This is an optimization exercise on Yosys and OpenROAD, whose aim is small area, a short achievable clock period and few clock cycles, not a production implementation.
RTL that was checked went through simulation tests only; none was proved equivalent to the original.
Some runs may be left out. An edit can pass the tests and still lose a function that they never use.
Function not checked in runs 3 to 7, 10 and 11: the RTL went through the layout flow alone.

--- config.mk ---
export PLATFORM = sky130hd
export DESIGN_NAME = seq_gcd
export DESIGN_NICKNAME = seq_gcd
export VERILOG_FILES = /design/flow/design.v
export SDC_FILE = /design/flow/constraint.sdc
export NUM_CORES = 4
export LEC_CHECK = 0
export CAP_MARGIN = 20
export CORE_MARGIN = 2
export CORE_UTILIZATION = 40
export SLEW_MARGIN = 20
--- constraint.sdc ---
create_clock -name core_clock -period 80.0 [get_ports {clk}]
set_input_delay 16.0000 -clock core_clock [delete_from_list [all_inputs] [get_ports {clk}]]
set_output_delay 16.0000 -clock core_clock [all_outputs]
set_load 0.01 [all_outputs]
--- design.v ---
module seq_gcd (
        clk,
        rst_n,
        load_i,
        a_i,
        b_i,
        gcd_o,
        done_o
);
        input wire clk;
        input wire rst_n;
        input wire load_i;
        input wire [31:0] a_i;
        input wire [31:0] b_i;
        output wire [31:0] gcd_o;
        output reg done_o;
        reg [31:0] x, y;
        reg [4:0] k;
        reg busy, rs, h;
        wire xnz = |x;
        wire ynz = |y;
        wire strip = ~x[0] & ~y[0] & xnz & ynz;
        wire caseA = ~x[0] & ynz;
        wire caseC = x[0] & y[0];
        wire add = caseC & (x[1] ^ y[1]);
        wire sub = ~add;
        wire [31:0] yb = {32{sub}} ^ (y & {32{caseC}});
        wire [31:0] xb = ~(x & {32{caseC}});
        wire [32:0] cp, cq;
        wire [31:0] P, Q;
        assign cp[0] = sub;
        assign cq[0] = 1'b1;
        genvar g;
        generate
                for (g = 0; g < 32; g = g + 1) begin : rip
                        assign {cp[g+1], P[g]} = x[g] + yb[g] + cp[g];
                        assign {cq[g+1], Q[g]} = y[g] + xb[g] + cq[g];
                end
        endgenerate
        wire xgty = ~cq[32];
        wire keepy = (caseA & ~strip) | (caseC & xgty);
        wire usep = (caseA & ~strip) | (caseC & (add | xgty));
        wire [32:0] sel = usep ? {add & cp[32], P} : {1'b0, Q};
        wire [31:0] v1 = sel[32:1];
        wire tA = ~strip & ~sel[1] & ~sel[2];
        wire [31:0] v2 = tA ? {2'b0, v1[31:2]} : v1;
        wire tB = ~strip & (tA ? ~sel[3] : ~sel[1]);
        wire [31:0] xn = tB ? {1'b0, v2[31:1]} : v2;
        wire [31:0] yr = keepy ? y : x;
        wire fin = ~strip & ((caseC & sub & ~|P) | ~xnz);
        wire kz = (k == 5'd0);
        always @(posedge clk) begin
                if (~busy) begin
                        x <= a_i;
                        y <= b_i;
                        k <= 5'd0;
                        rs <= 1'b0;
                        h <= 1'b0;
                end else if (rs) begin
                        x <= xn;
                        y <= {y[30:0], 1'b0};
                        k <= k - 5'd1;
                end else begin
                        x <= xn;
                        y <= yr;
                        h <= strip & ~h;
                        if (strip & ~h)
                                k <= k + 5'd1;
                        if (fin & ~kz)
                                rs <= 1'b1;
                end
        end
        always @(posedge clk or negedge rst_n) begin
                if (~rst_n) begin
                        busy <= 1'b0;
                        done_o <= 1'b0;
                end else begin
                        busy <= load_i | (busy & ~done_o);
                        done_o <= busy & ~done_o & (rs ? (k == 5'd1) : (fin & kz));
                end
        end
        assign gcd_o = y;
endmodule
--- flow/run.sh ---
#!/bin/bash
# Standard layout, with every port buffered by a sky130_fd_sc_hd__buf_1 instead of the
# cell buffer_ports picks by default.
set -euo pipefail
export BUFFER_PORTS_ARGS="-buffer_cell sky130_fd_sc_hd__buf_1"
bash standard.sh "BUFFER_PORTS_ARGS=$BUFFER_PORTS_ARGS" finish > standard.log 2>&1
--- standard.sh ---
#!/bin/bash
# synth_recipe.tcl (not shown) runs the flow's synth.tcl, then flattens the netlist and writes it again
# the make line also repeats each setting of config.mk as NAME=value (left out here)
make -C /OpenROAD-flow-scripts/flow DESIGN_CONFIG=/design/flow/config.mk WORK_HOME=/design/flow/orfs CLKGATE_MAP_FILE= SYNTH_SCRIPT=/design/flow/synth_recipe.tcl "${@:-finish}"
==> run_results.csv, run 1 <==
group,metric,value,unit
yosys,synth_top_flop_cell,"dfxtp_1",
setup_path,critPathArrivalTime,1.23,ns
setup_path,cp_max_fo,38,
grt,grt_pass1_wl,36.1,mm
status,outcome,"finished clean",
place,gp_congestion,0.909,
layout,area_growth,11.9,%
timing,slew_viol_final,0,
layout,num_antenna_cells,0,
drt,viasPerCell,5.91,
timing,period_minus_slack,17.23,ns
min_path,hold_class,"flop to flop",
setup_path,r2r_setup_slack,63.15,ns
cts,htree_levels,3,
grt,grt_use_total,26.7,%
cts,numCtsBuffers,9,
timing,hold_viol_final,0,
timing,rsz0062_at_grt,"no",
die,initial_core_util,40.6,%
die,ios,100,
yosys,async_flop_share,2.74,%
timing,slew_headroom,22.9,%
yosys,yosys.area.top_type,"fa_1",
yosys,yosysSeqAreaShare,26.8,%
timing,finalSetupViolCount,0,
cts,postCtsSetupBuffers,0,
grt,grt_pass1_vias,6162,
yosys,synth.avg_cell_area,8.52,sq um
timing,tightest_slew,1.15,ns
cts,cts_buffer_depth,2,
run,drv_cap,0,
grt,grt_overflow,0,
grt,grt_max_degree,86,
yosys,syn_inst,785,
layout,instances_no_fill,1079,
min_path,hold_depth,1,
yosys,ys_seq_elements,73,
timing,max_freq,58.0,MHz
yosys,synth_edf_count,32,
drt,firstDrtPassIters,5,
drt,drtAntennaViolNets,0,
yosys,ys_types,64,
place,port_buffers,99,
place,placed_cells,1063,
yosys,ys_warn_count,1,
die,dieArea,0.0178,sq mm
cts,path_clk_slew,0.06,ns
place,post-dp-hpwl,16.9,mm
drt,wl_per_cell,21.5,um
yosys,synth_top_cells_by_area,"fa_1, edfxtp_1, dfxtp_1",
setup_path,r2r_cells,40,
cts,clock_sinks,73,
drt,drc,0,
grt,antenna_found_initial,1,
setup_path,end_kind,"output port",
setup_path,start_kind,"flop",
setup_path,required,64.00,ns
yosys,ys_top_cells_by_count,"nand2_1, inv_1, and3_1",
timing,fin_crit_sh,21.5,%
timing,fin_setup_tns,0,ns
cts,cts_hold_buf,0,
cts,cts_root_buf,"clkbuf_16",
drt,vias,6376,
layout,final_nets,987,
yosys,synth_top_area_share,18.6,%
cts,cts_resized,0,
layout,drive_gt1_share,5.01,%
setup_path,critPathKind,"flop to output port",
layout,nFillCells,1699,
drt,drtIter0Drc,811,
yosys,synth_most_common_cell,"nand2_1",
drt,routed_wl,23.2,mm
yosys,syn-cell-area,0.00669,sq mm
cts,cts_tree,"done",
Testbench counts for the RTL of run 1, summed over its fixed seeds: cycles 52,701.
## run 1: cells in the final DEF, fill, tap and decap left out, types with 4 or more instances in the layout
master / netlist / final
nand2_1: 109 / 109
buf_1: 3 / 99
inv_1: 69 / 69
and3_1: 67 / 67
fa_1: 62 / 62
a21oi_1: 54 / 54
nor2_1: 54 / 54
nand3_1: 46 / 46
mux2i_1: 39 / 39
dfxtp_1: 39 / 38
edfxtp_1: 32 / 32
nand4_1: 22 / 22
nor4_1: 17 / 17
nor3_1: 15 / 15
o221ai_1: 12 / 12
buf_4: 2 / 12
clkbuf_16: 0 / 9
o21ai_0: 7 / 7
o211ai_1: 5 / 5
a31oi_1: 5 / 5
a211o_1: 4 / 4
a221o_1: 4 / 4
a221oi_1: 4 / 4
ha_1: 4 / 4
## run 1: flip-flops by register name, summed over array words and instances, names as in the netlist
signal,count
busy,1
rs,1
k,5
done_o,1
x,32
h,1
y,32
## run 1: logic make-up after synthesis
kind of cell / count (synthesis) / share of synthesized area, %
AND/OR/NAND/NOR: 345 / 25.4
flip-flops: 73 / 26.8
AO/OA/AOI/OAI: 127 / 13.1
other: 1 / 0.0561
buffers and inverters: 124 / 7.58
multiplexers: 44 / 7.02
XOR/XNOR: 5 / 0.767
adder cells (fa/ha/maj): 66 / 19.3
## run 1: metrics by stage
step                      worst slack [ns]  hold WS [ns]  area (sq um)
after CTS                            62.75         0.483          7480
after global placement               63.16         0.453          7200
final                                62.77         0.483          7480
after floorplan                      63.51         0.457          6690
after global routing                 62.55         0.493          7480
after detailed placement             63.14         0.474          7200
## run 1: area by class of cell
| class | instances | area (sq um) | share of cell area, % |
|---|---|---|---|
| repair buffers | 111 | 462 | 6.17 |
| inverters | 70 | 263 | 3.51 |
| multi-input cells | 589 | 4410 | 58.9 |
| well taps | 220 | 275 | 3.68 |
| flip-flops and latches | 73 | 1790 | 24.0 |
| clock buffers | 12 | 236 | 3.16 |
| clock inverters | 4 | 45.0 | 0.602 |
## run 1: routing by layer
layer  routed length, um  up-vias  part of all wire [%]  track usage (%)
met1               10200     3081                    44             38.3
met5                   0        -                     0                0
li1                    -     2897                     -                -
met2               10200      348                    44             39.7
met4                 749        0                   3.2             10.5
met3                2090       50                   9.0             5.18
## run 1: critical path, cell delays in order, from the launching register on
cell	delay, ns
edfxtp_1	0.35
buf_4	0.34
buf_1	0.19
## run 1: final timing paths
check / from / endpoint
worst min register to register: done_o / busy
worst max-delay path: y[0] / gcd_o[0]
min in group asynchronous: rst_n / done_o
worst max register to register: x[0] / x[2]
max in group asynchronous: rst_n / busy
worst min-delay path: done_o / busy
**Run 1: PDN straps and rails**

Scale: 4 px per um. Pins as bars on the die edge. Tap cells in grey.
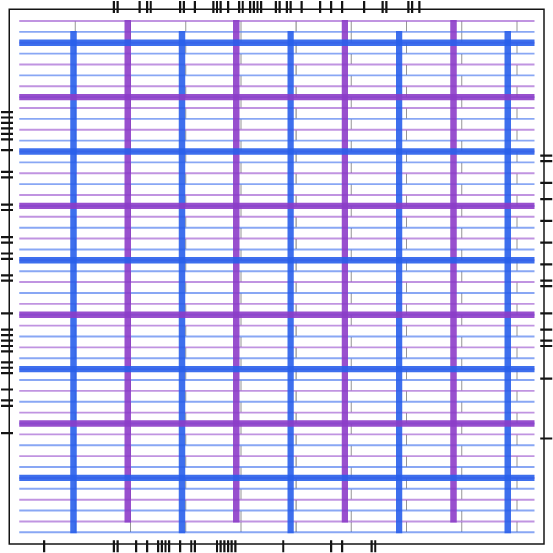
Key: purple = VDD; blue = VSS
220 tap cells. 9 straps on met5. 48 met1 rails follow the rows. The core has 47 rows.
Die Width: 133 um
Vert. Die Dim: 133 um
total core area: 0.0165 sq mm

**Run 1: placement by cell class**

Scale: 3 px per um. Fill, decap, tap and diode cells in grey.
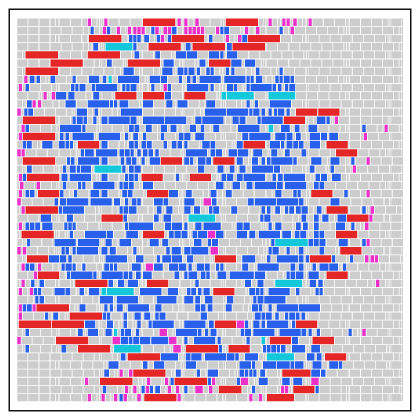
Key: blue = combinational and other logic [cells 659, share of their area 65%]; cyan = clock drivers and dummy loads [cells 16, share of their area 3.9%]; magenta = other buffers and delay cells [cells 111, share of their area 6.4%]; red = flops [cells 73, share of their area 25%]
fraction of area in registers: 24.0%
Placement Rows: 47
final instance area: 0.00748 sq mm
fin util: 45.4%

**Run 1: routed clock nets over the placement**

Scale: 4 px per um.
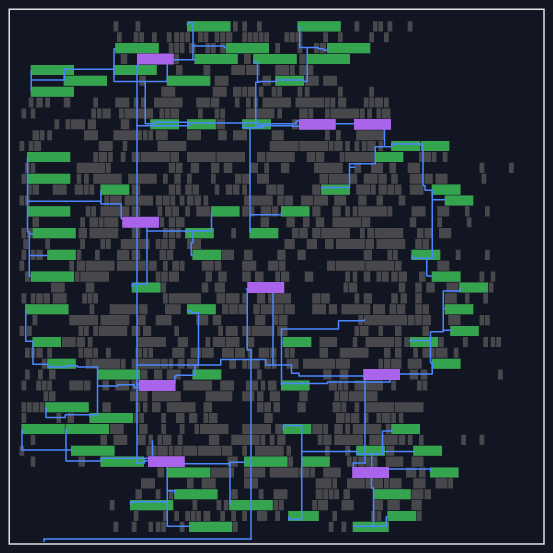
Key: blue = clock wires [length 1270 um]; green = flip-flops [count 73]; purple = clock drivers [count 9]
Position of the flops: all over the die.
clk_skew: 0.00414 ns
Clock Latency Late Sink: 0.35 ns

**Run 1: top view of the die**

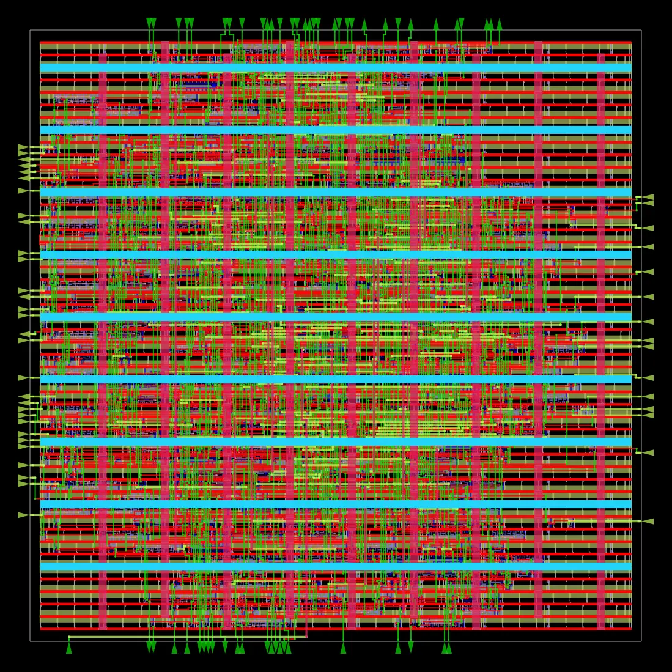

==> inputs of run 2 (changes only) <==
--- a/config.mk
+++ b/config.mk
@@ -9,3 +9,4 @@
 export CORE_MARGIN = 2
 export CORE_UTILIZATION = 40
+export CTS_BUF_LIST = sky130_fd_sc_hd__clkbuf_8
 export SLEW_MARGIN = 20
**Run 2: top view of the die**

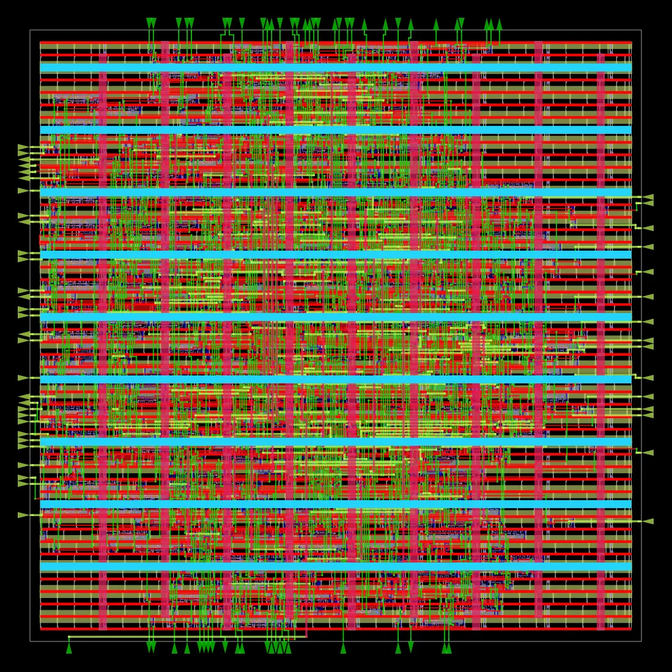
final WL: 23.2 mm
fin util: 44.8%
final instance area: 0.00738 sq mm
fin cells: 1079
full die area: 0.0178 sq mm

**Run 2: routed metal, one colour a layer**

Scale: 3 px per um.
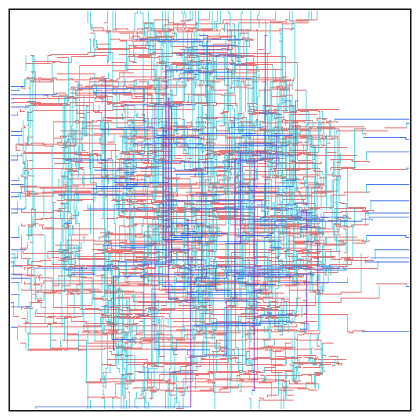
Key: red = metal 1 [wire length 10100 um]; purple = metal 4 [wire length 831 um]; blue = metal 3 [wire length 2080 um]; cyan = metal 2 [wire length 10200 um]
DR vias: 6385
all-layer global routing usage: 26.6%
routed len/inst: 21.5 um

==> run 2 against run 1 <==
Synthesized cell count is the same. Synthesized area unchanged. Via count increased by 0.14%. Final cell count did not move. Clock skew grew 0.0042 ns. Register-to-register slack gained 0.02 ns. Routed wire length shrank 0.30%. Sequential share of layout area increased by 0.33 points. Flip-flop and latch count unchanged. First-iteration DRC count shrank 8.1%. Critical path type unchanged. Critical endpoint unchanged. Largest cell class unchanged.
==> run_results.csv, run 2 <==
group,metric,value,unit
status,outcome,"finished clean",
place,port_buffers,99,
setup_path,crit_slowest_cell,"edfxtp_1",
yosys,synth_top_cells_by_area,"fa_1, edfxtp_1, dfxtp_1",
timing,hold_viol_final,0,
layout,final_common_cell,"nand2_1",
setup_path,required,64.00,ns
grt,grt_max_degree,86,
run,drv_cap,0,
yosys,ys_warn_count,1,
yosys,yosysSeqAreaShare,26.8,%
cts,clk_latency,0.38,ns
timing,rsz0062_at_grt,"no",
layout,final_nets,987,
die,rows,47,
timing,fin_crit_sh,21.6,%
timing,max_freq,57.9,MHz
cts,path_clk_slew,0.08,ns
timing,finalSetupViolCount,0,
cts,cts_tree,"done",
cts,cts_root_buf,"clkbuf_8",
cts,cts_hold_buf,0,
yosys,syn_inst,785,
yosys,synth_top_flop_cell,"dfxtp_1",
layout,area_growth,10.4,%
min_path,hold_class,"flop to flop",
setup_path,start_kind,"flop",
yosys,syn-cell-area,0.00669,sq mm
layout,nFillCells,1713,
timing,period_minus_slack,17.27,ns
cts,htree_levels,3,
die,ios,100,
setup_path,critPathArrivalTime,1.27,ns
yosys,synth_top_area_share,18.6,%
layout,num_antenna_cells,0,
yosys,ys_types,64,
drt,viasPerCell,5.92,
place,gp_congestion,0.909,
yosys,ys_top_cells_by_count,"nand2_1, inv_1, and3_1",
cts,cts_resized,0,
setup_path,cpPeakStageDelay,0.35,ns
cts,postCtsSetupBuffers,0,
drt,drc,0,
cts,clock_sinks,73,
die,die_h,133,um
place,post-dp-hpwl,16.9,mm
timing,slew_headroom,21.3,%
setup_path,end_kind,"output port",
timing,slew_viol_final,0,
setup_path,critPathKind,"flop to output port",
yosys,synth.avg_cell_area,8.52,sq um
drt,drtAntennaViolNets,0,
grt,grt_pass1_vias,6207,
timing,fin_skew,0.00837,ns
cts,numCtsBuffers,9,
yosys,async_flop_share,2.74,%
layout,drive_gt1_share,5.01,%
setup_path,cp_max_fo,38,
timing,fin_setup_tns,0,ns
grt,grt_overflow,0,
grt,grt_pass1_wl,36.2,mm
die,dieWidth,133,um
timing,tightest_slew,1.18,ns
yosys,yosys.area.top_type,"fa_1",
timing,worst_slack,62.73,ns
die,core,0.0165,sq mm
cts,cts_buffer_depth,2,
timing,fin_hold_ws,0.486,ns
setup_path,cp_cell_sequence,"buf_4 > buf_1",
yosys,ys_seq_elements,73,
layout,mostFrequentLayoutCells,"nand2_1, buf_1, inv_1",
layout,top_regs,"x (32), y (32), k (5)",
place,placed_area,0.00720,sq mm
drt,drtIter0Drc,745,
yosys,synth_most_common_cell,"nand2_1",
drt,firstDrtPassIters,7,
grt,antenna_found_initial,1,
yosys,synth_edf_count,32,
place,dp_slack,63.14,ns
die,initial_core_util,40.6,%
[run 2: cell counts after synthesis]
Identical to the previous run, type by type.
[run 2: cell families after synthesis]
kind of cell	count (synthesis)	share of synthesized area (%)
XOR/XNOR	5	0.767
adder cells (fa/ha/maj)	66	19.3
AND/OR/NAND/NOR	345	25.4
buffers and inverters	124	7.58
AO/OA/AOI/OAI	127	13.1
multiplexers	44	7.02
other	1	0.0561
flip-flops	73	26.8
[run 2: stage by stage]
step	utilization [%]	instances
3_3_place_gp	43.7	1063
4_1_cts	44.8	1079
3_5_place_dp	43.7	1063
5_1_grt	44.8	1079
2_1_floorplan	-	786
6_report	44.8	1079
[run 2: critical path: cells and delay by family (launching register included)]
kind | cells | cell delay, ns
buffers and inverters | 2 | 0.53
DFF | 1 | 0.35
[run 2: worst paths after layout]
path / startpoint / to / slack (ns) / depth (start not counted)
setup / recovery: y[0] / gcd_o[0] / 62.73 / 2
hold / removal: done_o / busy / 0.49 / 1
setup reg to reg: x[0] / x[2] / 63.17 / 40
hold reg to reg: done_o / busy / 0.49 / 1
max in group asynchronous: rst_n / busy / 64.47 / 1
min in group asynchronous: rst_n / done_o / 15.39 / 1
[run 2: layer usage]
| metal | wire, um | global-route usage, % | up-vias |
|---|---|---|---|
| li1 | - | - | 2903 |
| met1 | 10100 | 38.1 | 3093 |
| met2 | 10200 | 39.5 | 334 |
| met3 | 2080 | 5.44 | 55 |
| met4 | 831 | 10.5 | 0 |
| met5 | 0 | 0 | - |
[run 2: final cells by class]
class	instances	area, sq um	area share, %
Timing Repair Buffer	111	462	6.25
Inverter	70	263	3.56
Sequential cell	73	1790	24.3
Clock inverter	7	56.3	0.763
Clock buffer	9	124	1.68
Multi-Input combinational cell	589	4410	59.7
Tap cell	220	275	3.73
**Run 2: routed clock nets over the placement**

Scale: 4 px per um.
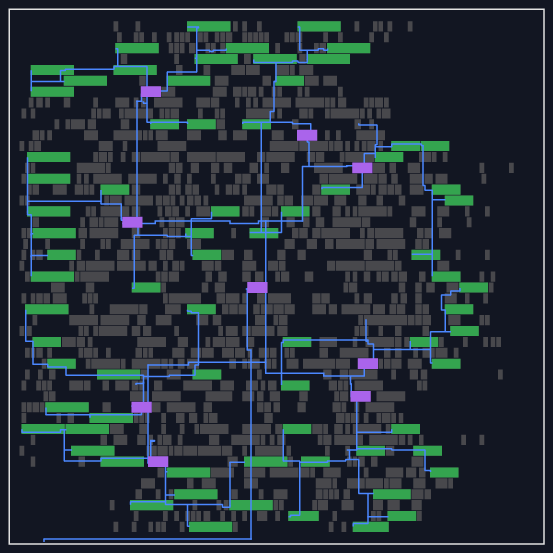

==> inputs of run 3 (changes only) <==
--- a/design.v
+++ b/design.v
@@ -25,8 +25,7 @@
         wire add = caseC & (x[1] ^ y[1]);
         wire sub = ~add;
-        wire [31:0] yb = {32{sub}} ^ (y & {32{caseC}});
-        wire [31:0] xb = ~(x & {32{caseC}});
+        wire [31:0] P;
+        wire [31:0] Q;
         wire [32:0] cp, cq;
-        wire [31:0] P, Q;
         assign cp[0] = sub;
         assign cq[0] = 1'b1;
@@ -34,6 +33,10 @@
         generate
                 for (g = 0; g < 32; g = g + 1) begin : rip
-                        assign {cp[g+1], P[g]} = x[g] + yb[g] + cp[g];
-                        assign {cq[g+1], Q[g]} = y[g] + xb[g] + cq[g];
+                        wire yb = (y[g] & caseC) ^ sub;
+                        wire xb = ~(x[g] & caseC);
+                        assign P[g] = x[g] ^ yb ^ cp[g];
+                        assign cp[g+1] = (x[g] & yb) | (x[g] & cp[g]) | (yb & cp[g]);
+                        assign Q[g] = y[g] ^ xb ^ cq[g];
+                        assign cq[g+1] = (y[g] & xb) | (y[g] & cq[g]) | (xb & cq[g]);
                 end
         endgenerate
@@ -48,5 +51,5 @@
         wire [31:0] xn = tB ? {1'b0, v2[31:1]} : v2;
         wire [31:0] yr = keepy ? y : x;
-        wire fin = ~strip & ((caseC & sub & ~|P) | ~xnz);
+        wire fin = ~strip & ((x == y) | ~xnz);
         wire kz = (k == 5'd0);
         always @(posedge clk) begin
--- a/config.mk
+++ b/config.mk
@@ -9,4 +9,3 @@
 export CORE_MARGIN = 2
 export CORE_UTILIZATION = 40
-export CTS_BUF_LIST = sky130_fd_sc_hd__clkbuf_8
 export SLEW_MARGIN = 20
**Run 3: routed clock nets over the placement**

Scale: 4 px per um.
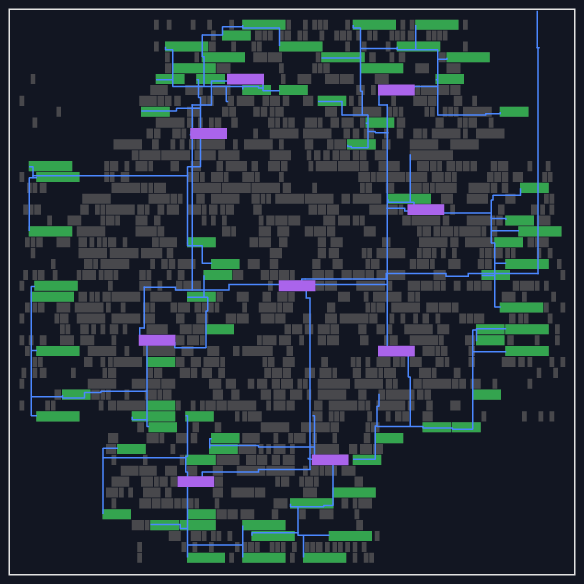
Key: purple = clock drivers [count 9]; green = flip-flops [count 73]; blue = clock wires [length 1350 um]
There are 10 routed clock nets. Position of the flops: all over the die.
Clock Latency Late Sink: 0.36 ns
clk_skew: 0.00780 ns

**Run 3: clock tree after CTS**

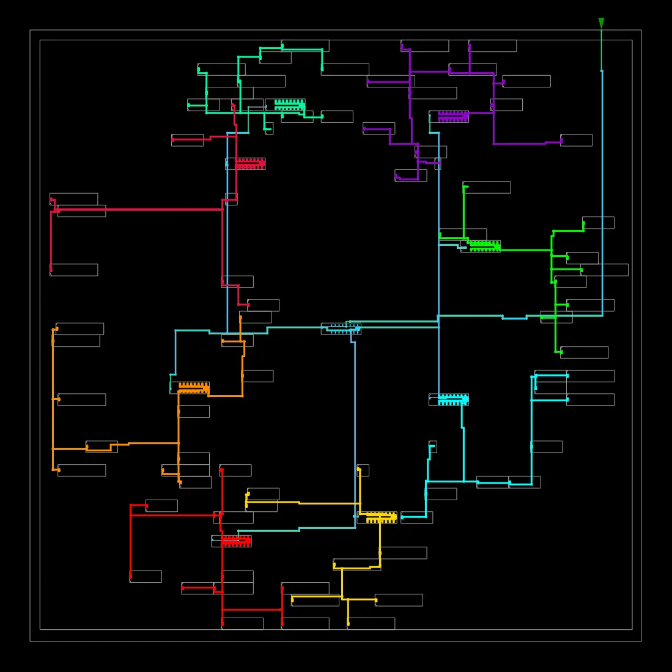
root buffer cell: clkbuf_16
H-tree depth: 3

==> run 3 against run 2 <==
Still clean on timing, DRC and antenna. Synthesized area increased by 12%. Register-to-register slack barely moved. Clock-buffer cell count up 1. Hold slack got worse by 0.015 ns. Global-route usage fell by 2.0 points. Non-clock buffer count rose by 3. Synthesized cell count is 12% higher. Critical path type unchanged. Largest cell class unchanged.
==> run_results.csv, run 3 <==
group,metric,value,unit
setup_path,critPathTopFamily,"flip-flops",
timing,fin_hold_ws,0.471,ns
drt,drtAntennaViolNets,0,
die,rows,50,
timing,slew_viol_final,0,
yosys,ys_top_cells_by_count,"nand2_1, nor3_1, inv_1",
grt,grt_use_total,24.6,%
cts,postCtsSetupBuffers,0,
setup_path,path_buf_inv,1,
yosys,synth-compound-area-share,19.1,%
yosys,synthMuxAreaShare,5.13,%
layout,final_area,0.00830,sq mm
yosys,ys_types,60,
setup_path,critPathArrivalTime,1.12,ns
die,dieArea,0.0199,sq mm
die,core,0.0186,sq mm
drt,wl_per_cell,20.0,um
yosys,yosysSeqAreaShare,23.9,%
yosys,yosys.area_share.simple,22.3,%
layout,mostFrequentLayoutCells,"buf_1, nand2_1, nor3_1",
cts,numCtsBuffers,9,
setup_path,cp_max_fo,6,
cts,path_clk_slew,0.06,ns
timing,hold_viol_final,0,
cts,cts_resized,0,
timing,rsz0062_at_grt,"no",
layout,num_antenna_cells,0,
yosys,synth_top_area_share,16.5,%
yosys,ys_seq_elements,73,
run,drv_cap,0,
drt,drtIter0Drc,642,
yosys,synth_most_common_cell,"nand2_1",
yosys,synth_top_flop_cell,"dfxtp_1",
drt,routed_wl,23.6,mm
timing,worst_slack,62.88,ns
layout,final_nets,1076,
drt,viasPerCell,5.93,
layout,area_growth,10.5,%
layout,drive_gt1_share,7.30,%
grt,grt_pass1_wl,38.3,mm
timing,finalSetupViolCount,0,
setup_path,cp.depth,1,
yosys,syn_inst,881,
die,initial_core_util,40.4,%
place,gp_congestion,0.844,
drt,firstDrtPassIters,6,
setup_path,r2r_cells,43,
layout,final_common_cell,"buf_1",
yosys,synth_top_cells_by_area,"fa_1, edfxtp_1, dfxtp_1",
yosys,ys_warn_count,1,
setup_path,cpPeakStageDelay,0.56,ns
setup_path,cp_cell_sequence,"buf_1",
min_path,hold_class,"flop to flop",
die,ios,100,
yosys,async_flop_share,2.74,%
drt,drc,0,
yosys,synth_xor_xnor_area_share,4.41,%
timing,max_freq,58.4,MHz
min_path,hold_depth,1,
cts,clock_sinks,73,
yosys,synth.avg_cell_area,8.53,sq um
setup_path,end_kind,"output port",
die,die_h,141,um
yosys,synth_adder_area_share,17.7,%
setup_path,required,64.00,ns
place,placed_area,0.00800,sq mm
grt,antenna_found_initial,0,
setup_path,start_kind,"flop",
setup_path,critPathKind,"flop to output port",
place,post-dp-hpwl,16.5,mm
timing,fin_setup_tns,0,ns
cts,cts_buffer_depth,2,
layout,instances_no_fill,1179,
yosys,synth_top_family_by_area,"simple AND/OR/NAND/NOR gates",
place,port_buffers,99,
yosys,synth_edf_count,32,
drt,vias,6991,
timing,fin_crit_sh,21.4,%
setup_path,crit_slowest_cell,"edfxtp_1",
yosys,yosys.area.top_type,"fa_1",
timing,tightest_slew,1.12,ns
place,placed_cells,1163,
grt,grt_max_degree,80,
timing,period_minus_slack,17.12,ns
die,dieWidth,141,um
layout,nFillCells,1902,
timing,slew_headroom,25.3,%
grt,grt_pass1_vias,6832,
grt,grt_overflow,0,
place,dp_slack,63.13,ns
cts,cts_hold_buf,0,
cts,cts_tree,"done",
layout,top_regs,"x (32), y (32), k (5)",
layout,finish.utilization,44.7,%
status,outcome,"finished clean",
yosys,syn-cell-area,0.00751,sq mm
[run 3: cell types whose count changed after synthesis, moves of 26 or more]
cell     before  now
xor2_1        3   32
and2_1        2   31
nand3_1      46    3
nor3_1       15   76
and3_1       67   30
a32oi_1       0   26
[run 3: cell type report]
| class | count | area (sq um) | share of cell area [%] |
|---|---|---|---|
| multi-input combinational | 669 | 5160 | 62.2 |
| sequential | 73 | 1790 | 21.6 |
| tap | 234 | 293 | 3.53 |
| clock inverter | 6 | 58.8 | 0.709 |
| clock buffer | 10 | 229 | 2.76 |
| timing repair buffer | 114 | 484 | 5.84 |
| inverter | 73 | 274 | 3.30 |
[run 3: logic make-up (layout without fill, tap and decap cells)]
logic type / count (synthesis) / after routing
adder cells (fa/ha/maj): 69 / 69
flip-flops: 73 / 73
AO/OA/AOI/OAI: 180 / 180
multiplexers: 36 / 36
buffers and inverters: 139 / 203
AND/OR/NAND/NOR: 347 / 347
XOR/XNOR: 37 / 37
[run 3: worst paths after layout]
check | slack, ns | to | start
worst max-delay path | 62.88 | gcd_o[25] | y[25]
min in group asynchronous | 15.42 | done_o | rst_n
worst min register to register | 0.47 | done_o | done_o
max in group asynchronous | 64.43 | busy | rst_n
worst max register to register | 63.17 | x[2] | y[0]
worst min-delay path | 0.47 | done_o | done_o
[run 3: worst register-to-register path: cells and delay by family (launching register included)]
| family | cells | cell delay (ns) |
|---|---|---|
| fa+ha+maj | 32 | 13.26 |
| compound gates | 5 | 1.06 |
| simple gates | 2 | 0.94 |
| buf+inv | 4 | 0.93 |
| flops | 1 | 0.49 |
[run 3: routing by layer]
layer	routed length (um)	part of all wire (%)	vias up	GRT usage [%]
met5	0	0	-	0
met4	690	2.9	0	9.89
met3	1700	7.2	57	4.18
met2	10600	45	305	37.2
met1	10600	45	3362	35.0
li1	-	-	3267	-
**Run 3: top view of the die**

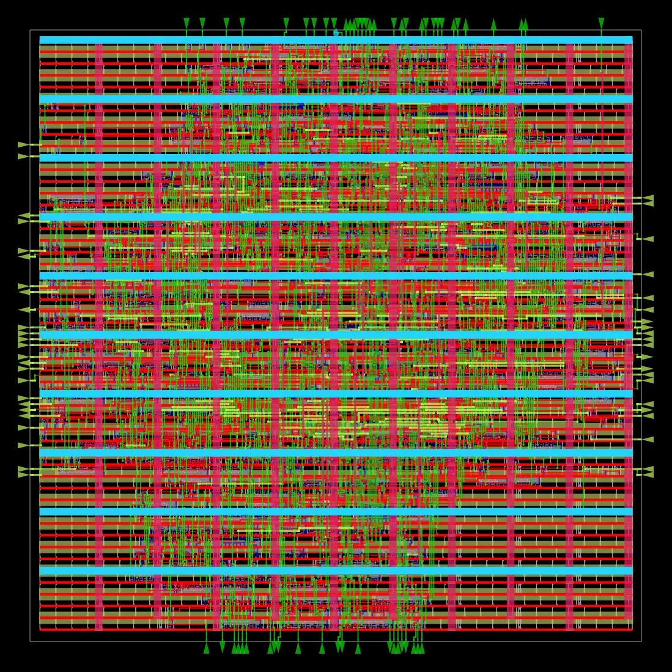

==> inputs of run 4 (changes only) <==
==> run.sh (new file) <==
#!/bin/bash
# synth_recipe.tcl (not shown) runs the flow's synth.tcl, then flattens the netlist and writes it again
# the make line also repeats each setting of config.mk as NAME=value (left out here)
make -C /OpenROAD-flow-scripts/flow DESIGN_CONFIG=/design/flow/config.mk WORK_HOME=/design/flow/orfs CLKGATE_MAP_FILE= SYNTH_SCRIPT=/design/flow/synth_recipe.tcl finish
removed: flow/run.sh
removed: standard.sh
**Run 4: top view of the die**

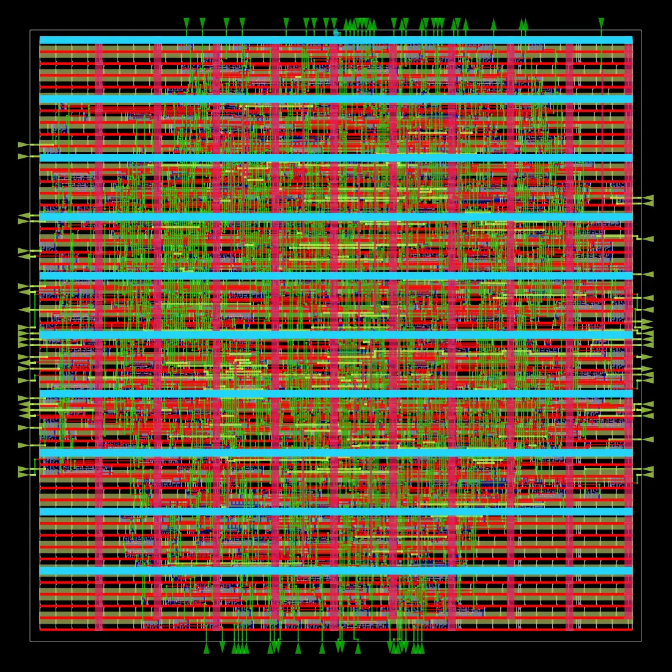
Vert. Die Dim: 141 um
full die area: 0.0199 sq mm
fin cells: 1178

**Run 4: routed metal, one colour a layer**

Scale: 3 px per um.
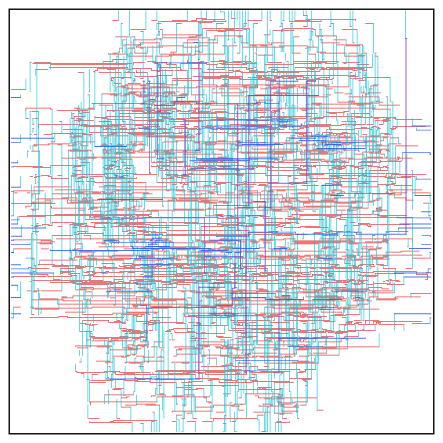
Key: blue = metal 3 [wire length 1290 um]; cyan = metal 2 [wire length 11100 um]; red = metal 1 [wire length 11100 um]; purple = metal 4 [wire length 566 um]
final WL: 24.1 mm
DR vias: 6979
all-layer global routing usage: 24.9%
routed len/inst: 20.5 um

==> run 4 against run 3 <==
First-iteration DRC count fell by 7.5%. Die area is the same. Sequential share of layout area fell by 1.7 points. Synthesized cell count unchanged. Global-route usage is 0.34 points higher. Highest routed layer unchanged. Final cell count barely moved. Critical path depth is the same. Hold slack lost 0.0057 ns. Setup slack got worse by 0.41 ns. Critical endpoint is now gcd_o[7]. Still clean. Clock skew increased by 0.0031 ns.
==> run_results.csv, run 4 <==
group,metric,value,unit
status,outcome,"finished clean",
place,gp_congestion,0.906,
die,ios,100,
grt,grt_overflow,0,
setup_path,startpoint,"y[7]",
min_path,worstHoldStart,"done_o",
timing,slew_viol_final,0,
yosys,yosys.area.top_type,"fa_1",
die,rows,50,
timing,fin_skew,0.0109,ns
drt,drtIter0Drc,594,
cts,htree_levels,3,
timing,rsz0062_at_grt,"no",
min_path,hold_class,"flop to flop",
yosys,synth_top_flop_cell,"dfxtp_1",
layout,final_area,0.00899,sq mm
yosys,synth.avg_cell_area,8.53,sq um
cts,postCtsSetupBuffers,0,
yosys,ys_warn_count,1,
place,post-dp-hpwl,17.1,mm
grt,grt_max_degree,80,
setup_path,cp_cell_sequence,"clkdlybuf4s50_1",
drt,viasPerCell,5.92,
layout,finish.utilization,48.4,%
timing,fin_setup_tns,0,ns
timing,max_freq,57.1,MHz
place,placed_cells,1162,
cts,cts_tree,"done",
timing,period_minus_slack,17.53,ns
layout,nFillCells,1818,
layout,area_growth,19.6,%
setup_path,r2r_setup_slack,63.24,ns
layout,mostFrequentLayoutCells,"clkdlybuf4s50_1, nand2_1, nor3_1",
die,initial_core_util,40.4,%
setup_path,start_kind,"flop",
yosys,async_flop_share,2.74,%
setup_path,r2r_end,"x[23]",
drt,drtAntennaViolNets,0,
grt,grt_pass1_wl,39.0,mm
cts,cts_resized,0,
cts,numCtsBuffers,9,
layout,final_common_cell,"clkdlybuf4s50_1",
layout,regArea,0.00179,sq mm
yosys,synth_most_common_cell,"nand2_1",
layout,top_regs,"x (32), y (32), k (5)",
die,core,0.0186,sq mm
setup_path,end_kind,"output port",
yosys,synth_top_cells_by_area,"fa_1, edfxtp_1, dfxtp_1",
timing,fin_crit_sh,21.9,%
layout,drive_gt1_share,7.52,%
setup_path,r2r_cells,43,
yosys,ys_seq_elements,73,
setup_path,path_buf_inv,1,
cts,cts_hold_buf,0,
setup_path,r2r_start,"y[0]",
die,dieWidth,141,um
cts,cts_root_buf,"clkbuf_16",
layout,num_antenna_cells,0,
layout,multi_input_area,0.00516,sq mm
yosys,syn_inst,881,
setup_path,crit_end,"gcd_o[7]",
cts,cts_buffer_depth,2,
yosys,synth_edf_count,32,
drt,drc,0,
yosys,synth_top_area_share,16.5,%
setup_path,cpPeakStageDelay,0.61,ns
grt,grt_pass1_vias,6970,
place,placed_area,0.00862,sq mm
setup_path,crit_slowest_cell,"clkdlybuf4s50_1",
yosys,ys_types,60,
setup_path,critPathTopFamily,"buffers and inverters",
setup_path,cp.depth,1,
drt,firstDrtPassIters,5,
yosys,yosysSeqAreaShare,23.9,%
run,drv_cap,0,
grt,antenna_found_initial,0,
timing,finalSetupViolCount,0,
setup_path,critPathArrivalTime,1.53,ns
cts,path_clk_slew,0.06,ns
setup_path,cp_max_fo,6,
timing,tightest_slew,1.09,ns
place,port_buffers,99,
cts,clk_latency,0.36,ns
yosys,syn-cell-area,0.00751,sq mm
setup_path,critPathKind,"flop to output port",
timing,hold_viol_final,0,
cts,clock_sinks,73,
yosys,ys_top_cells_by_count,"nand2_1, nor3_1, inv_1",
setup_path,required,64.00,ns
timing,slew_headroom,27.0,%
layout,final_nets,1075,
==> run 4: changes by cell type in the layout (fill, tap and decap cells not counted), sizes merged <==
cell           change
bufinv             +2
clkinv             -3
clkdlybuf4s50     +99
buf              -100
clkinvlp           -1
clkbuf             +2
==> run 4: how the worst min path moves through the flow <==
| stage | to | slack (ns) | cells after the start |
|---|---|---|---|
| 6_report | done_o | 0.47 | 1 |
| 5_1_grt | busy | 0.50 | 1 |
| 2_1_floorplan | k[4] | 0.48 | 2 |
| 4_1_cts | busy | 0.47 | 1 |
| 3_5_place_dp | busy | 0.47 | 1 |
| 3_3_place_gp | done_o | 0.45 | 1 |
==> run 4: logic make-up after synthesis <==
| logic type | count (synthesis) | synth area share [%] |
|---|---|---|
| xor gates and xnor gates | 37 | 4.41 |
| and+or+nand+nor | 347 | 22.3 |
| AOI/OAI and AO/OA | 180 | 19.1 |
| muxes | 36 | 5.13 |
| adders and majority gates | 69 | 17.7 |
| buffers and inverters | 139 | 7.56 |
| DFF | 73 | 23.9 |
==> run 4: cell type report <==
class | instances | share of cell area [%]
Multi-Input combinational cell | 669 | 57.5
Sequential cell | 73 | 20.0
Timing Repair Buffer | 113 | 12.2
Tap cell | 234 | 3.26
Inverter | 73 | 3.05
Clock buffer | 12 | 2.97
Clock inverter | 4 | 1.09
==> run 4: routing by layer <==
metal,vias up,wire [um],track usage [%]
li1,3256,-,-
met4,0,566,7.89
met3,44,1290,4.59
met1,3453,11100,34.9
met2,226,11100,39.2
met5,-,0,0
==> run 4: worst reg2reg max path, delay by kind of cell (launching register included) <==
| kind | cells | cell delay, ns |
|---|---|---|
| AO/OA/AOI/OAI | 4 | 0.73 |
| adder cells (fa/ha/maj) | 32 | 13.32 |
| buffers and inverters | 4 | 0.89 |
| flip-flops | 1 | 0.47 |
| AND/OR/NAND/NOR | 3 | 1.21 |
==> run 4: per-stage QoR <==
step / setup WS (ns) / hold WS, ns
after floorplan: 63.49 / 0.481
after global placement: 62.85 / 0.454
after detailed placement: 62.86 / 0.465
after CTS: 62.46 / 0.473
after global routing: 62.43 / 0.498
final: 62.47 / 0.465
**Run 4: routed clock nets over the placement**

Scale: 4 px per um.
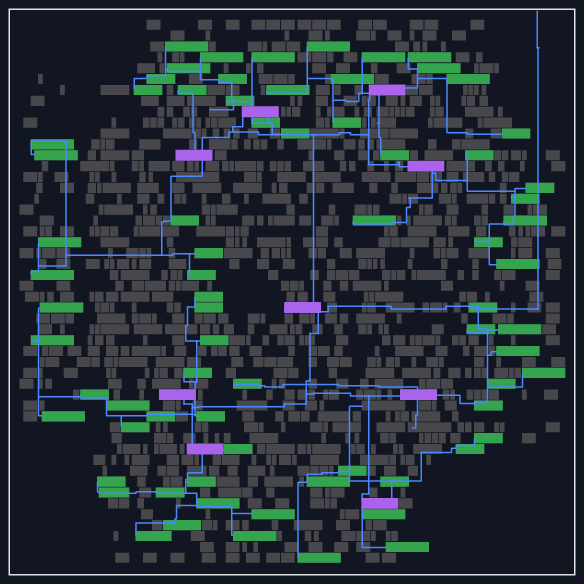

==> inputs of run 5 (changes only) <==
--- a/design.v
+++ b/design.v
@@ -17,5 +17,5 @@
         reg [31:0] x, y;
         reg [4:0] k;
-        reg busy, rs, h;
+        reg busy, rs;
         wire xnz = |x;
         wire ynz = |y;
@@ -42,6 +42,6 @@
         endgenerate
         wire xgty = ~cq[32];
-        wire keepy = (caseA & ~strip) | (caseC & xgty);
-        wire usep = (caseA & ~strip) | (caseC & (add | xgty));
+        wire keepy = caseA | (caseC & xgty);
+        wire usep = caseA | (caseC & (add | xgty));
         wire [32:0] sel = usep ? {add & cp[32], P} : {1'b0, Q};
         wire [31:0] v1 = sel[32:1];
@@ -51,5 +51,5 @@
         wire [31:0] xn = tB ? {1'b0, v2[31:1]} : v2;
         wire [31:0] yr = keepy ? y : x;
-        wire fin = ~strip & ((x == y) | ~xnz);
+        wire fin = ~strip & ((xn == yr) | (xn == 32'd0));
         wire kz = (k == 5'd0);
         always @(posedge clk) begin
@@ -59,14 +59,11 @@
                         k <= 5'd0;
                         rs <= 1'b0;
-                        h <= 1'b0;
                 end else if (rs) begin
-                        x <= xn;
                         y <= {y[30:0], 1'b0};
                         k <= k - 5'd1;
                 end else begin
                         x <= xn;
-                        y <= yr;
-                        h <= strip & ~h;
-                        if (strip & ~h)
+                        y <= strip ? {1'b0, y[31:1]} : yr;
+                        if (strip)
                                 k <= k + 5'd1;
                         if (fin & ~kz)
**Run 5: routed clock nets over the placement**

Scale: 4 px per um.
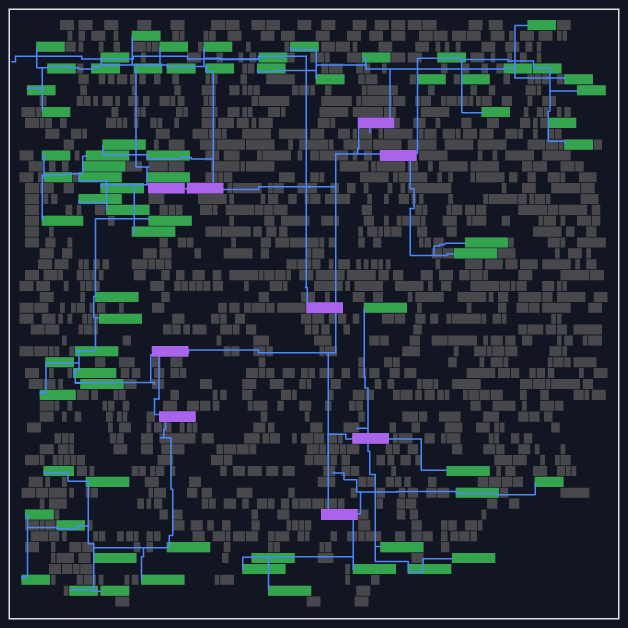
Key: blue = clock wires [length 1460 um]; purple = clock drivers [count 9]; green = flip-flops [count 72]
There are 10 routed clock nets. Position of the flops: all over the die.

==> run 5 against run 4 <==
Still clean. Register-to-register slack got worse by 1.8 ns. Synthesized cell count increased by 25%. Clock skew decreased by 0.0042 ns. Synthesized area increased by 17%. Core utilization decreased by 0.74 points. Final cell count increased by 22%. Via count increased by 34%. First-iteration DRC count increased by 120%. Setup slack got worse by 1.0 ns. Largest cell class unchanged.
==> run_results.csv, run 5 <==
group,metric,value,unit
timing,period_minus_slack,18.57,ns
timing,tightest_slew,1.32,ns
die,die_h,152,um
timing,hold_viol_final,0,
grt,use_met1,46.6,%
layout,top_regs,"x (32), y (32), k (5)",
setup_path,crit_slowest_cell,"edfxtp_1",
die,core,0.0217,sq mm
die,rows,54,
yosys,yosys.area.top_type,"fa_1",
place,placed_area,0.0100,sq mm
grt,antenna_found_initial,0,
place,gp_congestion,1.03,
timing,worst_slack,61.43,ns
yosys,synth_edf_count,32,
grt,grt_overflow,0,
setup_path,required,80.27,ns
yosys,syn_inst,1097,
cts,cts_root_buf,"clkbuf_16",
setup_path,critPathKind,"flop to flop",
timing,slew_viol_final,0,
status,outcome,"finished clean",
setup_path,start_kind,"flop",
setup_path,crit_top_cell,"fa_1",
setup_path,cpPeakStageDelay,0.94,ns
cts,cts_resized,0,
grt,use_met3,7.07,%
layout,mostFrequentLayoutCells,"nor2_1, a21oi_1, nand2_1",
layout,final_nets,1282,
yosys,ys_seq_elements,72,
grt,grt_pass1_wl,60.2,mm
grt,grt_util_met2,53.1,%
place,port_buffers,99,
drt,firstDrtPassIters,6,
yosys,ys_top_cells_by_count,"nor2_1, a21oi_1, nand2_1",
timing,fin_setup_tns,0,ns
yosys,ys_types,79,
yosys,synth_top_cells_by_area,"fa_1, edfxtp_1, dfxtp_1",
timing,max_freq,53.9,MHz
drt,routed_wl,40.3,mm
yosys,syn-cell-area,0.00876,sq mm
cts,cts_tree,"done",
layout,drive_gt1_share,9.36,%
drt,vias,9384,
timing,finalSetupViolCount,0,
setup_path,cp_max_fo,63,
cts,clk_latency,0.35,ns
layout,area_growth,17.9,%
yosys,synth_most_common_cell,"nor2_1",
drt,drc,0,
grt,grt-busiest-layer,"met2",
min_path,hold_class,"flop to flop",
cts,postCtsSetupBuffers,0,
place,post-dp-hpwl,30.7,mm
cts,cts_hold_buf,0,
drt,wl_per_cell,28.1,um
yosys,yosysSeqAreaShare,20.2,%
timing,fin_crit_sh,23.2,%
yosys,synth_top_flop_cell,"dfxtp_1",
die,initial_core_util,40.4,%
grt,grt_use_total,34.5,%
layout,final_common_cell,"nor2_1",
place,dp_slack,61.64,ns
layout,final_area,0.0103,sq mm
yosys,synth_top_area_share,14.2,%
drt,viasPerCell,6.54,
timing,slew_headroom,11.6,%
die,dieArea,0.0231,sq mm
cts,cts_buffer_depth,2,
die,dieWidth,152,um
yosys,ys_warn_count,1,
cts,htree_levels,3,
drt,drtAntennaViolNets,0,
setup_path,critPathArrivalTime,18.84,ns
timing,fin_skew,0.00671,ns
drt,drtIter0Drc,1314,
cts,path_clk_slew,0.07,ns
layout,num_antenna_cells,0,
grt,grt_max_degree,72,
yosys,async_flop_share,2.78,%
die,ios,100,
grt,grt_pass1_vias,9063,
timing,rsz0062_at_grt,"no",
run,drv_cap,0,
yosys,synth.avg_cell_area,7.98,sq um
setup_path,end_kind,"flop",
**Run 5: clock tree after CTS**

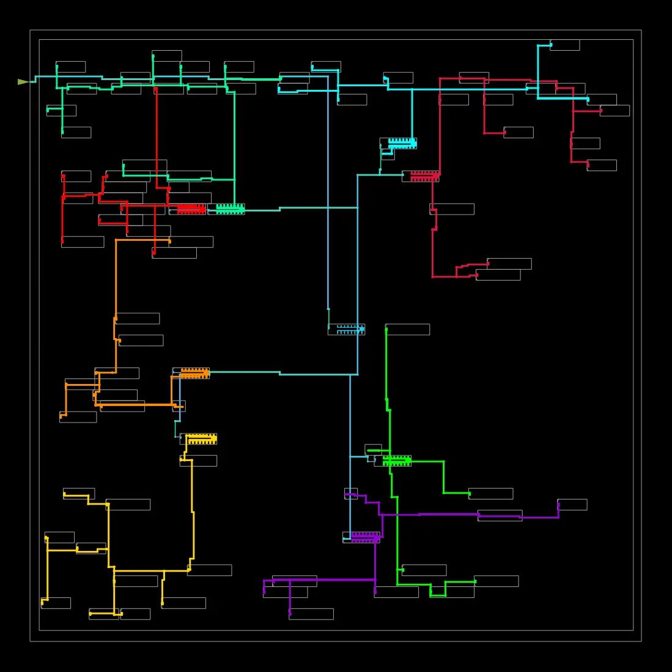
Sink Count: 72
count of flip-flops and latches: 72
Num CTS Buffers: 9

==> run 5: changes by cell type in the layout (fill, tap and decap cells not counted), sizes merged, moves of 19 or more <==
cell / previous run / this run
nor2: 71 / 150
a21oi: 64 / 134
inv: 73 / 16
nor3: 76 / 23
a211oi: 3 / 42
xnor2: 4 / 41
o211ai: 4 / 36
nand2: 94 / 120
xor2: 33 / 8
a32oi: 26 / 2
o31ai: 25 / 5
mux2: 0 / 19
o21ai: 6 / 25
o221ai: 27 / 8
==> run 5: path summary, 6_finish.rpt <==
check / start / endpoint / slack, ns / cells past startpoint
setup reg to reg: x[0] / done_o / 61.43 / 44
hold / removal: k[4] / k[4] / 0.53 / 2
hold reg to reg: k[4] / k[4] / 0.53 / 2
setup / recovery: x[0] / done_o / 61.43 / 44
max in group asynchronous: rst_n / busy / 64.01 / 1
min in group asynchronous: rst_n / busy / 15.83 / 1
==> run 5: critical path: cells and delay by family, from the launching register on <==
kind,cells,cell delay [ns]
flip-flops,1,0.94
adder cells (fa/ha/maj),29,12.43
multiplexers,1,0.33
AND/OR/NAND/NOR,4,1.16
AO/OA/AOI/OAI,8,2.89
buffers and inverters,2,0.66
==> run 5: stage by stage <==
step,hold WS (ns),instances,util [%]
finish,0.526,1434,47.6
global route,0.569,1434,47.6
CTS,0.530,1434,47.6
detailed placement,0.515,1418,46.1
global placement,0.497,1417,46.0
floorplan,0.481,1098,-
==> run 5: layer usage <==
layer | wire [um] | vias to the layer above | share of wire (%)
met5 | 0 | - | 0
met4 | 2160 | 0 | 5.4
met3 | 3940 | 114 | 9.8
met2 | 17800 | 547 | 44
met1 | 16400 | 4555 | 41
li1 | - | 4168 | -
==> run 5: kinds of logic after synthesis <==
family          share of synthesized area (%)
fa+ha+maj                                14.7
compound gates                           27.4
other cells                            0.0428
flops                                    20.2
simple gates                             22.9
xor+xnor                                 4.90
buf+inv                                  4.54
mux                                      5.19
==> run 5: final cells by class <==
| type | count | area [sq um] |
|---|---|---|
| Inverter | 13 | 48.8 |
| Tap cell | 280 | 350 |
| Clock buffer | 11 | 264 |
| Multi-Input combinational cell | 929 | 6650 |
| Sequential cell | 72 | 1780 |
| Clock inverter | 5 | 67.6 |
| Timing Repair Buffer | 124 | 1180 |
| Fill cell | 2207 | 11400 |
**Run 5: routed metal, one colour a layer**

Scale: 2 px per um.
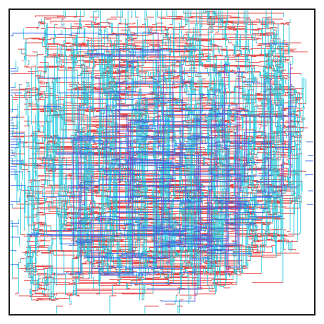

==> inputs of run 6 (changes only) <==
--- a/design.v
+++ b/design.v
@@ -17,5 +17,5 @@
         reg [31:0] x, y;
         reg [4:0] k;
-        reg busy, rs;
+        reg busy, rs, h;
         wire xnz = |x;
         wire ynz = |y;
@@ -25,23 +25,42 @@
         wire add = caseC & (x[1] ^ y[1]);
         wire sub = ~add;
-        wire [31:0] P;
-        wire [31:0] Q;
+        localparam L = 24;
+        wire [31:0] yb = {32{sub}} ^ (y & {32{caseC}});
+        wire [31:0] xb = ~(x & {32{caseC}});
         wire [32:0] cp, cq;
+        wire [32:L] cp0, cp1, cq0, cq1;
+        wire [31:0] P, Q, P0, P1, Q0, Q1;
         assign cp[0] = sub;
         assign cq[0] = 1'b1;
+        assign cp0[L] = 1'b0;
+        assign cp1[L] = 1'b1;
+        assign cq0[L] = 1'b0;
+        assign cq1[L] = 1'b1;
         genvar g;
         generate
-                for (g = 0; g < 32; g = g + 1) begin : rip
-                        wire yb = (y[g] & caseC) ^ sub;
-                        wire xb = ~(x[g] & caseC);
-                        assign P[g] = x[g] ^ yb ^ cp[g];
-                        assign cp[g+1] = (x[g] & yb) | (x[g] & cp[g]) | (yb & cp[g]);
-                        assign Q[g] = y[g] ^ xb ^ cq[g];
-                        assign cq[g+1] = (y[g] & xb) | (y[g] & cq[g]) | (xb & cq[g]);
+                for (g = 0; g < L; g = g + 1) begin : lo
+                        assign P[g] = x[g] ^ yb[g] ^ cp[g];
+                        assign cp[g+1] = (x[g] & yb[g]) | (x[g] & cp[g]) | (yb[g] & cp[g]);
+                        assign Q[g] = y[g] ^ xb[g] ^ cq[g];
+                        assign cq[g+1] = (y[g] & xb[g]) | (y[g] & cq[g]) | (xb[g] & cq[g]);
+                end
+                for (g = L; g < 32; g = g + 1) begin : hi
+                        assign P0[g] = x[g] ^ yb[g] ^ cp0[g];
+                        assign cp0[g+1] = (x[g] & yb[g]) | (x[g] & cp0[g]) | (yb[g] & cp0[g]);
+                        assign P1[g] = x[g] ^ yb[g] ^ cp1[g];
+                        assign cp1[g+1] = (x[g] & yb[g]) | (x[g] & cp1[g]) | (yb[g] & cp1[g]);
+                        assign Q0[g] = y[g] ^ xb[g] ^ cq0[g];
+                        assign cq0[g+1] = (y[g] & xb[g]) | (y[g] & cq0[g]) | (xb[g] & cq0[g]);
+                        assign Q1[g] = y[g] ^ xb[g] ^ cq1[g];
+                        assign cq1[g+1] = (y[g] & xb[g]) | (y[g] & cq1[g]) | (xb[g] & cq1[g]);
                 end
         endgenerate
+        assign P[31:L] = cp[L] ? P1[31:L] : P0[31:L];
+        assign cp[32] = cp[L] ? cp1[32] : cp0[32];
+        assign Q[31:L] = cq[L] ? Q1[31:L] : Q0[31:L];
+        assign cq[32] = cq[L] ? cq1[32] : cq0[32];
         wire xgty = ~cq[32];
-        wire keepy = caseA | (caseC & xgty);
-        wire usep = caseA | (caseC & (add | xgty));
+        wire keepy = (caseA & ~strip) | (caseC & xgty);
+        wire usep = (caseA & ~strip) | (caseC & (add | xgty));
         wire [32:0] sel = usep ? {add & cp[32], P} : {1'b0, Q};
         wire [31:0] v1 = sel[32:1];
@@ -51,5 +70,5 @@
         wire [31:0] xn = tB ? {1'b0, v2[31:1]} : v2;
         wire [31:0] yr = keepy ? y : x;
-        wire fin = ~strip & ((xn == yr) | (xn == 32'd0));
+        wire fin = ~strip & ((x == y) | ~xnz);
         wire kz = (k == 5'd0);
         always @(posedge clk) begin
@@ -59,11 +78,14 @@
                         k <= 5'd0;
                         rs <= 1'b0;
+                        h <= 1'b0;
                 end else if (rs) begin
+                        x <= xn;
                         y <= {y[30:0], 1'b0};
                         k <= k - 5'd1;
                 end else begin
                         x <= xn;
-                        y <= strip ? {1'b0, y[31:1]} : yr;
-                        if (strip)
+                        y <= yr;
+                        h <= strip & ~h;
+                        if (strip & ~h)
                                 k <= k + 5'd1;
                         if (fin & ~kz)
**Run 6: routed metal, one colour a layer**

Scale: 3 px per um.
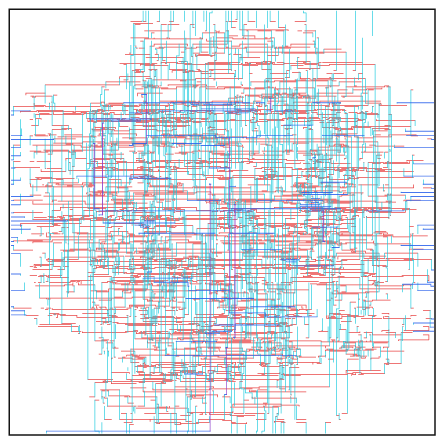
Key: purple = metal 4 [wire length 284 um]; red = metal 1 [wire length 10200 um]; cyan = metal 2 [wire length 9970 um]; blue = metal 3 [wire length 1150 um]
routed len/inst: 18.2 um
DR vias: 6424
final WL: 21.6 mm

==> run 6 against run 5 <==
Still clean. Via count shrank 32%. Routed wire length is 46% lower. Synthesized area shrank 14%. Non-clock buffer count shrank 16. Hold slack worse by 0.064 ns. Synthesized cell count shrank 20%. First-iteration DRC count fell by 67%. Largest cell class unchanged.
==> run_results.csv, run 6 <==
group,metric,value,unit
grt,grt_use_total,22.3,%
grt,grt_pass1_vias,6493,
timing,fin_hold_ws,0.462,ns
grt,grt_max_degree,66,
yosys,syn_inst,876,
cts,cts_hold_buf,0,
layout,num_antenna_cells,0,
timing,fin_skew,0.00538,ns
yosys,ys_types,69,
die,initial_core_util,40.5,%
grt,grt_pass1_wl,34.9,mm
timing,fin_setup_tns,0,ns
min_path,hold_class,"flop to flop",
layout,mostFrequentLayoutCells,"nor2_1, clkdlybuf4s50_1, nand2_1",
drt,drtIter0Drc,434,
setup_path,critPathArrivalTime,1.64,ns
yosys,synth_top_flop_cell,"dfxtp_1",
timing,rsz0062_at_grt,"no",
place,port_buffers,99,
setup_path,startpoint,"y[1]",
setup_path,cp_max_fo,8,
yosys,synth_top_area_share,12.7,%
cts,clock_sinks,73,
layout,finish.utilization,47.9,%
drt,firstDrtPassIters,5,
setup_path,crit_slowest_cell,"edfxtp_1",
layout,final_common_cell,"nor2_1",
timing,fin_crit_sh,22.1,%
yosys,synth_most_common_cell,"nor2_1",
setup_path,cpPeakStageDelay,0.66,ns
cts,cts_root_buf,"clkbuf_16",
yosys,synth_edf_count,32,
layout,area_growth,18.2,%
yosys,yosysSeqAreaShare,23.7,%
die,rows,50,
cts,path_clk_slew,0.06,ns
timing,finalSetupViolCount,0,
die,dieArea,0.0200,sq mm
yosys,ys_warn_count,1,
cts,htree_levels,3,
yosys,syn-cell-area,0.00755,sq mm
setup_path,r2r_cells,36,
setup_path,r2r_setup_slack,66.17,ns
setup_path,path_buf_inv,1,
cts,cts_tree,"done",
setup_path,cp.depth,1,
cts,postCtsSetupBuffers,0,
setup_path,cp_cell_sequence,"clkdlybuf4s50_1",
status,outcome,"finished clean",
layout,nFillCells,1817,
grt,antenna_found_initial,0,
timing,slew_viol_final,0,
timing,tightest_slew,1.00,ns
drt,drtAntennaViolNets,0,
setup_path,crit_end,"gcd_o[1]",
place,gp_congestion,0.921,
yosys,synth_top_cells_by_area,"edfxtp_1, fa_1, dfxtp_1",
**Run 6: PDN straps and rails**

Scale: 3 px per um. Pins as bars on the die edge. Tap cells in grey.
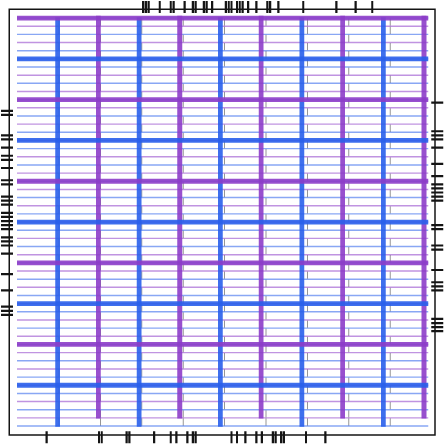
Key: purple = VDD; blue = VSS
10 straps on met4. 100 signal pins sit on the boundary.
total core area: 0.0186 sq mm
Vert. Die Dim: 141 um
Die Width: 141 um

==> run 6: layer usage <==
metal	track usage, %	vias up	wire [um]
met5	0	-	0
li1	-	3152	-
met3	3.41	21	1150
met2	35.8	193	9970
met4	5.63	0	283
met1	31.5	3058	10200
==> run 6: cell families after synthesis <==
logic type | count (synthesis) | synth area share, %
and+or+nand+nor | 324 | 20.0
AOI/OAI and AO/OA | 123 | 10.4
buffers and inverters | 115 | 6.56
xor gates and xnor gates | 56 | 6.99
adders and majority gates | 71 | 16.3
DFF | 73 | 23.7
muxes | 114 | 16.1
==> run 6: worst min path at each step <==
stage / startpoint / endpoint / slack, ns / cells past startpoint
2_1_floorplan: done_o / done_o / 0.50 / 1
3_3_place_gp: done_o / done_o / 0.45 / 1
3_5_place_dp: done_o / done_o / 0.46 / 1
4_1_cts: done_o / done_o / 0.46 / 1
5_1_grt: done_o / done_o / 0.49 / 1
6_report: done_o / done_o / 0.46 / 1
==> run 6: layout make-up <==
type	count	area [sq um]	area share, %
inverter	63	236	2.65
clock buffer	13	260	2.91
clock inverter	3	15.0	0.168
tap	234	293	3.28
multi-input combinational	688	5270	59.0
sequential	73	1800	20.1
timing repair buffer	108	1060	11.9
==> run 6: metrics by stage <==
step | std cells
5_1_grt | 1182
3_5_place_dp | 1166
4_1_cts | 1182
2_1_floorplan | 876
3_3_place_gp | 1166
6_report | 1182
**Run 6: placement by cell class**

Scale: 3 px per um. Fill, decap, tap and diode cells in grey.
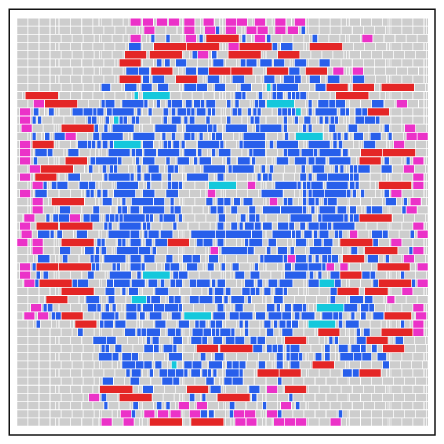

==> inputs of run 7 (changes only) <==
==> design.v (replaced) <==
module seq_gcd (
        clk,
        rst_n,
        load_i,
        a_i,
        b_i,
        gcd_o,
        done_o
);
        input wire clk;
        input wire rst_n;
        input wire load_i;
        input wire [31:0] a_i;
        input wire [31:0] b_i;
        output wire [31:0] gcd_o;
        output reg done_o;
        reg [31:0] a_q;
        reg [31:0] b_q;
        wire [31:0] a_muxed;
        wire [31:0] b_muxed;
        reg CS;
        reg NS;
        reg load_int;
        always @(posedge clk or negedge rst_n) begin : proc_seq
                if (~rst_n) begin
                        a_q <= 0;
                        b_q <= 0;
                end
                else begin
                        a_q <= a_muxed;
                        b_q <= b_muxed;
                end
        end
        assign gcd_o = a_q;
        assign a_muxed = (load_int ? a_i : b_q);
        assign b_muxed = (load_int ? b_i : a_q % b_q);
        always @(posedge clk or negedge rst_n) begin : proc_update_state
                if (~rst_n)
                        CS <= 1'd0;
                else
                        CS <= NS;
        end
        always @(*) begin : proc_compute_NS
                load_int = 1'b0;
                done_o = 1'b0;
                case (CS)
                        1'd0: begin
                                done_o = 1'b0;
                                load_int = load_i;
                                if (load_i)
                                        NS = 1'd1;
                                else
                                        NS = 1'd0;
                        end
                        1'd1: begin
                                load_int = 1'b0;
                                done_o = b_q == 0;
                                if (b_q == 0)
                                        NS = 1'd0;
                                else
                                        NS = 1'd1;
                        end
                endcase
        end
endmodule
**Run 7: placement by cell class**

Scale: 1 px per um. Fill, decap, tap and diode cells in grey.
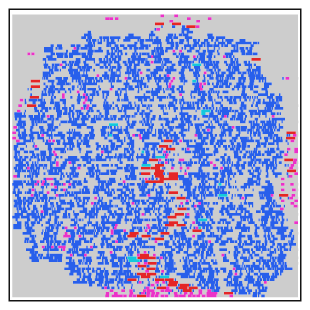
Key: cyan = clock drivers and dummy loads [cells 16, share of their area 0.89%]; red = flops [cells 65, share of their area 4.6%]; magenta = other buffers and delay cells [cells 240, share of their area 5.9%]; blue = combinational and other logic [cells 4504, share of their area 89%]
fraction of area in registers: 4.48%
total core area: 0.0808 sq mm

==> run 7 against run 6 <==
Sequential share of layout area decreased by 16 points. First-iteration DRC count rose to 9.6 times the previous value. Hold slack improved by 0.13 ns. Final area grew to 4.1 times the previous value. Still clean. Die area rose to 4.2 times the previous value. Flip-flop and latch count fell by 8. Synthesized area rose to 4.3 times the previous value. Non-clock buffer count grew 132. Register-to-register slack got worse by 62 ns.
==> run_results.csv, run 7 <==
group,metric,value,unit
yosys,synth_most_common_cell,"ha_1",
drt,drtAntennaViolNets,0,
drt,firstDrtPassIters,7,
cts,cts_hold_buf,0,
yosys,ys_top_cells_by_count,"ha_1, nor2_1, nand2_1",
yosys,yosysSeqAreaShare,4.97,%
layout,final_nets,5417,
place,port_buffers,99,
yosys,synth_edf_count,0,
timing,period_minus_slack,76.15,ns
setup_path,required,80.35,ns
yosys,synth.avg_cell_area,6.93,sq um
layout,mostFrequentLayoutCells,"ha_1, nor2_1, nand2_1",
layout,instances_no_fill,5886,
die,dieWidth,290,um
grt,grt_use_total,33.6,%
grt,grt_max_degree,84,
die,dieArea,0.0841,sq mm
timing,slew_viol_final,0,
timing,fin_crit_sh,95.2,%
timing,fin_hold_ws,0.593,ns
timing,max_freq,13.1,MHz
drt,viasPerCell,6.50,
setup_path,critPathKind,"flop to flop",
drt,drc,0,
place,placed_cells,5858,
place,gp_congestion,1.08,
layout,final_common_cell,"ha_1",
grt,grt_pass1_wl,219,mm
yosys,ys_warn_count,1,
yosys,async_flop_share,100,%
setup_path,cpPeakStageDelay,0.71,ns
cts,cts_tree,"done",
layout,top_regs,"a_q (32), b_q (32), CS (1)",
drt,drtIter0Drc,4166,
yosys,syn_inst,4724,
setup_path,crit_top_cell,"ha_1",
cts,numCtsBuffers,9,
cts,path_clk_slew,0.08,ns
layout,finish.utilization,45.0,%
setup_path,end_kind,"flop",
timing,worst_slack,3.85,ns
layout,area_growth,11.0,%
die,initial_core_util,40.5,%
timing,fin_setup_tns,0,ns
place,dp_slack,-0.998,ns
setup_path,start_kind,"flop",
setup_path,cp_max_fo,30,
timing,slew_headroom,25.3,%
cts,clk_latency,0.41,ns
status,outcome,"finished clean",
timing,fin_skew,0.0255,ns
drt,vias,38200,
drt,routed_wl,148,mm
yosys,synth_top_area_share,20.2,%
yosys,synth_top_cells_by_area,"ha_1, a21oi_1, xnor2_1",
cts,cts_buffer_depth,2,
min_path,hold_class,"flop to flop",
setup_path,crit_slowest_cell,"or4_1",
**Run 7: clock tree after CTS**

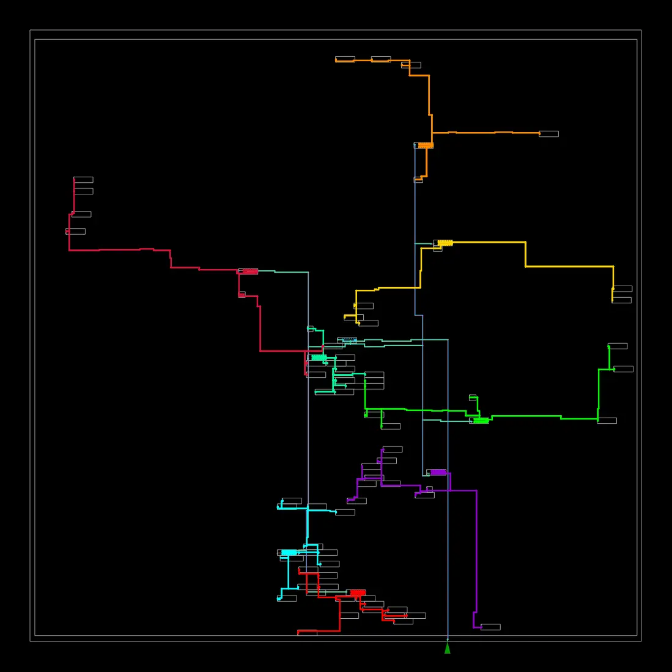
count of flip-flops and latches: 65
Sink Count: 65

[run 7: worst paths after layout]
kind | cells past startpoint | slack (ns) | startpoint | to
worst max-delay path | 279 | 3.85 | b_q[18] | b_q[31]
worst min-delay path | 2 | 0.59 | CS | CS
worst max register to register | 279 | 3.85 | b_q[18] | b_q[31]
worst min register to register | 2 | 0.59 | CS | CS
max in group asynchronous | 2 | 63.36 | rst_n | b_q[23]
min in group asynchronous | 1 | 15.51 | rst_n | a_q[24]
[run 7: routing by layer]
layer	up-vias	GRT usage (%)	wire, um
met4	0	13.8	6760
li1	17900	-	-
met3	375	5.45	14400
met2	1980	51.6	62300
met1	18000	46.4	64900
met5	-	0	0
[run 7: repair_timing]
| action | 4_1_cts | 5_1_grt |
|---|---|---|
| cloned | 0 | 1 |
| hold endpoints to repair | 0 | 0 |
| pin swaps | 0 | 7 |
| gates resized for setup | 6 | 87 |
| setup buffers | 0 | 10 |
| setup endpoints to repair | 32 | 32 |
[run 7: kinds of logic after synthesis]
family                     synth area share, %
muxes                                     3.18
adders and majority gates                 20.3
DFF                                       4.97
buffers and inverters                     4.09
xor gates and xnor gates                  9.88
AOI/OAI and AO/OA                         33.7
and+or+nand+nor                           23.9
[run 7: worst max-delay path: cells and delay by family, from the launching register on]
family	cells	cell delay, ns
adders and majority gates	31	10.79
and+or+nand+nor	67	15.81
xor gates and xnor gates	1	0.15
muxes	7	2.31
DFF	1	0.55
buffers and inverters	14	3.10
AOI/OAI and AO/OA	159	43.20
[run 7: layout make-up]
type	instances	area, sq um
inverters	198	743
flip-flops and latches	65	1630
clock buffers	9	225
well taps	1060	1330
fillers	8390	44500
diodes	1	2.50
repair buffers	240	2080
multi-input cells	4306	30200
clock inverters	7	85.1
**Run 7: PDN straps and rails**

Scale: 1.5 px per um. Pins as bars on the die edge. Tap cells in grey.
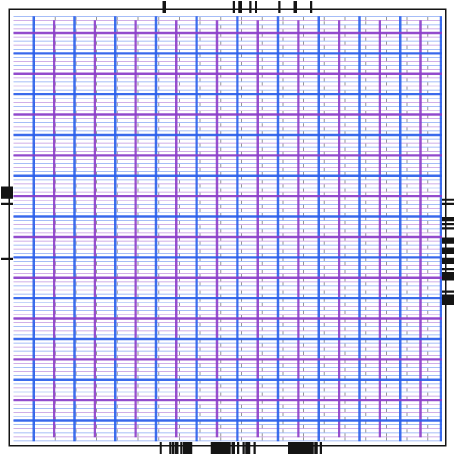

==> inputs of run 8 (changes only) <==
==> design.v (replaced) <==
module seq_gcd (
        clk,
        rst_n,
        load_i,
        a_i,
        b_i,
        gcd_o,
        done_o
);
        input wire clk;
        input wire rst_n;
        input wire load_i;
        input wire [31:0] a_i;
        input wire [31:0] b_i;
        output wire [31:0] gcd_o;
        output reg done_o;
        reg [32:0] x;
        reg [31:0] y;
        reg [4:0] k;
        reg busy, rs, h;
        wire xs = x[32];
        wire xnz = |x;
        wire ynz = |y;
        wire strip = ~x[0] & ~y[0] & xnz & ynz;
        wire caseA = ~x[0] & ynz;
        wire caseC = x[0] & y[0];
        wire xoff = strip | ~(caseA | caseC);
        wire yoff = caseA & ~strip;
        wire inv = caseC & ~xs;
        wire [32:0] xg = x & {33{~xoff}};
        wire [32:0] yg = {1'b0, y & {32{~yoff}}} ^ {33{inv}};
        wire [17:0] c;
        wire [32:0] s;
        assign c[0] = inv;
        assign {c[1], s[1:0]} = xg[1:0] + yg[1:0] + c[0];
        assign {c[2], s[3:2]} = xg[3:2] + yg[3:2] + c[1];
        assign {c[3], s[5:4]} = xg[5:4] + yg[5:4] + c[2];
        assign {c[4], s[7:6]} = xg[7:6] + yg[7:6] + c[3];
        assign {c[5], s[9:8]} = xg[9:8] + yg[9:8] + c[4];
        assign {c[6], s[11:10]} = xg[11:10] + yg[11:10] + c[5];
        assign {c[7], s[13:12]} = xg[13:12] + yg[13:12] + c[6];
        assign {c[8], s[15:14]} = xg[15:14] + yg[15:14] + c[7];
        assign {c[9], s[17:16]} = xg[17:16] + yg[17:16] + c[8];
        assign {c[10], s[19:18]} = xg[19:18] + yg[19:18] + c[9];
        assign {c[11], s[21:20]} = xg[21:20] + yg[21:20] + c[10];
        assign {c[12], s[23:22]} = xg[23:22] + yg[23:22] + c[11];
        assign {c[13], s[25:24]} = xg[25:24] + yg[25:24] + c[12];
        assign {c[14], s[27:26]} = xg[27:26] + yg[27:26] + c[13];
        assign {c[15], s[29:28]} = xg[29:28] + yg[29:28] + c[14];
        assign {c[16], s[31:30]} = xg[31:30] + yg[31:30] + c[15];
        assign {c[17], s[32:32]} = xg[32:32] + yg[32:32] + c[16];
        wire [32:0] v1 = {s[32], s[32:1]};
        wire tA = ~strip & ~s[1] & ~s[2];
        wire [32:0] v2 = tA ? {{2{s[32]}}, v1[32:2]} : v1;
        wire tB = ~strip & (tA ? ~s[3] : ~s[1]);
        wire [32:0] xn = tB ? {v2[32], v2[32:1]} : v2;
        wire [31:0] xa = {x[31:1] ^ {31{xs}}, x[0]};
        wire keepy = yoff | (caseC & (s[32] == xs));
        wire [31:0] yr = keepy ? y : xa;
        wire fin = ~strip & ((caseC & ~|s) | ~xnz);
        wire kz = (k == 5'd0);
        always @(posedge clk) begin
                if (~busy) begin
                        x <= {1'b0, a_i};
                        y <= b_i;
                        k <= 5'd0;
                        rs <= 1'b0;
                        h <= 1'b0;
                end else if (rs) begin
                        x <= xn;
                        y <= {y[30:0], 1'b0};
                        k <= k - 5'd1;
                end else begin
                        x <= xn;
                        y <= yr;
                        h <= strip & ~h;
                        if (strip & ~h)
                                k <= k + 5'd1;
                        if (fin & ~kz)
                                rs <= 1'b1;
                end
        end
        always @(posedge clk or negedge rst_n) begin
                if (~rst_n) begin
                        busy <= 1'b0;
                        done_o <= 1'b0;
                end else begin
                        busy <= load_i | (busy & ~done_o);
                        done_o <= busy & ~done_o & (rs ? (k == 5'd1) : (fin & kz));
                end
        end
        assign gcd_o = y;
endmodule
==> flow/run.sh (new file) <==
#!/bin/bash
# Standard layout, with every port buffered by a sky130_fd_sc_hd__buf_1 instead of the
# cell buffer_ports picks by default.
set -euo pipefail
export BUFFER_PORTS_ARGS="-buffer_cell sky130_fd_sc_hd__buf_1"
bash standard.sh "BUFFER_PORTS_ARGS=$BUFFER_PORTS_ARGS" finish > standard.log 2>&1
==> standard.sh (new file) <==
#!/bin/bash
# synth_recipe.tcl (not shown) runs the flow's synth.tcl, then flattens the netlist and writes it again
# the make line also repeats each setting of config.mk as NAME=value (left out here)
make -C /OpenROAD-flow-scripts/flow DESIGN_CONFIG=/design/flow/config.mk WORK_HOME=/design/flow/orfs CLKGATE_MAP_FILE= SYNTH_SCRIPT=/design/flow/synth_recipe.tcl "${@:-finish}"
removed: run.sh
**Run 8: PDN straps and rails**

Scale: 4 px per um. Pins as bars on the die edge. Tap cells in grey.
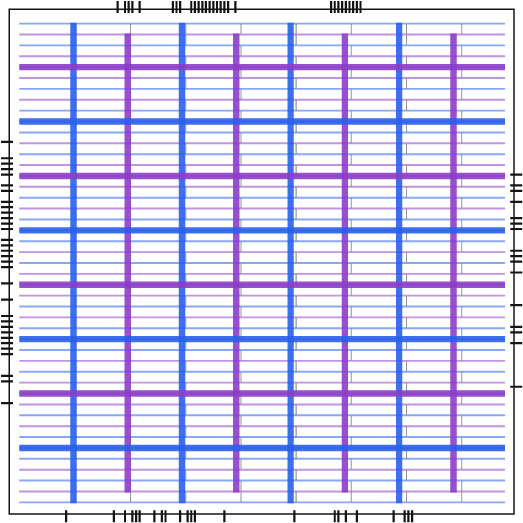
Key: blue = VSS; purple = VDD
100 signal pins sit on the boundary. 8 straps on met4. The core has 44 rows.
Die Width: 126 um
Vert. Die Dim: 126 um

**Run 8: routed clock nets over the placement**

Scale: 4 px per um.
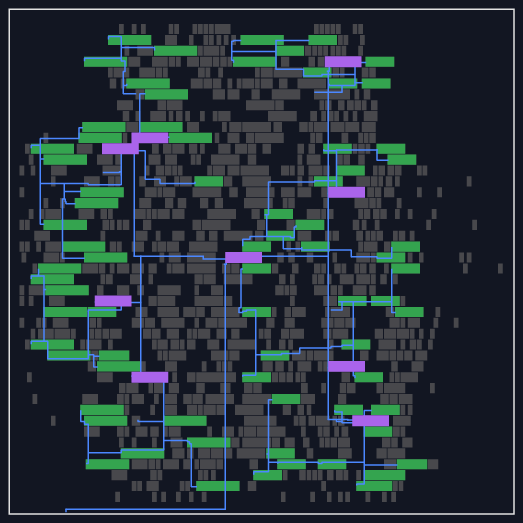
Key: purple = clock drivers [count 9]; green = flip-flops [count 74]; blue = clock wires [length 1090 um]
There are 10 routed clock nets.
clk_skew: 0.00964 ns

==> run 8 against run 7 <==
Still clean. Routed wire length fell by 89%. Fmax rose to 4.5 times the previous value. Flip-flop and latch count rose by 9. First-iteration DRC count fell by 89%. Via count fell by 87%. Sequential share of layout area rose by 23 points. Final cell count fell by 84%.
==> run_results.csv, run 8 <==
group,metric,value,unit
layout,instances_no_fill,942,
yosys,ys_top_cells_by_count,"nor2_1, a21oi_1, nand2_1",
layout,top_register,"x",
setup_path,cp.depth,1,
timing,period_minus_slack,17.10,ns
grt,antenna_found_initial,0,
cts,numCtsBuffers,9,
timing,slew_viol_final,0,
grt,grt_max_degree,78,
setup_path,r2r_setup_slack,63.32,ns
setup_path,cp_max_fo,9,
yosys,synth_most_common_cell,"nor2_1",
timing,fin_crit_sh,21.4,%
die,initial_core_util,40.8,%
min_path,hold_class,"flop to flop",
setup_path,cp_cell_sequence,"buf_1",
yosys,synth_top_cells_by_area,"edfxtp_1, dfxtp_1, fa_1",
place,port_buffers,99,
layout,final_area,0.00670,sq mm
cts,cts_root_buf,"clkbuf_16",
cts,postCtsSetupBuffers,0,
cts,cts_tree,"done",
setup_path,r2r_cells,45,
cts,cts_buffer_depth,2,
cts,clock_sinks,74,
die,core,0.0145,sq mm
layout,final_nets,855,
layout,drive_gt1_share,9.10,%
layout,mostFrequentLayoutCells,"buf_1, nor2_1, a21oi_1",
yosys,ys_warn_count,1,
setup_path,required,64.00,ns
layout,final_common_cell,"buf_1",
setup_path,critPathArrivalTime,1.10,ns
yosys,yosys.area.top_type,"edfxtp_1",
timing,finalSetupViolCount,0,
die,ios,100,
min_path,hold_depth,2,
setup_path,r2r_end,"done_o",
drt,routed_wl,16.3,mm
yosys,synth_edf_count,32,
status,outcome,"finished clean",
timing,max_freq,58.5,MHz
place,post-dp-hpwl,12.2,mm
timing,rsz0062_at_grt,"no",
setup_path,startpoint,"y[0]",
setup_path,critPathTopFamily,"flip-flops",
yosys,synth.avg_cell_area,8.64,sq um
drt,drc,0,
yosys,yosysSeqAreaShare,30.5,%
run,drv_cap,0,
layout,area_growth,12.9,%
setup_path,crit_end,"gcd_o[0]",
cts,clk_latency,0.34,ns
cts,cts_hold_buf,0,
setup_path,cpPeakStageDelay,0.57,ns
setup_path,critPathKind,"flop to output port",
place,placed_area,0.00640,sq mm
drt,drtAntennaViolNets,0,
setup_path,end_kind,"output port",
drt,viasPerCell,5.37,
place,dp_slack,63.24,ns
grt,grt_pass1_wl,26.5,mm
setup_path,start_kind,"flop",
die,dieArea,0.0158,sq mm
timing,fin_setup_tns,0,ns
yosys,ys_types,54,
setup_path,path_buf_inv,1,
layout,largest_reg_flops,33,
place,gp_congestion,0.887,
timing,slew_headroom,32.9,%
layout,finish.utilization,46.1,%
yosys,syn_inst,687,
setup_path,crit_slowest_cell,"edfxtp_1",
drt,vias,5057,
yosys,synth_top_flop_cell,"dfxtp_1",
drt,firstDrtPassIters,5,
grt,grt_use_total,21.1,%
timing,worst_slack,62.90,ns
timing,hold_viol_final,0,
cts,cts_resized,0,
layout,top_regs,"x (33), y (32), k (5)",
cts,path_clk_slew,0.06,ns
drt,wl_per_cell,17.3,um
setup_path,r2r_start,"y[4]",
yosys,syn-cell-area,0.00593,sq mm
cts,htree_levels,3,
layout,num_antenna_cells,0,
timing,tightest_slew,1.01,ns
yosys,ys_seq_elements,74,
grt,grt_pass1_vias,4831,
grt,grt_overflow,0,
drt,drtIter0Drc,452,
yosys,async_flop_share,2.70,%
die,rows,44,
yosys,synth_top_area_share,16.2,%
place,placed_cells,926,
Testbench counts for the RTL of run 8, summed over its fixed seeds: cycles 55,907.
[run 8: how the worst min path moves through the flow]
stage                     endpoint  slack, ns  from
after global routing             h       0.60     h
after floorplan                  h       0.47     h
after CTS                        h       0.54     h
after detailed placement         h       0.53     h
final                            h       0.53     h
after global placement           h       0.49     h
[run 8: metrics by stage]
stage                     hold WS (ns)
final                            0.533
after global routing             0.596
after CTS                        0.537
after detailed placement         0.530
after global placement           0.489
after floorplan                  0.465
[run 8: kinds of logic after synthesis]
kind of cell	count (synthesis)	synth area share (%)
compound gates	140	13.2
xor+xnor	66	9.74
fa+ha+maj	35	11.3
buf+inv	63	4.39
flops	74	30.5
mux	60	10.9
simple gates	249	19.9
[run 8: area by class of cell]
class | instances | area [sq um]
fillers | 1460 | 7830
multi-input cells | 550 | 3880
flip-flops and latches | 74 | 1820
repair buffers | 107 | 432
clock buffers | 13 | 282
well taps | 184 | 230
inverters | 11 | 41.3
clock inverters | 3 | 17.5
[run 8: routing by layer]
metal	global-route usage [%]	vias to the layer above	wire, um
li1	-	2485	-
met1	32.5	2376	8140
met2	29.7	170	6790
met3	2.85	26	913
met4	8.73	0	427
met5	0	-	0
**Run 8: placement by cell class**

Scale: 3 px per um. Fill, decap, tap and diode cells in grey.
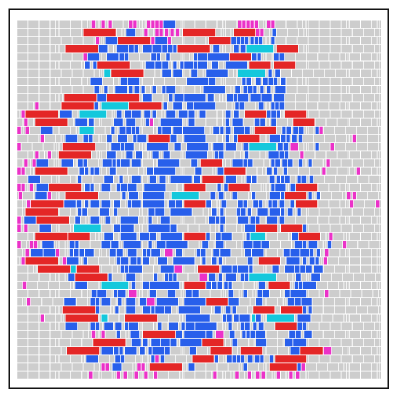

==> inputs of run 9 (changes only) <==
--- a/config.mk
+++ b/config.mk
@@ -9,3 +9,4 @@
 export CORE_MARGIN = 2
 export CORE_UTILIZATION = 40
+export CTS_BUF_LIST = sky130_fd_sc_hd__clkbuf_8
 export SLEW_MARGIN = 20
**Run 9: placement by cell class**

Scale: 3 px per um. Fill, decap, tap and diode cells in grey.
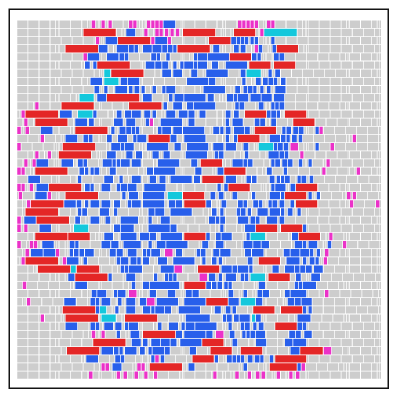
Key: blue = combinational and other logic [cells 561, share of their area 62%]; red = flops [cells 74, share of their area 29%]; cyan = clock drivers and dummy loads [cells 16, share of their area 3.2%]; magenta = other buffers and delay cells [cells 107, share of their area 6.8%]
fin util: 45.4%
total core area: 0.0145 sq mm
fraction of area in registers: 27.5%
final instance area: 0.00660 sq mm

==> run 9 against run 8 <==
Still clean. Global-route usage about the same. Register-to-register slack barely moved. First-iteration DRC count down 1.5%. Core utilization down 0.66 points. Clock-buffer cell count decreased by 2. Via count grew 0.12%. Critical path type unchanged. Largest cell class unchanged.
==> run_results.csv, run 9 <==
group,metric,value,unit
status,outcome,"finished clean",
cts,clk_latency,0.37,ns
setup_path,r2r_setup_slack,63.31,ns
drt,viasPerCell,5.37,
timing,tightest_slew,0.994,ns
yosys,synth_top_flop_cell,"dfxtp_1",
grt,grt_pass1_wl,26.6,mm
cts,path_clk_slew,0.09,ns
die,die_h,126,um
grt,antenna_found_initial,0,
setup_path,r2r_cells,45,
yosys,synth_top_area_share,16.2,%
cts,numCtsBuffers,9,
grt,grt_max_degree,78,
layout,area_growth,11.3,%
setup_path,critPathArrivalTime,1.15,ns
die,dieArea,0.0158,sq mm
timing,fin_setup_tns,0,ns
drt,drtAntennaViolNets,0,
setup_path,start_kind,"flop",
timing,rsz0062_at_grt,"no",
timing,slew_headroom,33.7,%
cts,cts_root_buf,"clkbuf_8",
yosys,synth_top_cells_by_area,"edfxtp_1, dfxtp_1, fa_1",
setup_path,critPathKind,"flop to output port",
cts,cts_hold_buf,0,
setup_path,cpPeakStageDelay,0.59,ns
cts,cts_resized,0,
timing,fin_skew,0.0144,ns
layout,top_regs,"x (33), y (32), k (5)",
yosys,ys_top_cells_by_count,"nor2_1, a21oi_1, nand2_1",
run,drv_cap,0,
setup_path,cp_cell_sequence,"buf_1",
setup_path,required,64.00,ns
yosys,synth.avg_cell_area,8.64,sq um
yosys,yosys.area.top_type,"edfxtp_1",
layout,largest_reg_flops,33,
min_path,hold_class,"flop to flop",
yosys,ys_types,54,
min_path,worstHoldStart,"h",
setup_path,critPathTopFamily,"flip-flops",
layout,nFillCells,1475,
place,post-dp-hpwl,12.2,mm
timing,period_minus_slack,17.15,ns
yosys,async_flop_share,2.70,%
setup_path,crit_slowest_cell,"edfxtp_1",
layout,num_antenna_cells,0,
cts,cts_tree,"done",
grt,grt_pass1_vias,4827,
yosys,ys_seq_elements,74,
timing,fin_crit_sh,21.4,%
layout,drive_gt1_share,9.10,%
cts,htree_levels,3,
drt,drtIter0Drc,445,
yosys,synth_edf_count,32,
setup_path,path_buf_inv,1,
layout,final_nets,855,
timing,fin_hold_ws,0.535,ns
yosys,synth_most_common_cell,"nor2_1",
drt,firstDrtPassIters,5,
die,rows,44,
yosys,syn-cell-area,0.00593,sq mm
setup_path,end_kind,"output port",
drt,drc,0,
timing,finalSetupViolCount,0,
cts,postCtsSetupBuffers,0,
die,initial_core_util,40.8,%
layout,mostFrequentLayoutCells,"buf_1, nor2_1, a21oi_1",
min_path,min_to,"h",
setup_path,r2r_start,"y[4]",
die,dieWidth,126,um
yosys,yosysSeqAreaShare,30.5,%
layout,final_common_cell,"buf_1",
place,gp_congestion,0.887,
timing,max_freq,58.3,MHz
min_path,hold_depth,2,
cts,clock_sinks,74,
grt,grt_overflow,0,
timing,hold_viol_final,0,
layout,top_register,"x",
yosys,ys_warn_count,1,
setup_path,cp_max_fo,9,
die,ios,100,
yosys,syn_inst,687,
place,port_buffers,99,
cts,cts_buffer_depth,2,
setup_path,r2r_end,"done_o",
timing,slew_viol_final,0,
**Run 9: routed metal, one colour a layer**

Scale: 3 px per um.
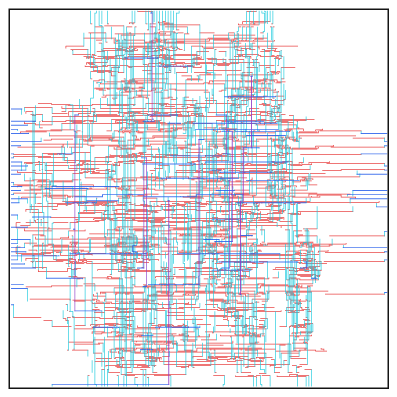
Key: purple = metal 4 [wire length 440 um]; cyan = metal 2 [wire length 6720 um]; red = metal 1 [wire length 8180 um]; blue = metal 3 [wire length 929 um]
DR vias: 5063
final WL: 16.3 mm
routed len/inst: 17.3 um
all-layer global routing usage: 21.1%

## run 9: cell types whose count changed in the layout (fill, tap and decap cells not counted), sizes merged
cell / before / now
clkbuf: 13 / 11
bufinv: 0 / 1
inv: 13 / 14
## run 9: through the flow
stage / setup slack, ns / util (%) / instances / instance area, sq um
global route: 62.81 / 45.4 / 942 / 6600
detailed placement: 63.24 / 44.0 / 926 / 6400
CTS: 62.83 / 45.4 / 942 / 6600
global placement: 63.25 / 44.0 / 926 / 6400
floorplan: 63.50 / - / 687 / 5930
finish: 62.85 / 45.4 / 942 / 6600
## run 9: per-layer routing
metal	wire, um	up-vias	global-route usage [%]
li1	-	2481	-
met1	8180	2397	32.6
met2	6720	158	29.4
met3	928	27	2.97
met4	440	0	8.73
met5	0	-	0
## run 9: cell type report
| class | instances | area, sq um | share of cell area [%] |
|---|---|---|---|
| clock buffers | 11 | 151 | 2.29 |
| clock inverters | 5 | 51.3 | 0.777 |
| inverters | 11 | 41.3 | 0.625 |
| multi-input cells | 550 | 3880 | 58.8 |
| flip-flops and latches | 74 | 1820 | 27.5 |
| well taps | 184 | 230 | 3.49 |
| repair buffers | 107 | 432 | 6.54 |
## run 9: logic make-up after synthesis
group                    synth area share (%)
buffers and inverters                    4.39
AO/OA/AOI/OAI                            13.2
flip-flops                               30.5
adder cells (fa/ha/maj)                  11.3
AND/OR/NAND/NOR                          19.9
multiplexers                             10.9
XOR/XNOR                                 9.74
## run 9: how the worst max path moves through the flow
| stage | start | to | slack [ns] | depth (start not counted) |
|---|---|---|---|---|
| after floorplan | y[0] | gcd_o[0] | 63.50 | 0 |
| after global placement | y[0] | gcd_o[0] | 63.25 | 1 |
| after detailed placement | y[0] | gcd_o[0] | 63.24 | 1 |
| after CTS | y[0] | gcd_o[0] | 62.83 | 1 |
| after global routing | x[32] | done_o | 62.81 | 44 |
| final | y[0] | gcd_o[0] | 62.85 | 1 |
**Run 9: top view of the die**

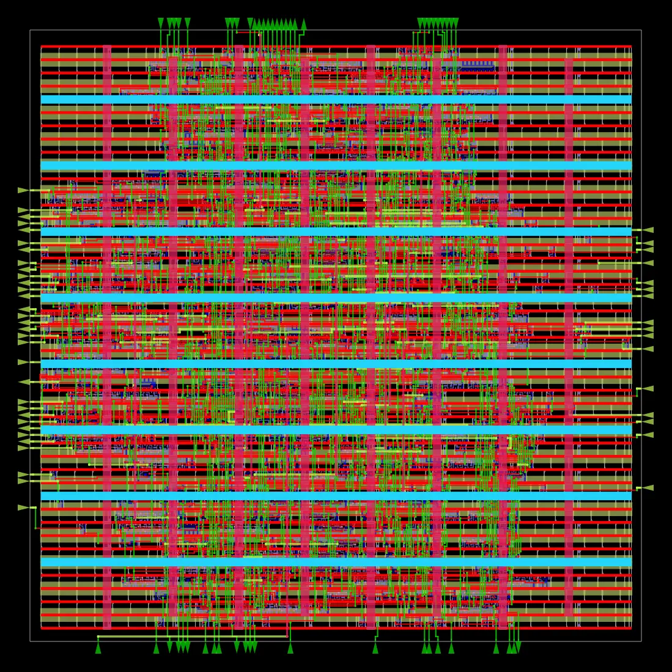

==> inputs of run 10 (changes only) <==
--- a/design.v
+++ b/design.v
@@ -30,24 +30,18 @@
         wire [32:0] xg = x & {33{~xoff}};
         wire [32:0] yg = {1'b0, y & {32{~yoff}}} ^ {33{inv}};
-        wire [17:0] c;
+        wire [11:0] c;
         wire [32:0] s;
         assign c[0] = inv;
-        assign {c[1], s[1:0]} = xg[1:0] + yg[1:0] + c[0];
-        assign {c[2], s[3:2]} = xg[3:2] + yg[3:2] + c[1];
-        assign {c[3], s[5:4]} = xg[5:4] + yg[5:4] + c[2];
-        assign {c[4], s[7:6]} = xg[7:6] + yg[7:6] + c[3];
-        assign {c[5], s[9:8]} = xg[9:8] + yg[9:8] + c[4];
-        assign {c[6], s[11:10]} = xg[11:10] + yg[11:10] + c[5];
-        assign {c[7], s[13:12]} = xg[13:12] + yg[13:12] + c[6];
-        assign {c[8], s[15:14]} = xg[15:14] + yg[15:14] + c[7];
-        assign {c[9], s[17:16]} = xg[17:16] + yg[17:16] + c[8];
-        assign {c[10], s[19:18]} = xg[19:18] + yg[19:18] + c[9];
-        assign {c[11], s[21:20]} = xg[21:20] + yg[21:20] + c[10];
-        assign {c[12], s[23:22]} = xg[23:22] + yg[23:22] + c[11];
-        assign {c[13], s[25:24]} = xg[25:24] + yg[25:24] + c[12];
-        assign {c[14], s[27:26]} = xg[27:26] + yg[27:26] + c[13];
-        assign {c[15], s[29:28]} = xg[29:28] + yg[29:28] + c[14];
-        assign {c[16], s[31:30]} = xg[31:30] + yg[31:30] + c[15];
-        assign {c[17], s[32:32]} = xg[32:32] + yg[32:32] + c[16];
+        assign {c[1], s[2:0]} = xg[2:0] + yg[2:0] + c[0];
+        assign {c[2], s[5:3]} = xg[5:3] + yg[5:3] + c[1];
+        assign {c[3], s[8:6]} = xg[8:6] + yg[8:6] + c[2];
+        assign {c[4], s[11:9]} = xg[11:9] + yg[11:9] + c[3];
+        assign {c[5], s[14:12]} = xg[14:12] + yg[14:12] + c[4];
+        assign {c[6], s[17:15]} = xg[17:15] + yg[17:15] + c[5];
+        assign {c[7], s[20:18]} = xg[20:18] + yg[20:18] + c[6];
+        assign {c[8], s[23:21]} = xg[23:21] + yg[23:21] + c[7];
+        assign {c[9], s[26:24]} = xg[26:24] + yg[26:24] + c[8];
+        assign {c[10], s[29:27]} = xg[29:27] + yg[29:27] + c[9];
+        assign {c[11], s[32:30]} = xg[32:30] + yg[32:30] + c[10];
         wire [32:0] v1 = {s[32], s[32:1]};
         wire tA = ~strip & ~s[1] & ~s[2];
--- a/config.mk
+++ b/config.mk
@@ -9,4 +9,3 @@
 export CORE_MARGIN = 2
 export CORE_UTILIZATION = 40
-export CTS_BUF_LIST = sky130_fd_sc_hd__clkbuf_8
 export SLEW_MARGIN = 20
**Run 10: top view of the die**

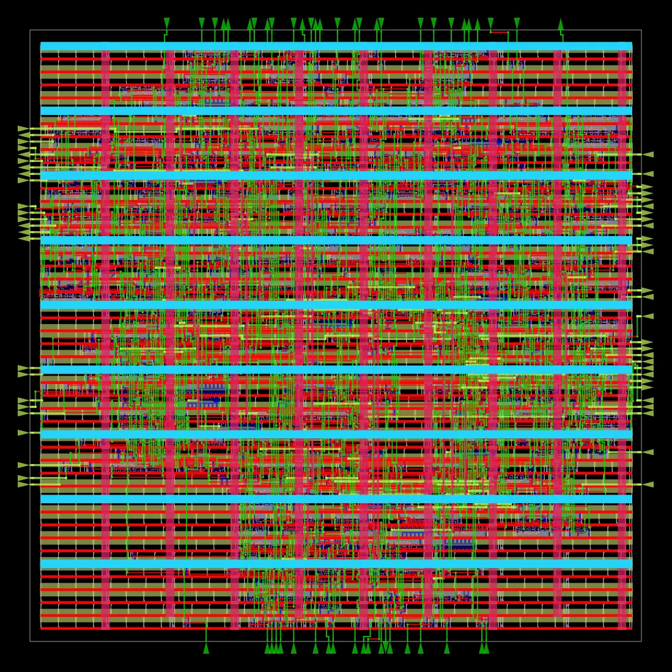
full die area: 0.0165 sq mm
final WL: 18.4 mm
Vert. Die Dim: 129 um
fin util: 46.2%
Placement Rows: 45

**Run 10: clock tree after CTS**

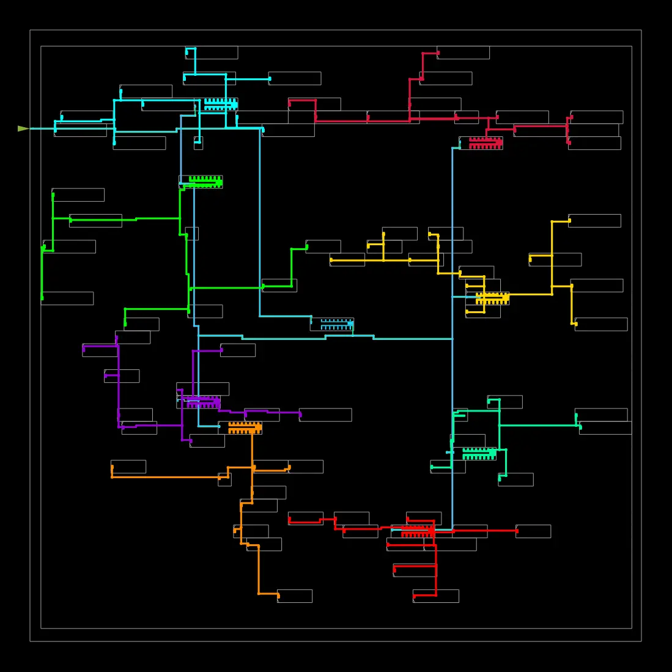
Sink Count: 74
count of flip-flops and latches: 74

==> run 10 against run 9 <==
Sequential share of layout area shrank 1.7 points. Register-to-register slack improved by 4.0 ns. Clock-buffer cell count shrank 1. Fmax rose by 0.55%. Largest cell class unchanged. Highest routed layer unchanged.
==> run_results.csv, run 10 <==
group,metric,value,unit
setup_path,cp_max_fo,7,
place,port_buffers,99,
min_path,hold_class,"flop to flop",
timing,slew_headroom,28.1,%
yosys,async_flop_share,2.70,%
yosys,yosysSeqAreaShare,29.2,%
place,placed_cells,923,
die,core,0.0152,sq mm
timing,fin_skew,0.00785,ns
yosys,syn-cell-area,0.00620,sq mm
yosys,yosys.area.top_type,"edfxtp_1",
cts,cts_buffer_depth,2,
yosys,ys_top_cells_by_count,"nand2_1, dfxtp_1, xor2_1",
yosys,ys_warn_count,1,
layout,area_growth,13.2,%
drt,viasPerCell,5.78,
yosys,synth_top_area_share,15.5,%
layout,largest_reg_flops,33,
drt,wl_per_cell,19.6,um
drt,firstDrtPassIters,5,
yosys,synth_most_common_cell,"nand2_1",
setup_path,start_kind,"flop",
layout,nFillCells,1525,
place,post-dp-hpwl,13.7,mm
setup_path,end_kind,"output port",
yosys,syn_inst,672,
timing,period_minus_slack,17.05,ns
timing,fin_setup_tns,0,ns
timing,fin_crit_sh,21.3,%
setup_path,critPathKind,"flop to output port",
cts,path_clk_slew,0.06,ns
setup_path,required,64.00,ns
timing,tightest_slew,1.08,ns
drt,drtIter0Drc,395,
place,gp_congestion,0.891,
layout,drive_gt1_share,9.32,%
timing,slew_viol_final,0,
layout,final_nets,858,
drt,drtAntennaViolNets,0,
cts,cts_resized,0,
timing,hold_viol_final,0,
grt,grt_overflow,0,
grt,grt_pass1_wl,29.2,mm
die,ios,100,
status,outcome,"finished clean",
cts,cts_root_buf,"clkbuf_16",
layout,top_regs,"x (33), y (32), k (5)",
grt,grt_use_total,22.8,%
die,initial_core_util,40.8,%
grt,antenna_found_initial,0,
cts,cts_tree,"done",
layout,final_common_cell,"buf_1",
cts,cts_hold_buf,0,
layout,top_register,"x",
timing,rsz0062_at_grt,"no",
layout,mostFrequentLayoutCells,"buf_1, nand2_1, xor2_1",
timing,max_freq,58.6,MHz
grt,grt_max_degree,63,
setup_path,cp_cell_sequence,"buf_1",
layout,regArea,0.00182,sq mm
yosys,synth_top_flop_cell,"dfxtp_1",
cts,clk_latency,0.35,ns
setup_path,cpPeakStageDelay,0.51,ns
cts,htree_levels,3,
layout,num_antenna_cells,0,
drt,vias,5432,
setup_path,critPathTopFamily,"flip-flops",
layout,instances_no_fill,939,
yosys,synth_top_cells_by_area,"edfxtp_1, dfxtp_1, fa_1",
cts,numCtsBuffers,9,
run,drv_cap,0,
setup_path,critPathArrivalTime,1.05,ns
cts,postCtsSetupBuffers,0,
yosys,synth_edf_count,32,
yosys,ys_types,62,
timing,finalSetupViolCount,0,
yosys,ys_seq_elements,74,
layout,multi_input_area,0.00417,sq mm
setup_path,crit_slowest_cell,"edfxtp_1",
yosys,synth.avg_cell_area,9.23,sq um
grt,grt_pass1_vias,5383,
setup_path,path_buf_inv,1,
drt,drc,0,
die,dieWidth,129,um
run 10: final cells by class:
| class | count | share of cell area (%) |
|---|---|---|
| Multi-Input combinational cell | 543 | 59.4 |
| Sequential cell | 74 | 25.9 |
| Tap cell | 188 | 3.35 |
| Clock buffer | 10 | 3.40 |
| Timing Repair Buffer | 107 | 6.15 |
| Clock inverter | 6 | 1.27 |
| Inverter | 11 | 0.588 |
run 10: path summary, 6_finish.rpt:
kind,from,end,slack [ns],cells after the start
max,y[0],gcd_o[0],62.95,1
min,h,h,0.51,2
max reg2reg,x[32],done_o,67.26,43
min reg2reg,h,h,0.51,2
max in group asynchronous,rst_n,busy,64.43,1
min in group asynchronous,rst_n,done_o,15.43,1
run 10: layer usage:
layer,routed length (um),global-route usage (%),part of all wire (%),vias to the layer above
met5,0,0,0,-
met4,600,9.78,3.3,0
met3,881,3.53,4.8,37
met2,8750,37.9,48,179
met1,8130,29.6,44,2655
li1,-,-,-,2561
run 10: cell families after synthesis:
kind of cell,after synthesis,synth area share [%]
AND/OR/NAND/NOR,219,17.8
AO/OA/AOI/OAI,135,15.2
XOR/XNOR,76,10.7
flip-flops,74,29.2
multiplexers,68,11.6
buffers and inverters,55,3.75
adder cells (fa/ha/maj),45,11.6
run 10: tightest hold or removal path, cell delays in order (launching register included):
cell	delay [ns]
dfxtp_1	0.34
nand2_1	0.07
a21oi_1	0.05
run 10: through the flow:
stage	instance area [sq um]	util, %	hold WS [ns]	worst slack, ns
floorplan	6200	-	0.466	63.51
CTS	7020	46.2	0.504	62.95
finish	7020	46.2	0.508	62.95
detailed placement	6690	44.0	0.491	63.33
global route	7020	46.2	0.531	62.91
global placement	6690	44.0	0.489	63.33
**Run 10: routed clock nets over the placement**

Scale: 4 px per um.
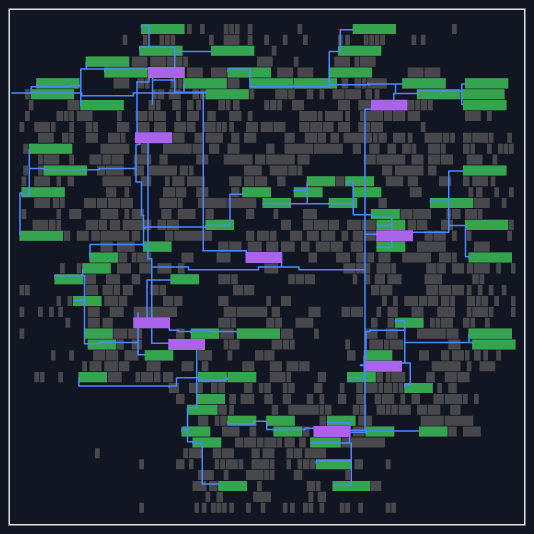

==> inputs of run 11 (changes only) <==
==> design.v (replaced) <==
module seq_gcd_step #(parameter W = 0) (
        input  wire [32:0] x,
        input  wire [31:0] y,
        input  wire        h,
        input  wire        xnz,
        input  wire        ynz,
        output wire [32:0] xn,
        output wire [31:0] yn,
        output wire        hn,
        output wire        kinc,
        output wire        fin,
        output wire        xnz_n,
        output wire        ynz_n
);
        wire xs = x[32];
        wire strip = ~x[0] & ~y[0] & xnz & ynz;
        wire caseA = ~x[0] & ynz;
        wire caseC = x[0] & y[0];
        wire caseB = ~caseA & ~caseC;
        wire xoff = strip | caseB;
        wire yoff = caseA & ~strip;
        wire inv = caseC & ~xs;
        wire [32:0] xg = x & {33{~xoff}};
        wire [32:0] yg = {1'b0, y & {32{~yoff}}} ^ {33{inv}};
        wire [32:0] s;
        generate
                if (W == 0) begin : one
                        assign s = xg + yg + {32'd0, inv};
                end else begin : chunks
                        localparam N = (33 + W - 1) / W;
                        wire [N:0] c;
                        assign c[0] = inv;
                        genvar g;
                        for (g = 0; g < N; g = g + 1) begin : ch
                                localparam LO = g * W;
                                localparam HI = (LO + W > 33) ? 32 : LO + W - 1;
                                assign {c[g+1], s[HI:LO]} = xg[HI:LO] + yg[HI:LO] + c[g];
                        end
                end
        endgenerate
        wire sz = ~|s;
        wire [32:0] v1 = {s[32], s[32:1]};
        wire tA = ~strip & ~s[1] & ~s[2];
        wire [32:0] v2 = tA ? {{2{s[32]}}, v1[32:2]} : v1;
        wire tB = ~strip & (tA ? ~s[3] : ~s[1]);
        assign xn = tB ? {v2[32], v2[32:1]} : v2;
        wire [31:0] xa = {x[31:1] ^ {31{xs}}, x[0]};
        wire keepy = yoff | (caseC & (s[32] == xs));
        assign yn = keepy ? y : xa;
        assign hn = strip & ~h;
        assign kinc = strip & ~h;
        assign fin = ~strip & ((caseC & sz) | ~xnz);
        assign xnz_n = ~((caseC & sz) | ~xnz | (caseB & ~ynz));
        assign ynz_n = xnz | ynz;
endmodule
module seq_gcd (
        clk,
        rst_n,
        load_i,
        a_i,
        b_i,
        gcd_o,
        done_o
);
        input wire clk;
        input wire rst_n;
        input wire load_i;
        input wire [31:0] a_i;
        input wire [31:0] b_i;
        output wire [31:0] gcd_o;
        output reg done_o;
        reg [32:0] x;
        reg [31:0] y;
        reg [4:0] k;
        reg busy, rs, h;
        wire [32:0] x1, x2;
        wire [31:0] y1, y2;
        wire h1, h2, ki1, ki2, fin1, fin2, xnz1, ynz1, xnz2, ynz2;
        seq_gcd_step #(.W(0)) st1 (
                .x(x), .y(y), .h(h), .xnz(|x), .ynz(|y),
                .xn(x1), .yn(y1), .hn(h1), .kinc(ki1), .fin(fin1),
                .xnz_n(xnz1), .ynz_n(ynz1));
        seq_gcd_step #(.W(0)) st2 (
                .x(x1), .y(y1), .h(h1), .xnz(xnz1), .ynz(ynz1),
                .xn(x2), .yn(y2), .hn(h2), .kinc(ki2), .fin(fin2),
                .xnz_n(xnz2), .ynz_n(ynz2));
        wire fin = fin1 | fin2;
        wire kz = (k == 5'd0);
        always @(posedge clk) begin
                if (~busy) begin
                        x <= {1'b0, a_i};
                        y <= b_i;
                        k <= 5'd0;
                        rs <= 1'b0;
                        h <= 1'b0;
                end else if (rs) begin
                        x <= x2;
                        y <= {y[30:0], 1'b0};
                        k <= k - 5'd1;
                end else begin
                        x <= x2;
                        y <= y2;
                        h <= h2;
                        k <= k + {4'd0, ki1} + {4'd0, ki2};
                        if (fin & ~kz)
                                rs <= 1'b1;
                end
        end
        always @(posedge clk or negedge rst_n) begin
                if (~rst_n) begin
                        busy <= 1'b0;
                        done_o <= 1'b0;
                end else begin
                        busy <= load_i | (busy & ~done_o);
                        done_o <= busy & ~done_o & (rs ? (k == 5'd1) : (fin & kz));
                end
        end
        assign gcd_o = y;
endmodule
--- a/config.mk
+++ b/config.mk
@@ -6,6 +6,8 @@
 export NUM_CORES = 4
 export LEC_CHECK = 0
+export ABC_AREA = 1
 export CAP_MARGIN = 20
 export CORE_MARGIN = 2
 export CORE_UTILIZATION = 40
+export CTS_BUF_LIST = sky130_fd_sc_hd__clkbuf_8
 export SLEW_MARGIN = 20
**Run 11: routed clock nets over the placement**

Scale: 3 px per um.
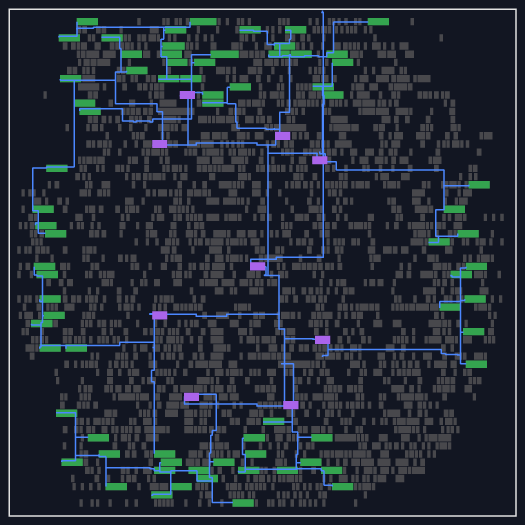
Key: purple = clock drivers [count 9]; blue = clock wires [length 1490 um]; green = flip-flops [count 74]
There are 10 routed clock nets. Position of the flops: all over the die.
clk_skew: 0.0127 ns
Clock Latency Late Sink: 0.40 ns

**Run 11: PDN straps and rails**

Scale: 3 px per um. Pins as bars on the die edge. Tap cells in grey.
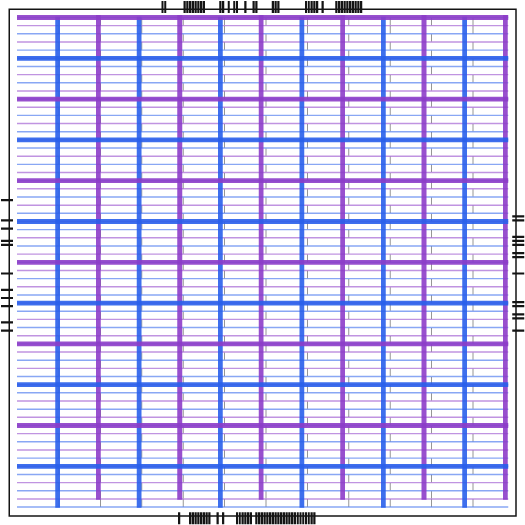
Key: purple = VDD; blue = VSS
The core has 60 rows. 341 tap cells. 12 straps on met4. 12 straps on met5. 61 met1 rails follow the rows.
total core area: 0.0267 sq mm
Die Width: 168 um
Vert. Die Dim: 168 um

==> run 11 against run 10 <==
Core utilization down 2.7 points. First-iteration DRC count rose to 3.1 times the previous value. Critical path type unchanged. Synthesized area up 74%. Global-route usage up 6.0 points. Final cell count up 140%.
==> run_results.csv, run 11 <==
group,metric,value,unit
layout,num_antenna_cells,0,
timing,fin_setup_tns,0,ns
min_path,hold_class,"flop to flop",
setup_path,critPathKind,"flop to output port",
cts,numCtsBuffers,9,
cts,path_clk_slew,0.10,ns
timing,period_minus_slack,17.01,ns
cts,cts_tree,"done",
timing,rsz0062_at_grt,"no",
setup_path,end_kind,"output port",
layout,nFillCells,3077,
die,ios,100,
drt,drc,0,
setup_path,critPathTopFamily,"flip-flops",
cts,cts_hold_buf,0,
timing,fin_crit_sh,21.3,%
setup_path,cp_max_fo,5,
grt,grt_pass1_wl,63.8,mm
setup_path,cp_cell_sequence,"buf_1",
yosys,ys_warn_count,1,
grt,grt_use_total,28.8,%
yosys,ys_top_cells_by_count,"nand2_1, nor2_1, inv_1",
setup_path,critPathArrivalTime,1.01,ns
yosys,synth_top_area_share,19.0,%
place,gp_congestion,0.955,
yosys,async_flop_share,2.70,%
cts,cts_buffer_depth,2,
cts,htree_levels,3,
yosys,syn-cell-area,0.0108,sq mm
yosys,synth_top_cells_by_area,"nand2_1, dfxtp_1, xor2_1",
yosys,synth.avg_cell_area,5.72,sq um
yosys,ys_seq_elements,74,
yosys,synth_edf_count,0,
place,post-dp-hpwl,33.7,mm
layout,mostFrequentLayoutCells,"nand2_1, nor2_1, inv_1",
drt,viasPerCell,5.47,
timing,max_freq,58.8,MHz
drt,firstDrtPassIters,5,
grt,grt_max_degree,54,
timing,finalSetupViolCount,0,
place,port_buffers,99,
cts,cts_resized,0,
layout,final_nets,2070,
layout,final_common_cell,"nand2_1",
setup_path,required,64.00,ns
setup_path,cp.depth,1,
layout,area_growth,7.39,%
layout,regArea,0.00149,sq mm
timing,slew_headroom,32.3,%
timing,worst_slack,62.99,ns
layout,top_regs,"x (33), y (32), k (5)",
drt,drtAntennaViolNets,0,
cts,cts_root_buf,"clkbuf_8",
timing,tightest_slew,1.01,ns
timing,hold_viol_final,0,
drt,wl_per_cell,18.1,um
die,rows,60,
place,dp_slack,63.42,ns
yosys,synth_top_flop_cell,"dfxtp_1",
yosys,yosysSeqAreaShare,13.8,%
yosys,yosys.area.top_type,"nand2_1",
setup_path,path_buf_inv,1,
grt,antenna_found_initial,0,
setup_path,cpPeakStageDelay,0.44,ns
yosys,syn_inst,1892,
die,initial_core_util,40.5,%
drt,drtIter0Drc,1238,
setup_path,crit_slowest_cell,"dfxtp_1",
yosys,synth_most_common_cell,"nand2_1",
min_path,hold_depth,2,
cts,postCtsSetupBuffers,0,
grt,grt_overflow,0,
drt,vias,12500,
setup_path,start_kind,"flop",
cts,clock_sinks,74,
layout,drive_gt1_share,3.09,%
run,drv_cap,0,
yosys,ys_types,53,
layout,largest_reg_flops,33,
layout,multi_input_area,0.00829,sq mm
timing,slew_viol_final,0,
grt,grt_pass1_vias,11500,
setup_path,r2r_cells,49,
drt,routed_wl,41.3,mm
die,dieArea,0.0284,sq mm
layout,top_register,"x",
status,outcome,"finished clean",
[run 11: changes by cell type after synthesis, sizes merged, moves of 74 or more]
| cell | change |
|---|---|
| a21oi | +114 |
| nand2 | +458 |
| nand3 | +74 |
| nor2 | +192 |
| o21ai | +185 |
| inv | +170 |
[run 11: layout make-up]
cell class              instances  share of cell area, %
inverters                     183                   5.92
repair buffers                112                   4.04
multi-input cells            1554                   71.4
flip-flops and latches         74                   12.9
clock inverters                 7                   1.02
clock buffers                   9                   1.07
well taps                     341                   3.67
[run 11: cell families (layout without fill, tap and decap cells)]
logic type	count (synthesis)	in the layout	synth area share, %
xor+xnor	150	150	12.4
buf+inv	264	311	9.60
simple gates	904	904	34.1
mux	6	6	0.555
compound gates	425	425	21.4
fa+ha+maj	69	69	8.19
flops	74	74	13.8
[run 11: layer usage]
layer / track usage, % / share of wire (%) / vias to the layer above
met2: 44.9 / 43 / 413
met5: 0 / 0 / -
met4: 8.02 / 2.4 / 0
met3: 2.66 / 5.6 / 61
li1: - / - / 6241
met1: 42.2 / 48 / 5747
[run 11: path summary, 6_finish.rpt]
| kind | endpoint | slack [ns] | from |
|---|---|---|---|
| max | gcd_o[28] | 62.99 | y[28] |
| min | k[3] | 0.50 | k[3] |
| max reg2reg | y[22] | 70.37 | x[32] |
| min reg2reg | k[3] | 0.50 | k[3] |
| max in group asynchronous | busy | 64.50 | rst_n |
| min in group asynchronous | done_o | 15.36 | rst_n |
[run 11: through the flow]
| step | instance area, sq um | instances | utilization (%) | hold WS [ns] |
|---|---|---|---|---|
| after detailed placement | 11400 | 2264 | 42.5 | 0.488 |
| after CTS | 11600 | 2280 | 43.5 | 0.503 |
| after global placement | 11400 | 2264 | 42.5 | 0.482 |
| after global routing | 11600 | 2280 | 43.5 | 0.532 |
| after floorplan | 10800 | 1892 | - | 0.460 |
| final | 11600 | 2280 | 43.5 | 0.501 |
[run 11: worst register-to-register path, delay by kind of cell, from the launching register on]
family                     cells  cell delay [ns]
and+or+nand+nor               28             3.32
AOI/OAI and AO/OA             11             2.43
buffers and inverters          5             2.00
adders and majority gates      2             0.88
xor gates and xnor gates       3             0.55
DFF                            1             0.32
**Run 11: placement by cell class**

Scale: 2 px per um. Fill, decap, tap and diode cells in grey.
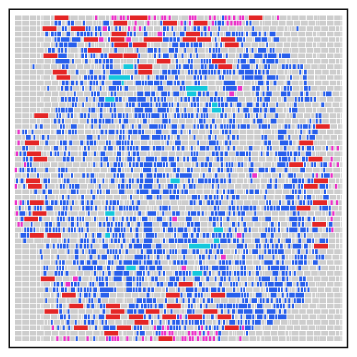

==> inputs of run 12 (changes only) <==
--- a/design.v
+++ b/design.v
@@ -81,5 +81,5 @@
                 .xn(x1), .yn(y1), .hn(h1), .kinc(ki1), .fin(fin1),
                 .xnz_n(xnz1), .ynz_n(ynz1));
-        seq_gcd_step #(.W(0)) st2 (
+        seq_gcd_step #(.W(3)) st2 (
                 .x(x1), .y(y1), .h(h1), .xnz(xnz1), .ynz(ynz1),
                 .xn(x2), .yn(y2), .hn(h2), .kinc(ki2), .fin(fin2),
--- a/config.mk
+++ b/config.mk
@@ -6,5 +6,4 @@
 export NUM_CORES = 4
 export LEC_CHECK = 0
-export ABC_AREA = 1
 export CAP_MARGIN = 20
 export CORE_MARGIN = 2
**Run 12: placement by cell class**

Scale: 2 px per um. Fill, decap, tap and diode cells in grey.
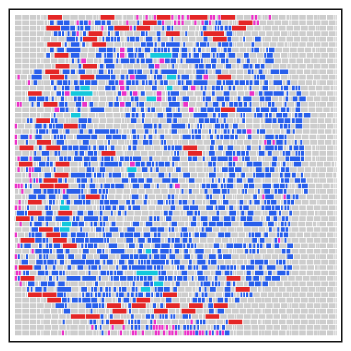
Key: blue = combinational and other logic [cells 1260, share of their area 79%]; red = flops [cells 74, share of their area 14%]; magenta = other buffers and delay cells [cells 124, share of their area 5.1%]; cyan = clock drivers and dummy loads [cells 16, share of their area 2.3%]
final instance area: 0.0113 sq mm
total core area: 0.0258 sq mm
fin util: 43.8%
fraction of area in registers: 13.2%

==> run 12 against run 11 <==
Non-clock buffer count increased by 12. Register-to-register slack got worse by 5.9 ns. Final area fell by 2.5%. Setup slack lost 0.14 ns. Die area decreased by 3.4%. Clock-buffer cell count increased by 1. Synthesized area shrank 3.5%. Fmax is 0.79% lower.
==> run_results.csv, run 12 <==
group,metric,value,unit
yosys,synth_xor_xnor_area_share,11.3,%
status,outcome,"finished clean",
yosys,synthMuxAreaShare,9.69,%
timing,hold_viol_final,0,
cts,cts_hold_buf,0,
setup_path,critPathKind,"flop to output port",
timing,finalSetupViolCount,0,
timing,rsz0062_at_grt,"no",
setup_path,critPathTopFamily,"flip-flops",
cts,cts_buffer_depth,2,
die,ios,100,
drt,drtAntennaViolNets,0,
yosys,ys_seq_elements,74,
min_path,hold_class,"flop to flop",
layout,final_nets,1614,
cts,cts_resized,0,
timing,fin_hold_ws,0.468,ns
setup_path,path_buf_inv,1,
layout,area_growth,8.58,%
drt,drtIter0Drc,1186,
yosys,ys_top_cells_by_count,"nand2_1, nor2_1, o21ai_0",
cts,htree_levels,3,
place,gp_congestion,1.02,
grt,grt_use_total,30.4,%
cts,cts_root_buf,"clkbuf_8",
cts,clock_sinks,74,
cts,numCtsBuffers,9,
drt,firstDrtPassIters,6,
place,dp_slack,63.26,ns
layout,top_register,"x",
timing,fin_setup_tns,0,ns
yosys,synth-compound-area-share,24.6,%
drt,drc,0,
layout,top_regs,"x (33), y (32), k (5)",
yosys,async_flop_share,2.70,%
cts,postCtsSetupBuffers,0,
timing,fin_skew,0.0190,ns
timing,slew_viol_final,0,
die,dieWidth,165,um
yosys,syn-cell-area,0.0104,sq mm
yosys,syn_inst,1419,
timing,fin_crit_sh,21.4,%
layout,drive_gt1_share,6.99,%
setup_path,start_kind,"flop",
place,post-dp-hpwl,32.5,mm
layout,nFillCells,2700,
grt,grt_overflow,0,
yosys,synth_edf_count,0,
place,placed_cells,1793,
die,initial_core_util,40.4,%
yosys,synth_top_area_share,13.8,%
layout,regArea,0.00150,sq mm
grt,antenna_found_initial,1,
layout,largest_reg_flops,33,
yosys,synth_top_flop_cell,"dfxtp_1",
yosys,yosysSeqAreaShare,14.3,%
layout,mostFrequentLayoutCells,"nand2_1, nor2_1, o21ai_0, buf_1, a21oi_1",
setup_path,critPathArrivalTime,1.15,ns
run,drv_cap,0,
die,rows,59,
cts,cts_tree,"done",
yosys,yosys.area.top_type,"dfxtp_1",
grt,grt_max_degree,78,
grt,grt_pass1_wl,62.4,mm
grt,grt_pass1_vias,10200,
setup_path,crit_slowest_cell,"dfxtp_1",
place,placed_area,0.0111,sq mm
layout,instances_no_fill,1809,
layout,num_antenna_cells,0,
yosys,yosys.area_share.simple,23.4,%
yosys,synth_top_family_by_area,"compound AO/OA/AOI/OAI gates",
yosys,synth_adder_area_share,11.0,%
setup_path,cp_cell_sequence,"buf_1",
setup_path,end_kind,"output port",
yosys,synth.avg_cell_area,7.35,sq um
drt,viasPerCell,6.12,
place,port_buffers,99,
timing,period_minus_slack,17.15,ns
drt,wl_per_cell,23.0,um
timing,slew_headroom,19.4,%
setup_path,cp_max_fo,5,
timing,tightest_slew,1.21,ns
yosys,synth_top_cells_by_area,"dfxtp_1, mux2i_1, ha_1",
yosys,ys_types,90,
setup_path,required,64.00,ns
yosys,synth_most_common_cell,"nand2_1",
layout,final_common_cell,"nand2_1",
die,die_h,165,um
cts,clk_latency,0.39,ns
timing,worst_slack,62.85,ns
die,dieArea,0.0274,sq mm
layout,multi_input_area,0.00838,sq mm
cts,path_clk_slew,0.09,ns
timing,max_freq,58.3,MHz
yosys,ys_warn_count,1,
setup_path,cpPeakStageDelay,0.53,ns
Testbench counts for the RTL of run 12, summed over its fixed seeds: cycles 31,604.
**Run 12: routed metal, one colour a layer**

Scale: 2 px per um.
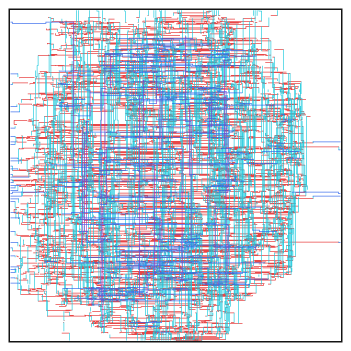
Key: purple = metal 4 [wire length 1300 um]; cyan = metal 2 [wire length 18000 um]; blue = metal 3 [wire length 3990 um]; red = metal 1 [wire length 18300 um]
DR vias: 11.1k
final WL: 41.6 mm

[run 12: cell count changes after synthesis, moves of 21 or more]
cell / change
and2_1: +43
o21ai_0: -72
mux2i_1: +71
a21o_1: +21
xor2_1: -29
o21ai_1: -48
a21oi_1: -37
nand3_1: -51
nand2_1: -377
inv_1: -118
nor2_1: -92
[run 12: area by class of cell]
| cell class | instances | share of cell area [%] |
|---|---|---|
| sequential | 74 | 13.2 |
| multi-input combinational | 1201 | 74.0 |
| clock inverter | 6 | 0.994 |
| clock buffer | 10 | 1.22 |
| tap | 335 | 3.70 |
| timing repair buffer | 124 | 4.94 |
| inverter | 59 | 1.96 |
[run 12: logic make-up after synthesis]
kind of cell | after synthesis
AND/OR/NAND/NOR | 504
AO/OA/AOI/OAI | 388
buffers and inverters | 144
XOR/XNOR | 133
multiplexers | 98
adder cells (fa/ha/maj) | 78
flip-flops | 74
[run 12: path summary, 6_finish.rpt]
| path | startpoint | to | slack [ns] | cells past startpoint |
|---|---|---|---|---|
| max in group asynchronous | rst_n | busy | 64.48 | 1 |
| min reg2reg | h | h | 0.47 | 1 |
| min | h | h | 0.47 | 1 |
| max reg2reg | y[7] | y[29] | 64.51 | 63 |
| min in group asynchronous | rst_n | busy | 15.37 | 1 |
| max | y[23] | gcd_o[23] | 62.85 | 1 |
[run 12: layer usage]
metal / GRT usage [%] / wire length (um)
met5: 0 / 0
met4: 9.21 / 1300
met3: 6.59 / 3990
met2: 46.9 / 18000
met1: 42.3 / 18300

==> static timing again, ports no longer ideal <==
The results above use ideal ports. As a check the final layouts listed here were re-extracted and re-timed, cells and wires unchanged. Step 1: set_driving_cell puts a clkbuf_16 on clk and a buf_2 on each other input, an assumption about the parent block. Step 2 adds t to the input delays and takes it off the output delays; t is the mean of the earliest and latest rising clock arrival at the registers after step 1. Input paths then give back, and output paths get back, about the clock's delay inside the block. Slacks: no drivers / after step 1 / after step 2; pairs: no drivers / after step 1.
run	t, ns	setup slack, ns	hold slack, ns	latest minus earliest clock arrival (ns)
run 1	0.394	62.767 / 62.726 / 63.119	0.483 / 0.483 / 0.483	0.004 / 0.005
run 2	0.414	62.730 / 62.694 / 63.108	0.486 / 0.486 / 0.486	0.008 / 0.008
run 3	0.403	62.881 / 62.836 / 63.167	0.471 / 0.471 / 0.471	0.008 / 0.008
run 4	0.399	62.472 / 62.426 / 62.825	0.465 / 0.465 / 0.465	0.011 / 0.010
run 5	0.398	61.432 / 61.432 / 61.432	0.526 / 0.526 / 0.526	0.007 / 0.006
run 6	0.385	62.359 / 62.314 / 62.699	0.462 / 0.462 / 0.462	0.005 / 0.006
run 7	0.459	3.855 / 3.855 / 3.855	0.593 / 0.593 / 0.593	0.025 / 0.025
run 8	0.375	62.900 / 62.863 / 63.238	0.533 / 0.533 / 0.533	0.010 / 0.010
run 9	0.400	62.852 / 62.819 / 63.220	0.535 / 0.535 / 0.535	0.014 / 0.015
run 10	0.388	62.946 / 62.906 / 63.294	0.508 / 0.508 / 0.508	0.008 / 0.008
run 11	0.433	62.986 / 62.945 / 63.379	0.501 / 0.501 / 0.501	0.013 / 0.013
run 12	0.428	62.850 / 62.805 / 63.234	0.468 / 0.468 / 0.468	0.019 / 0.019
After both steps every run listed still meets setup and hold.
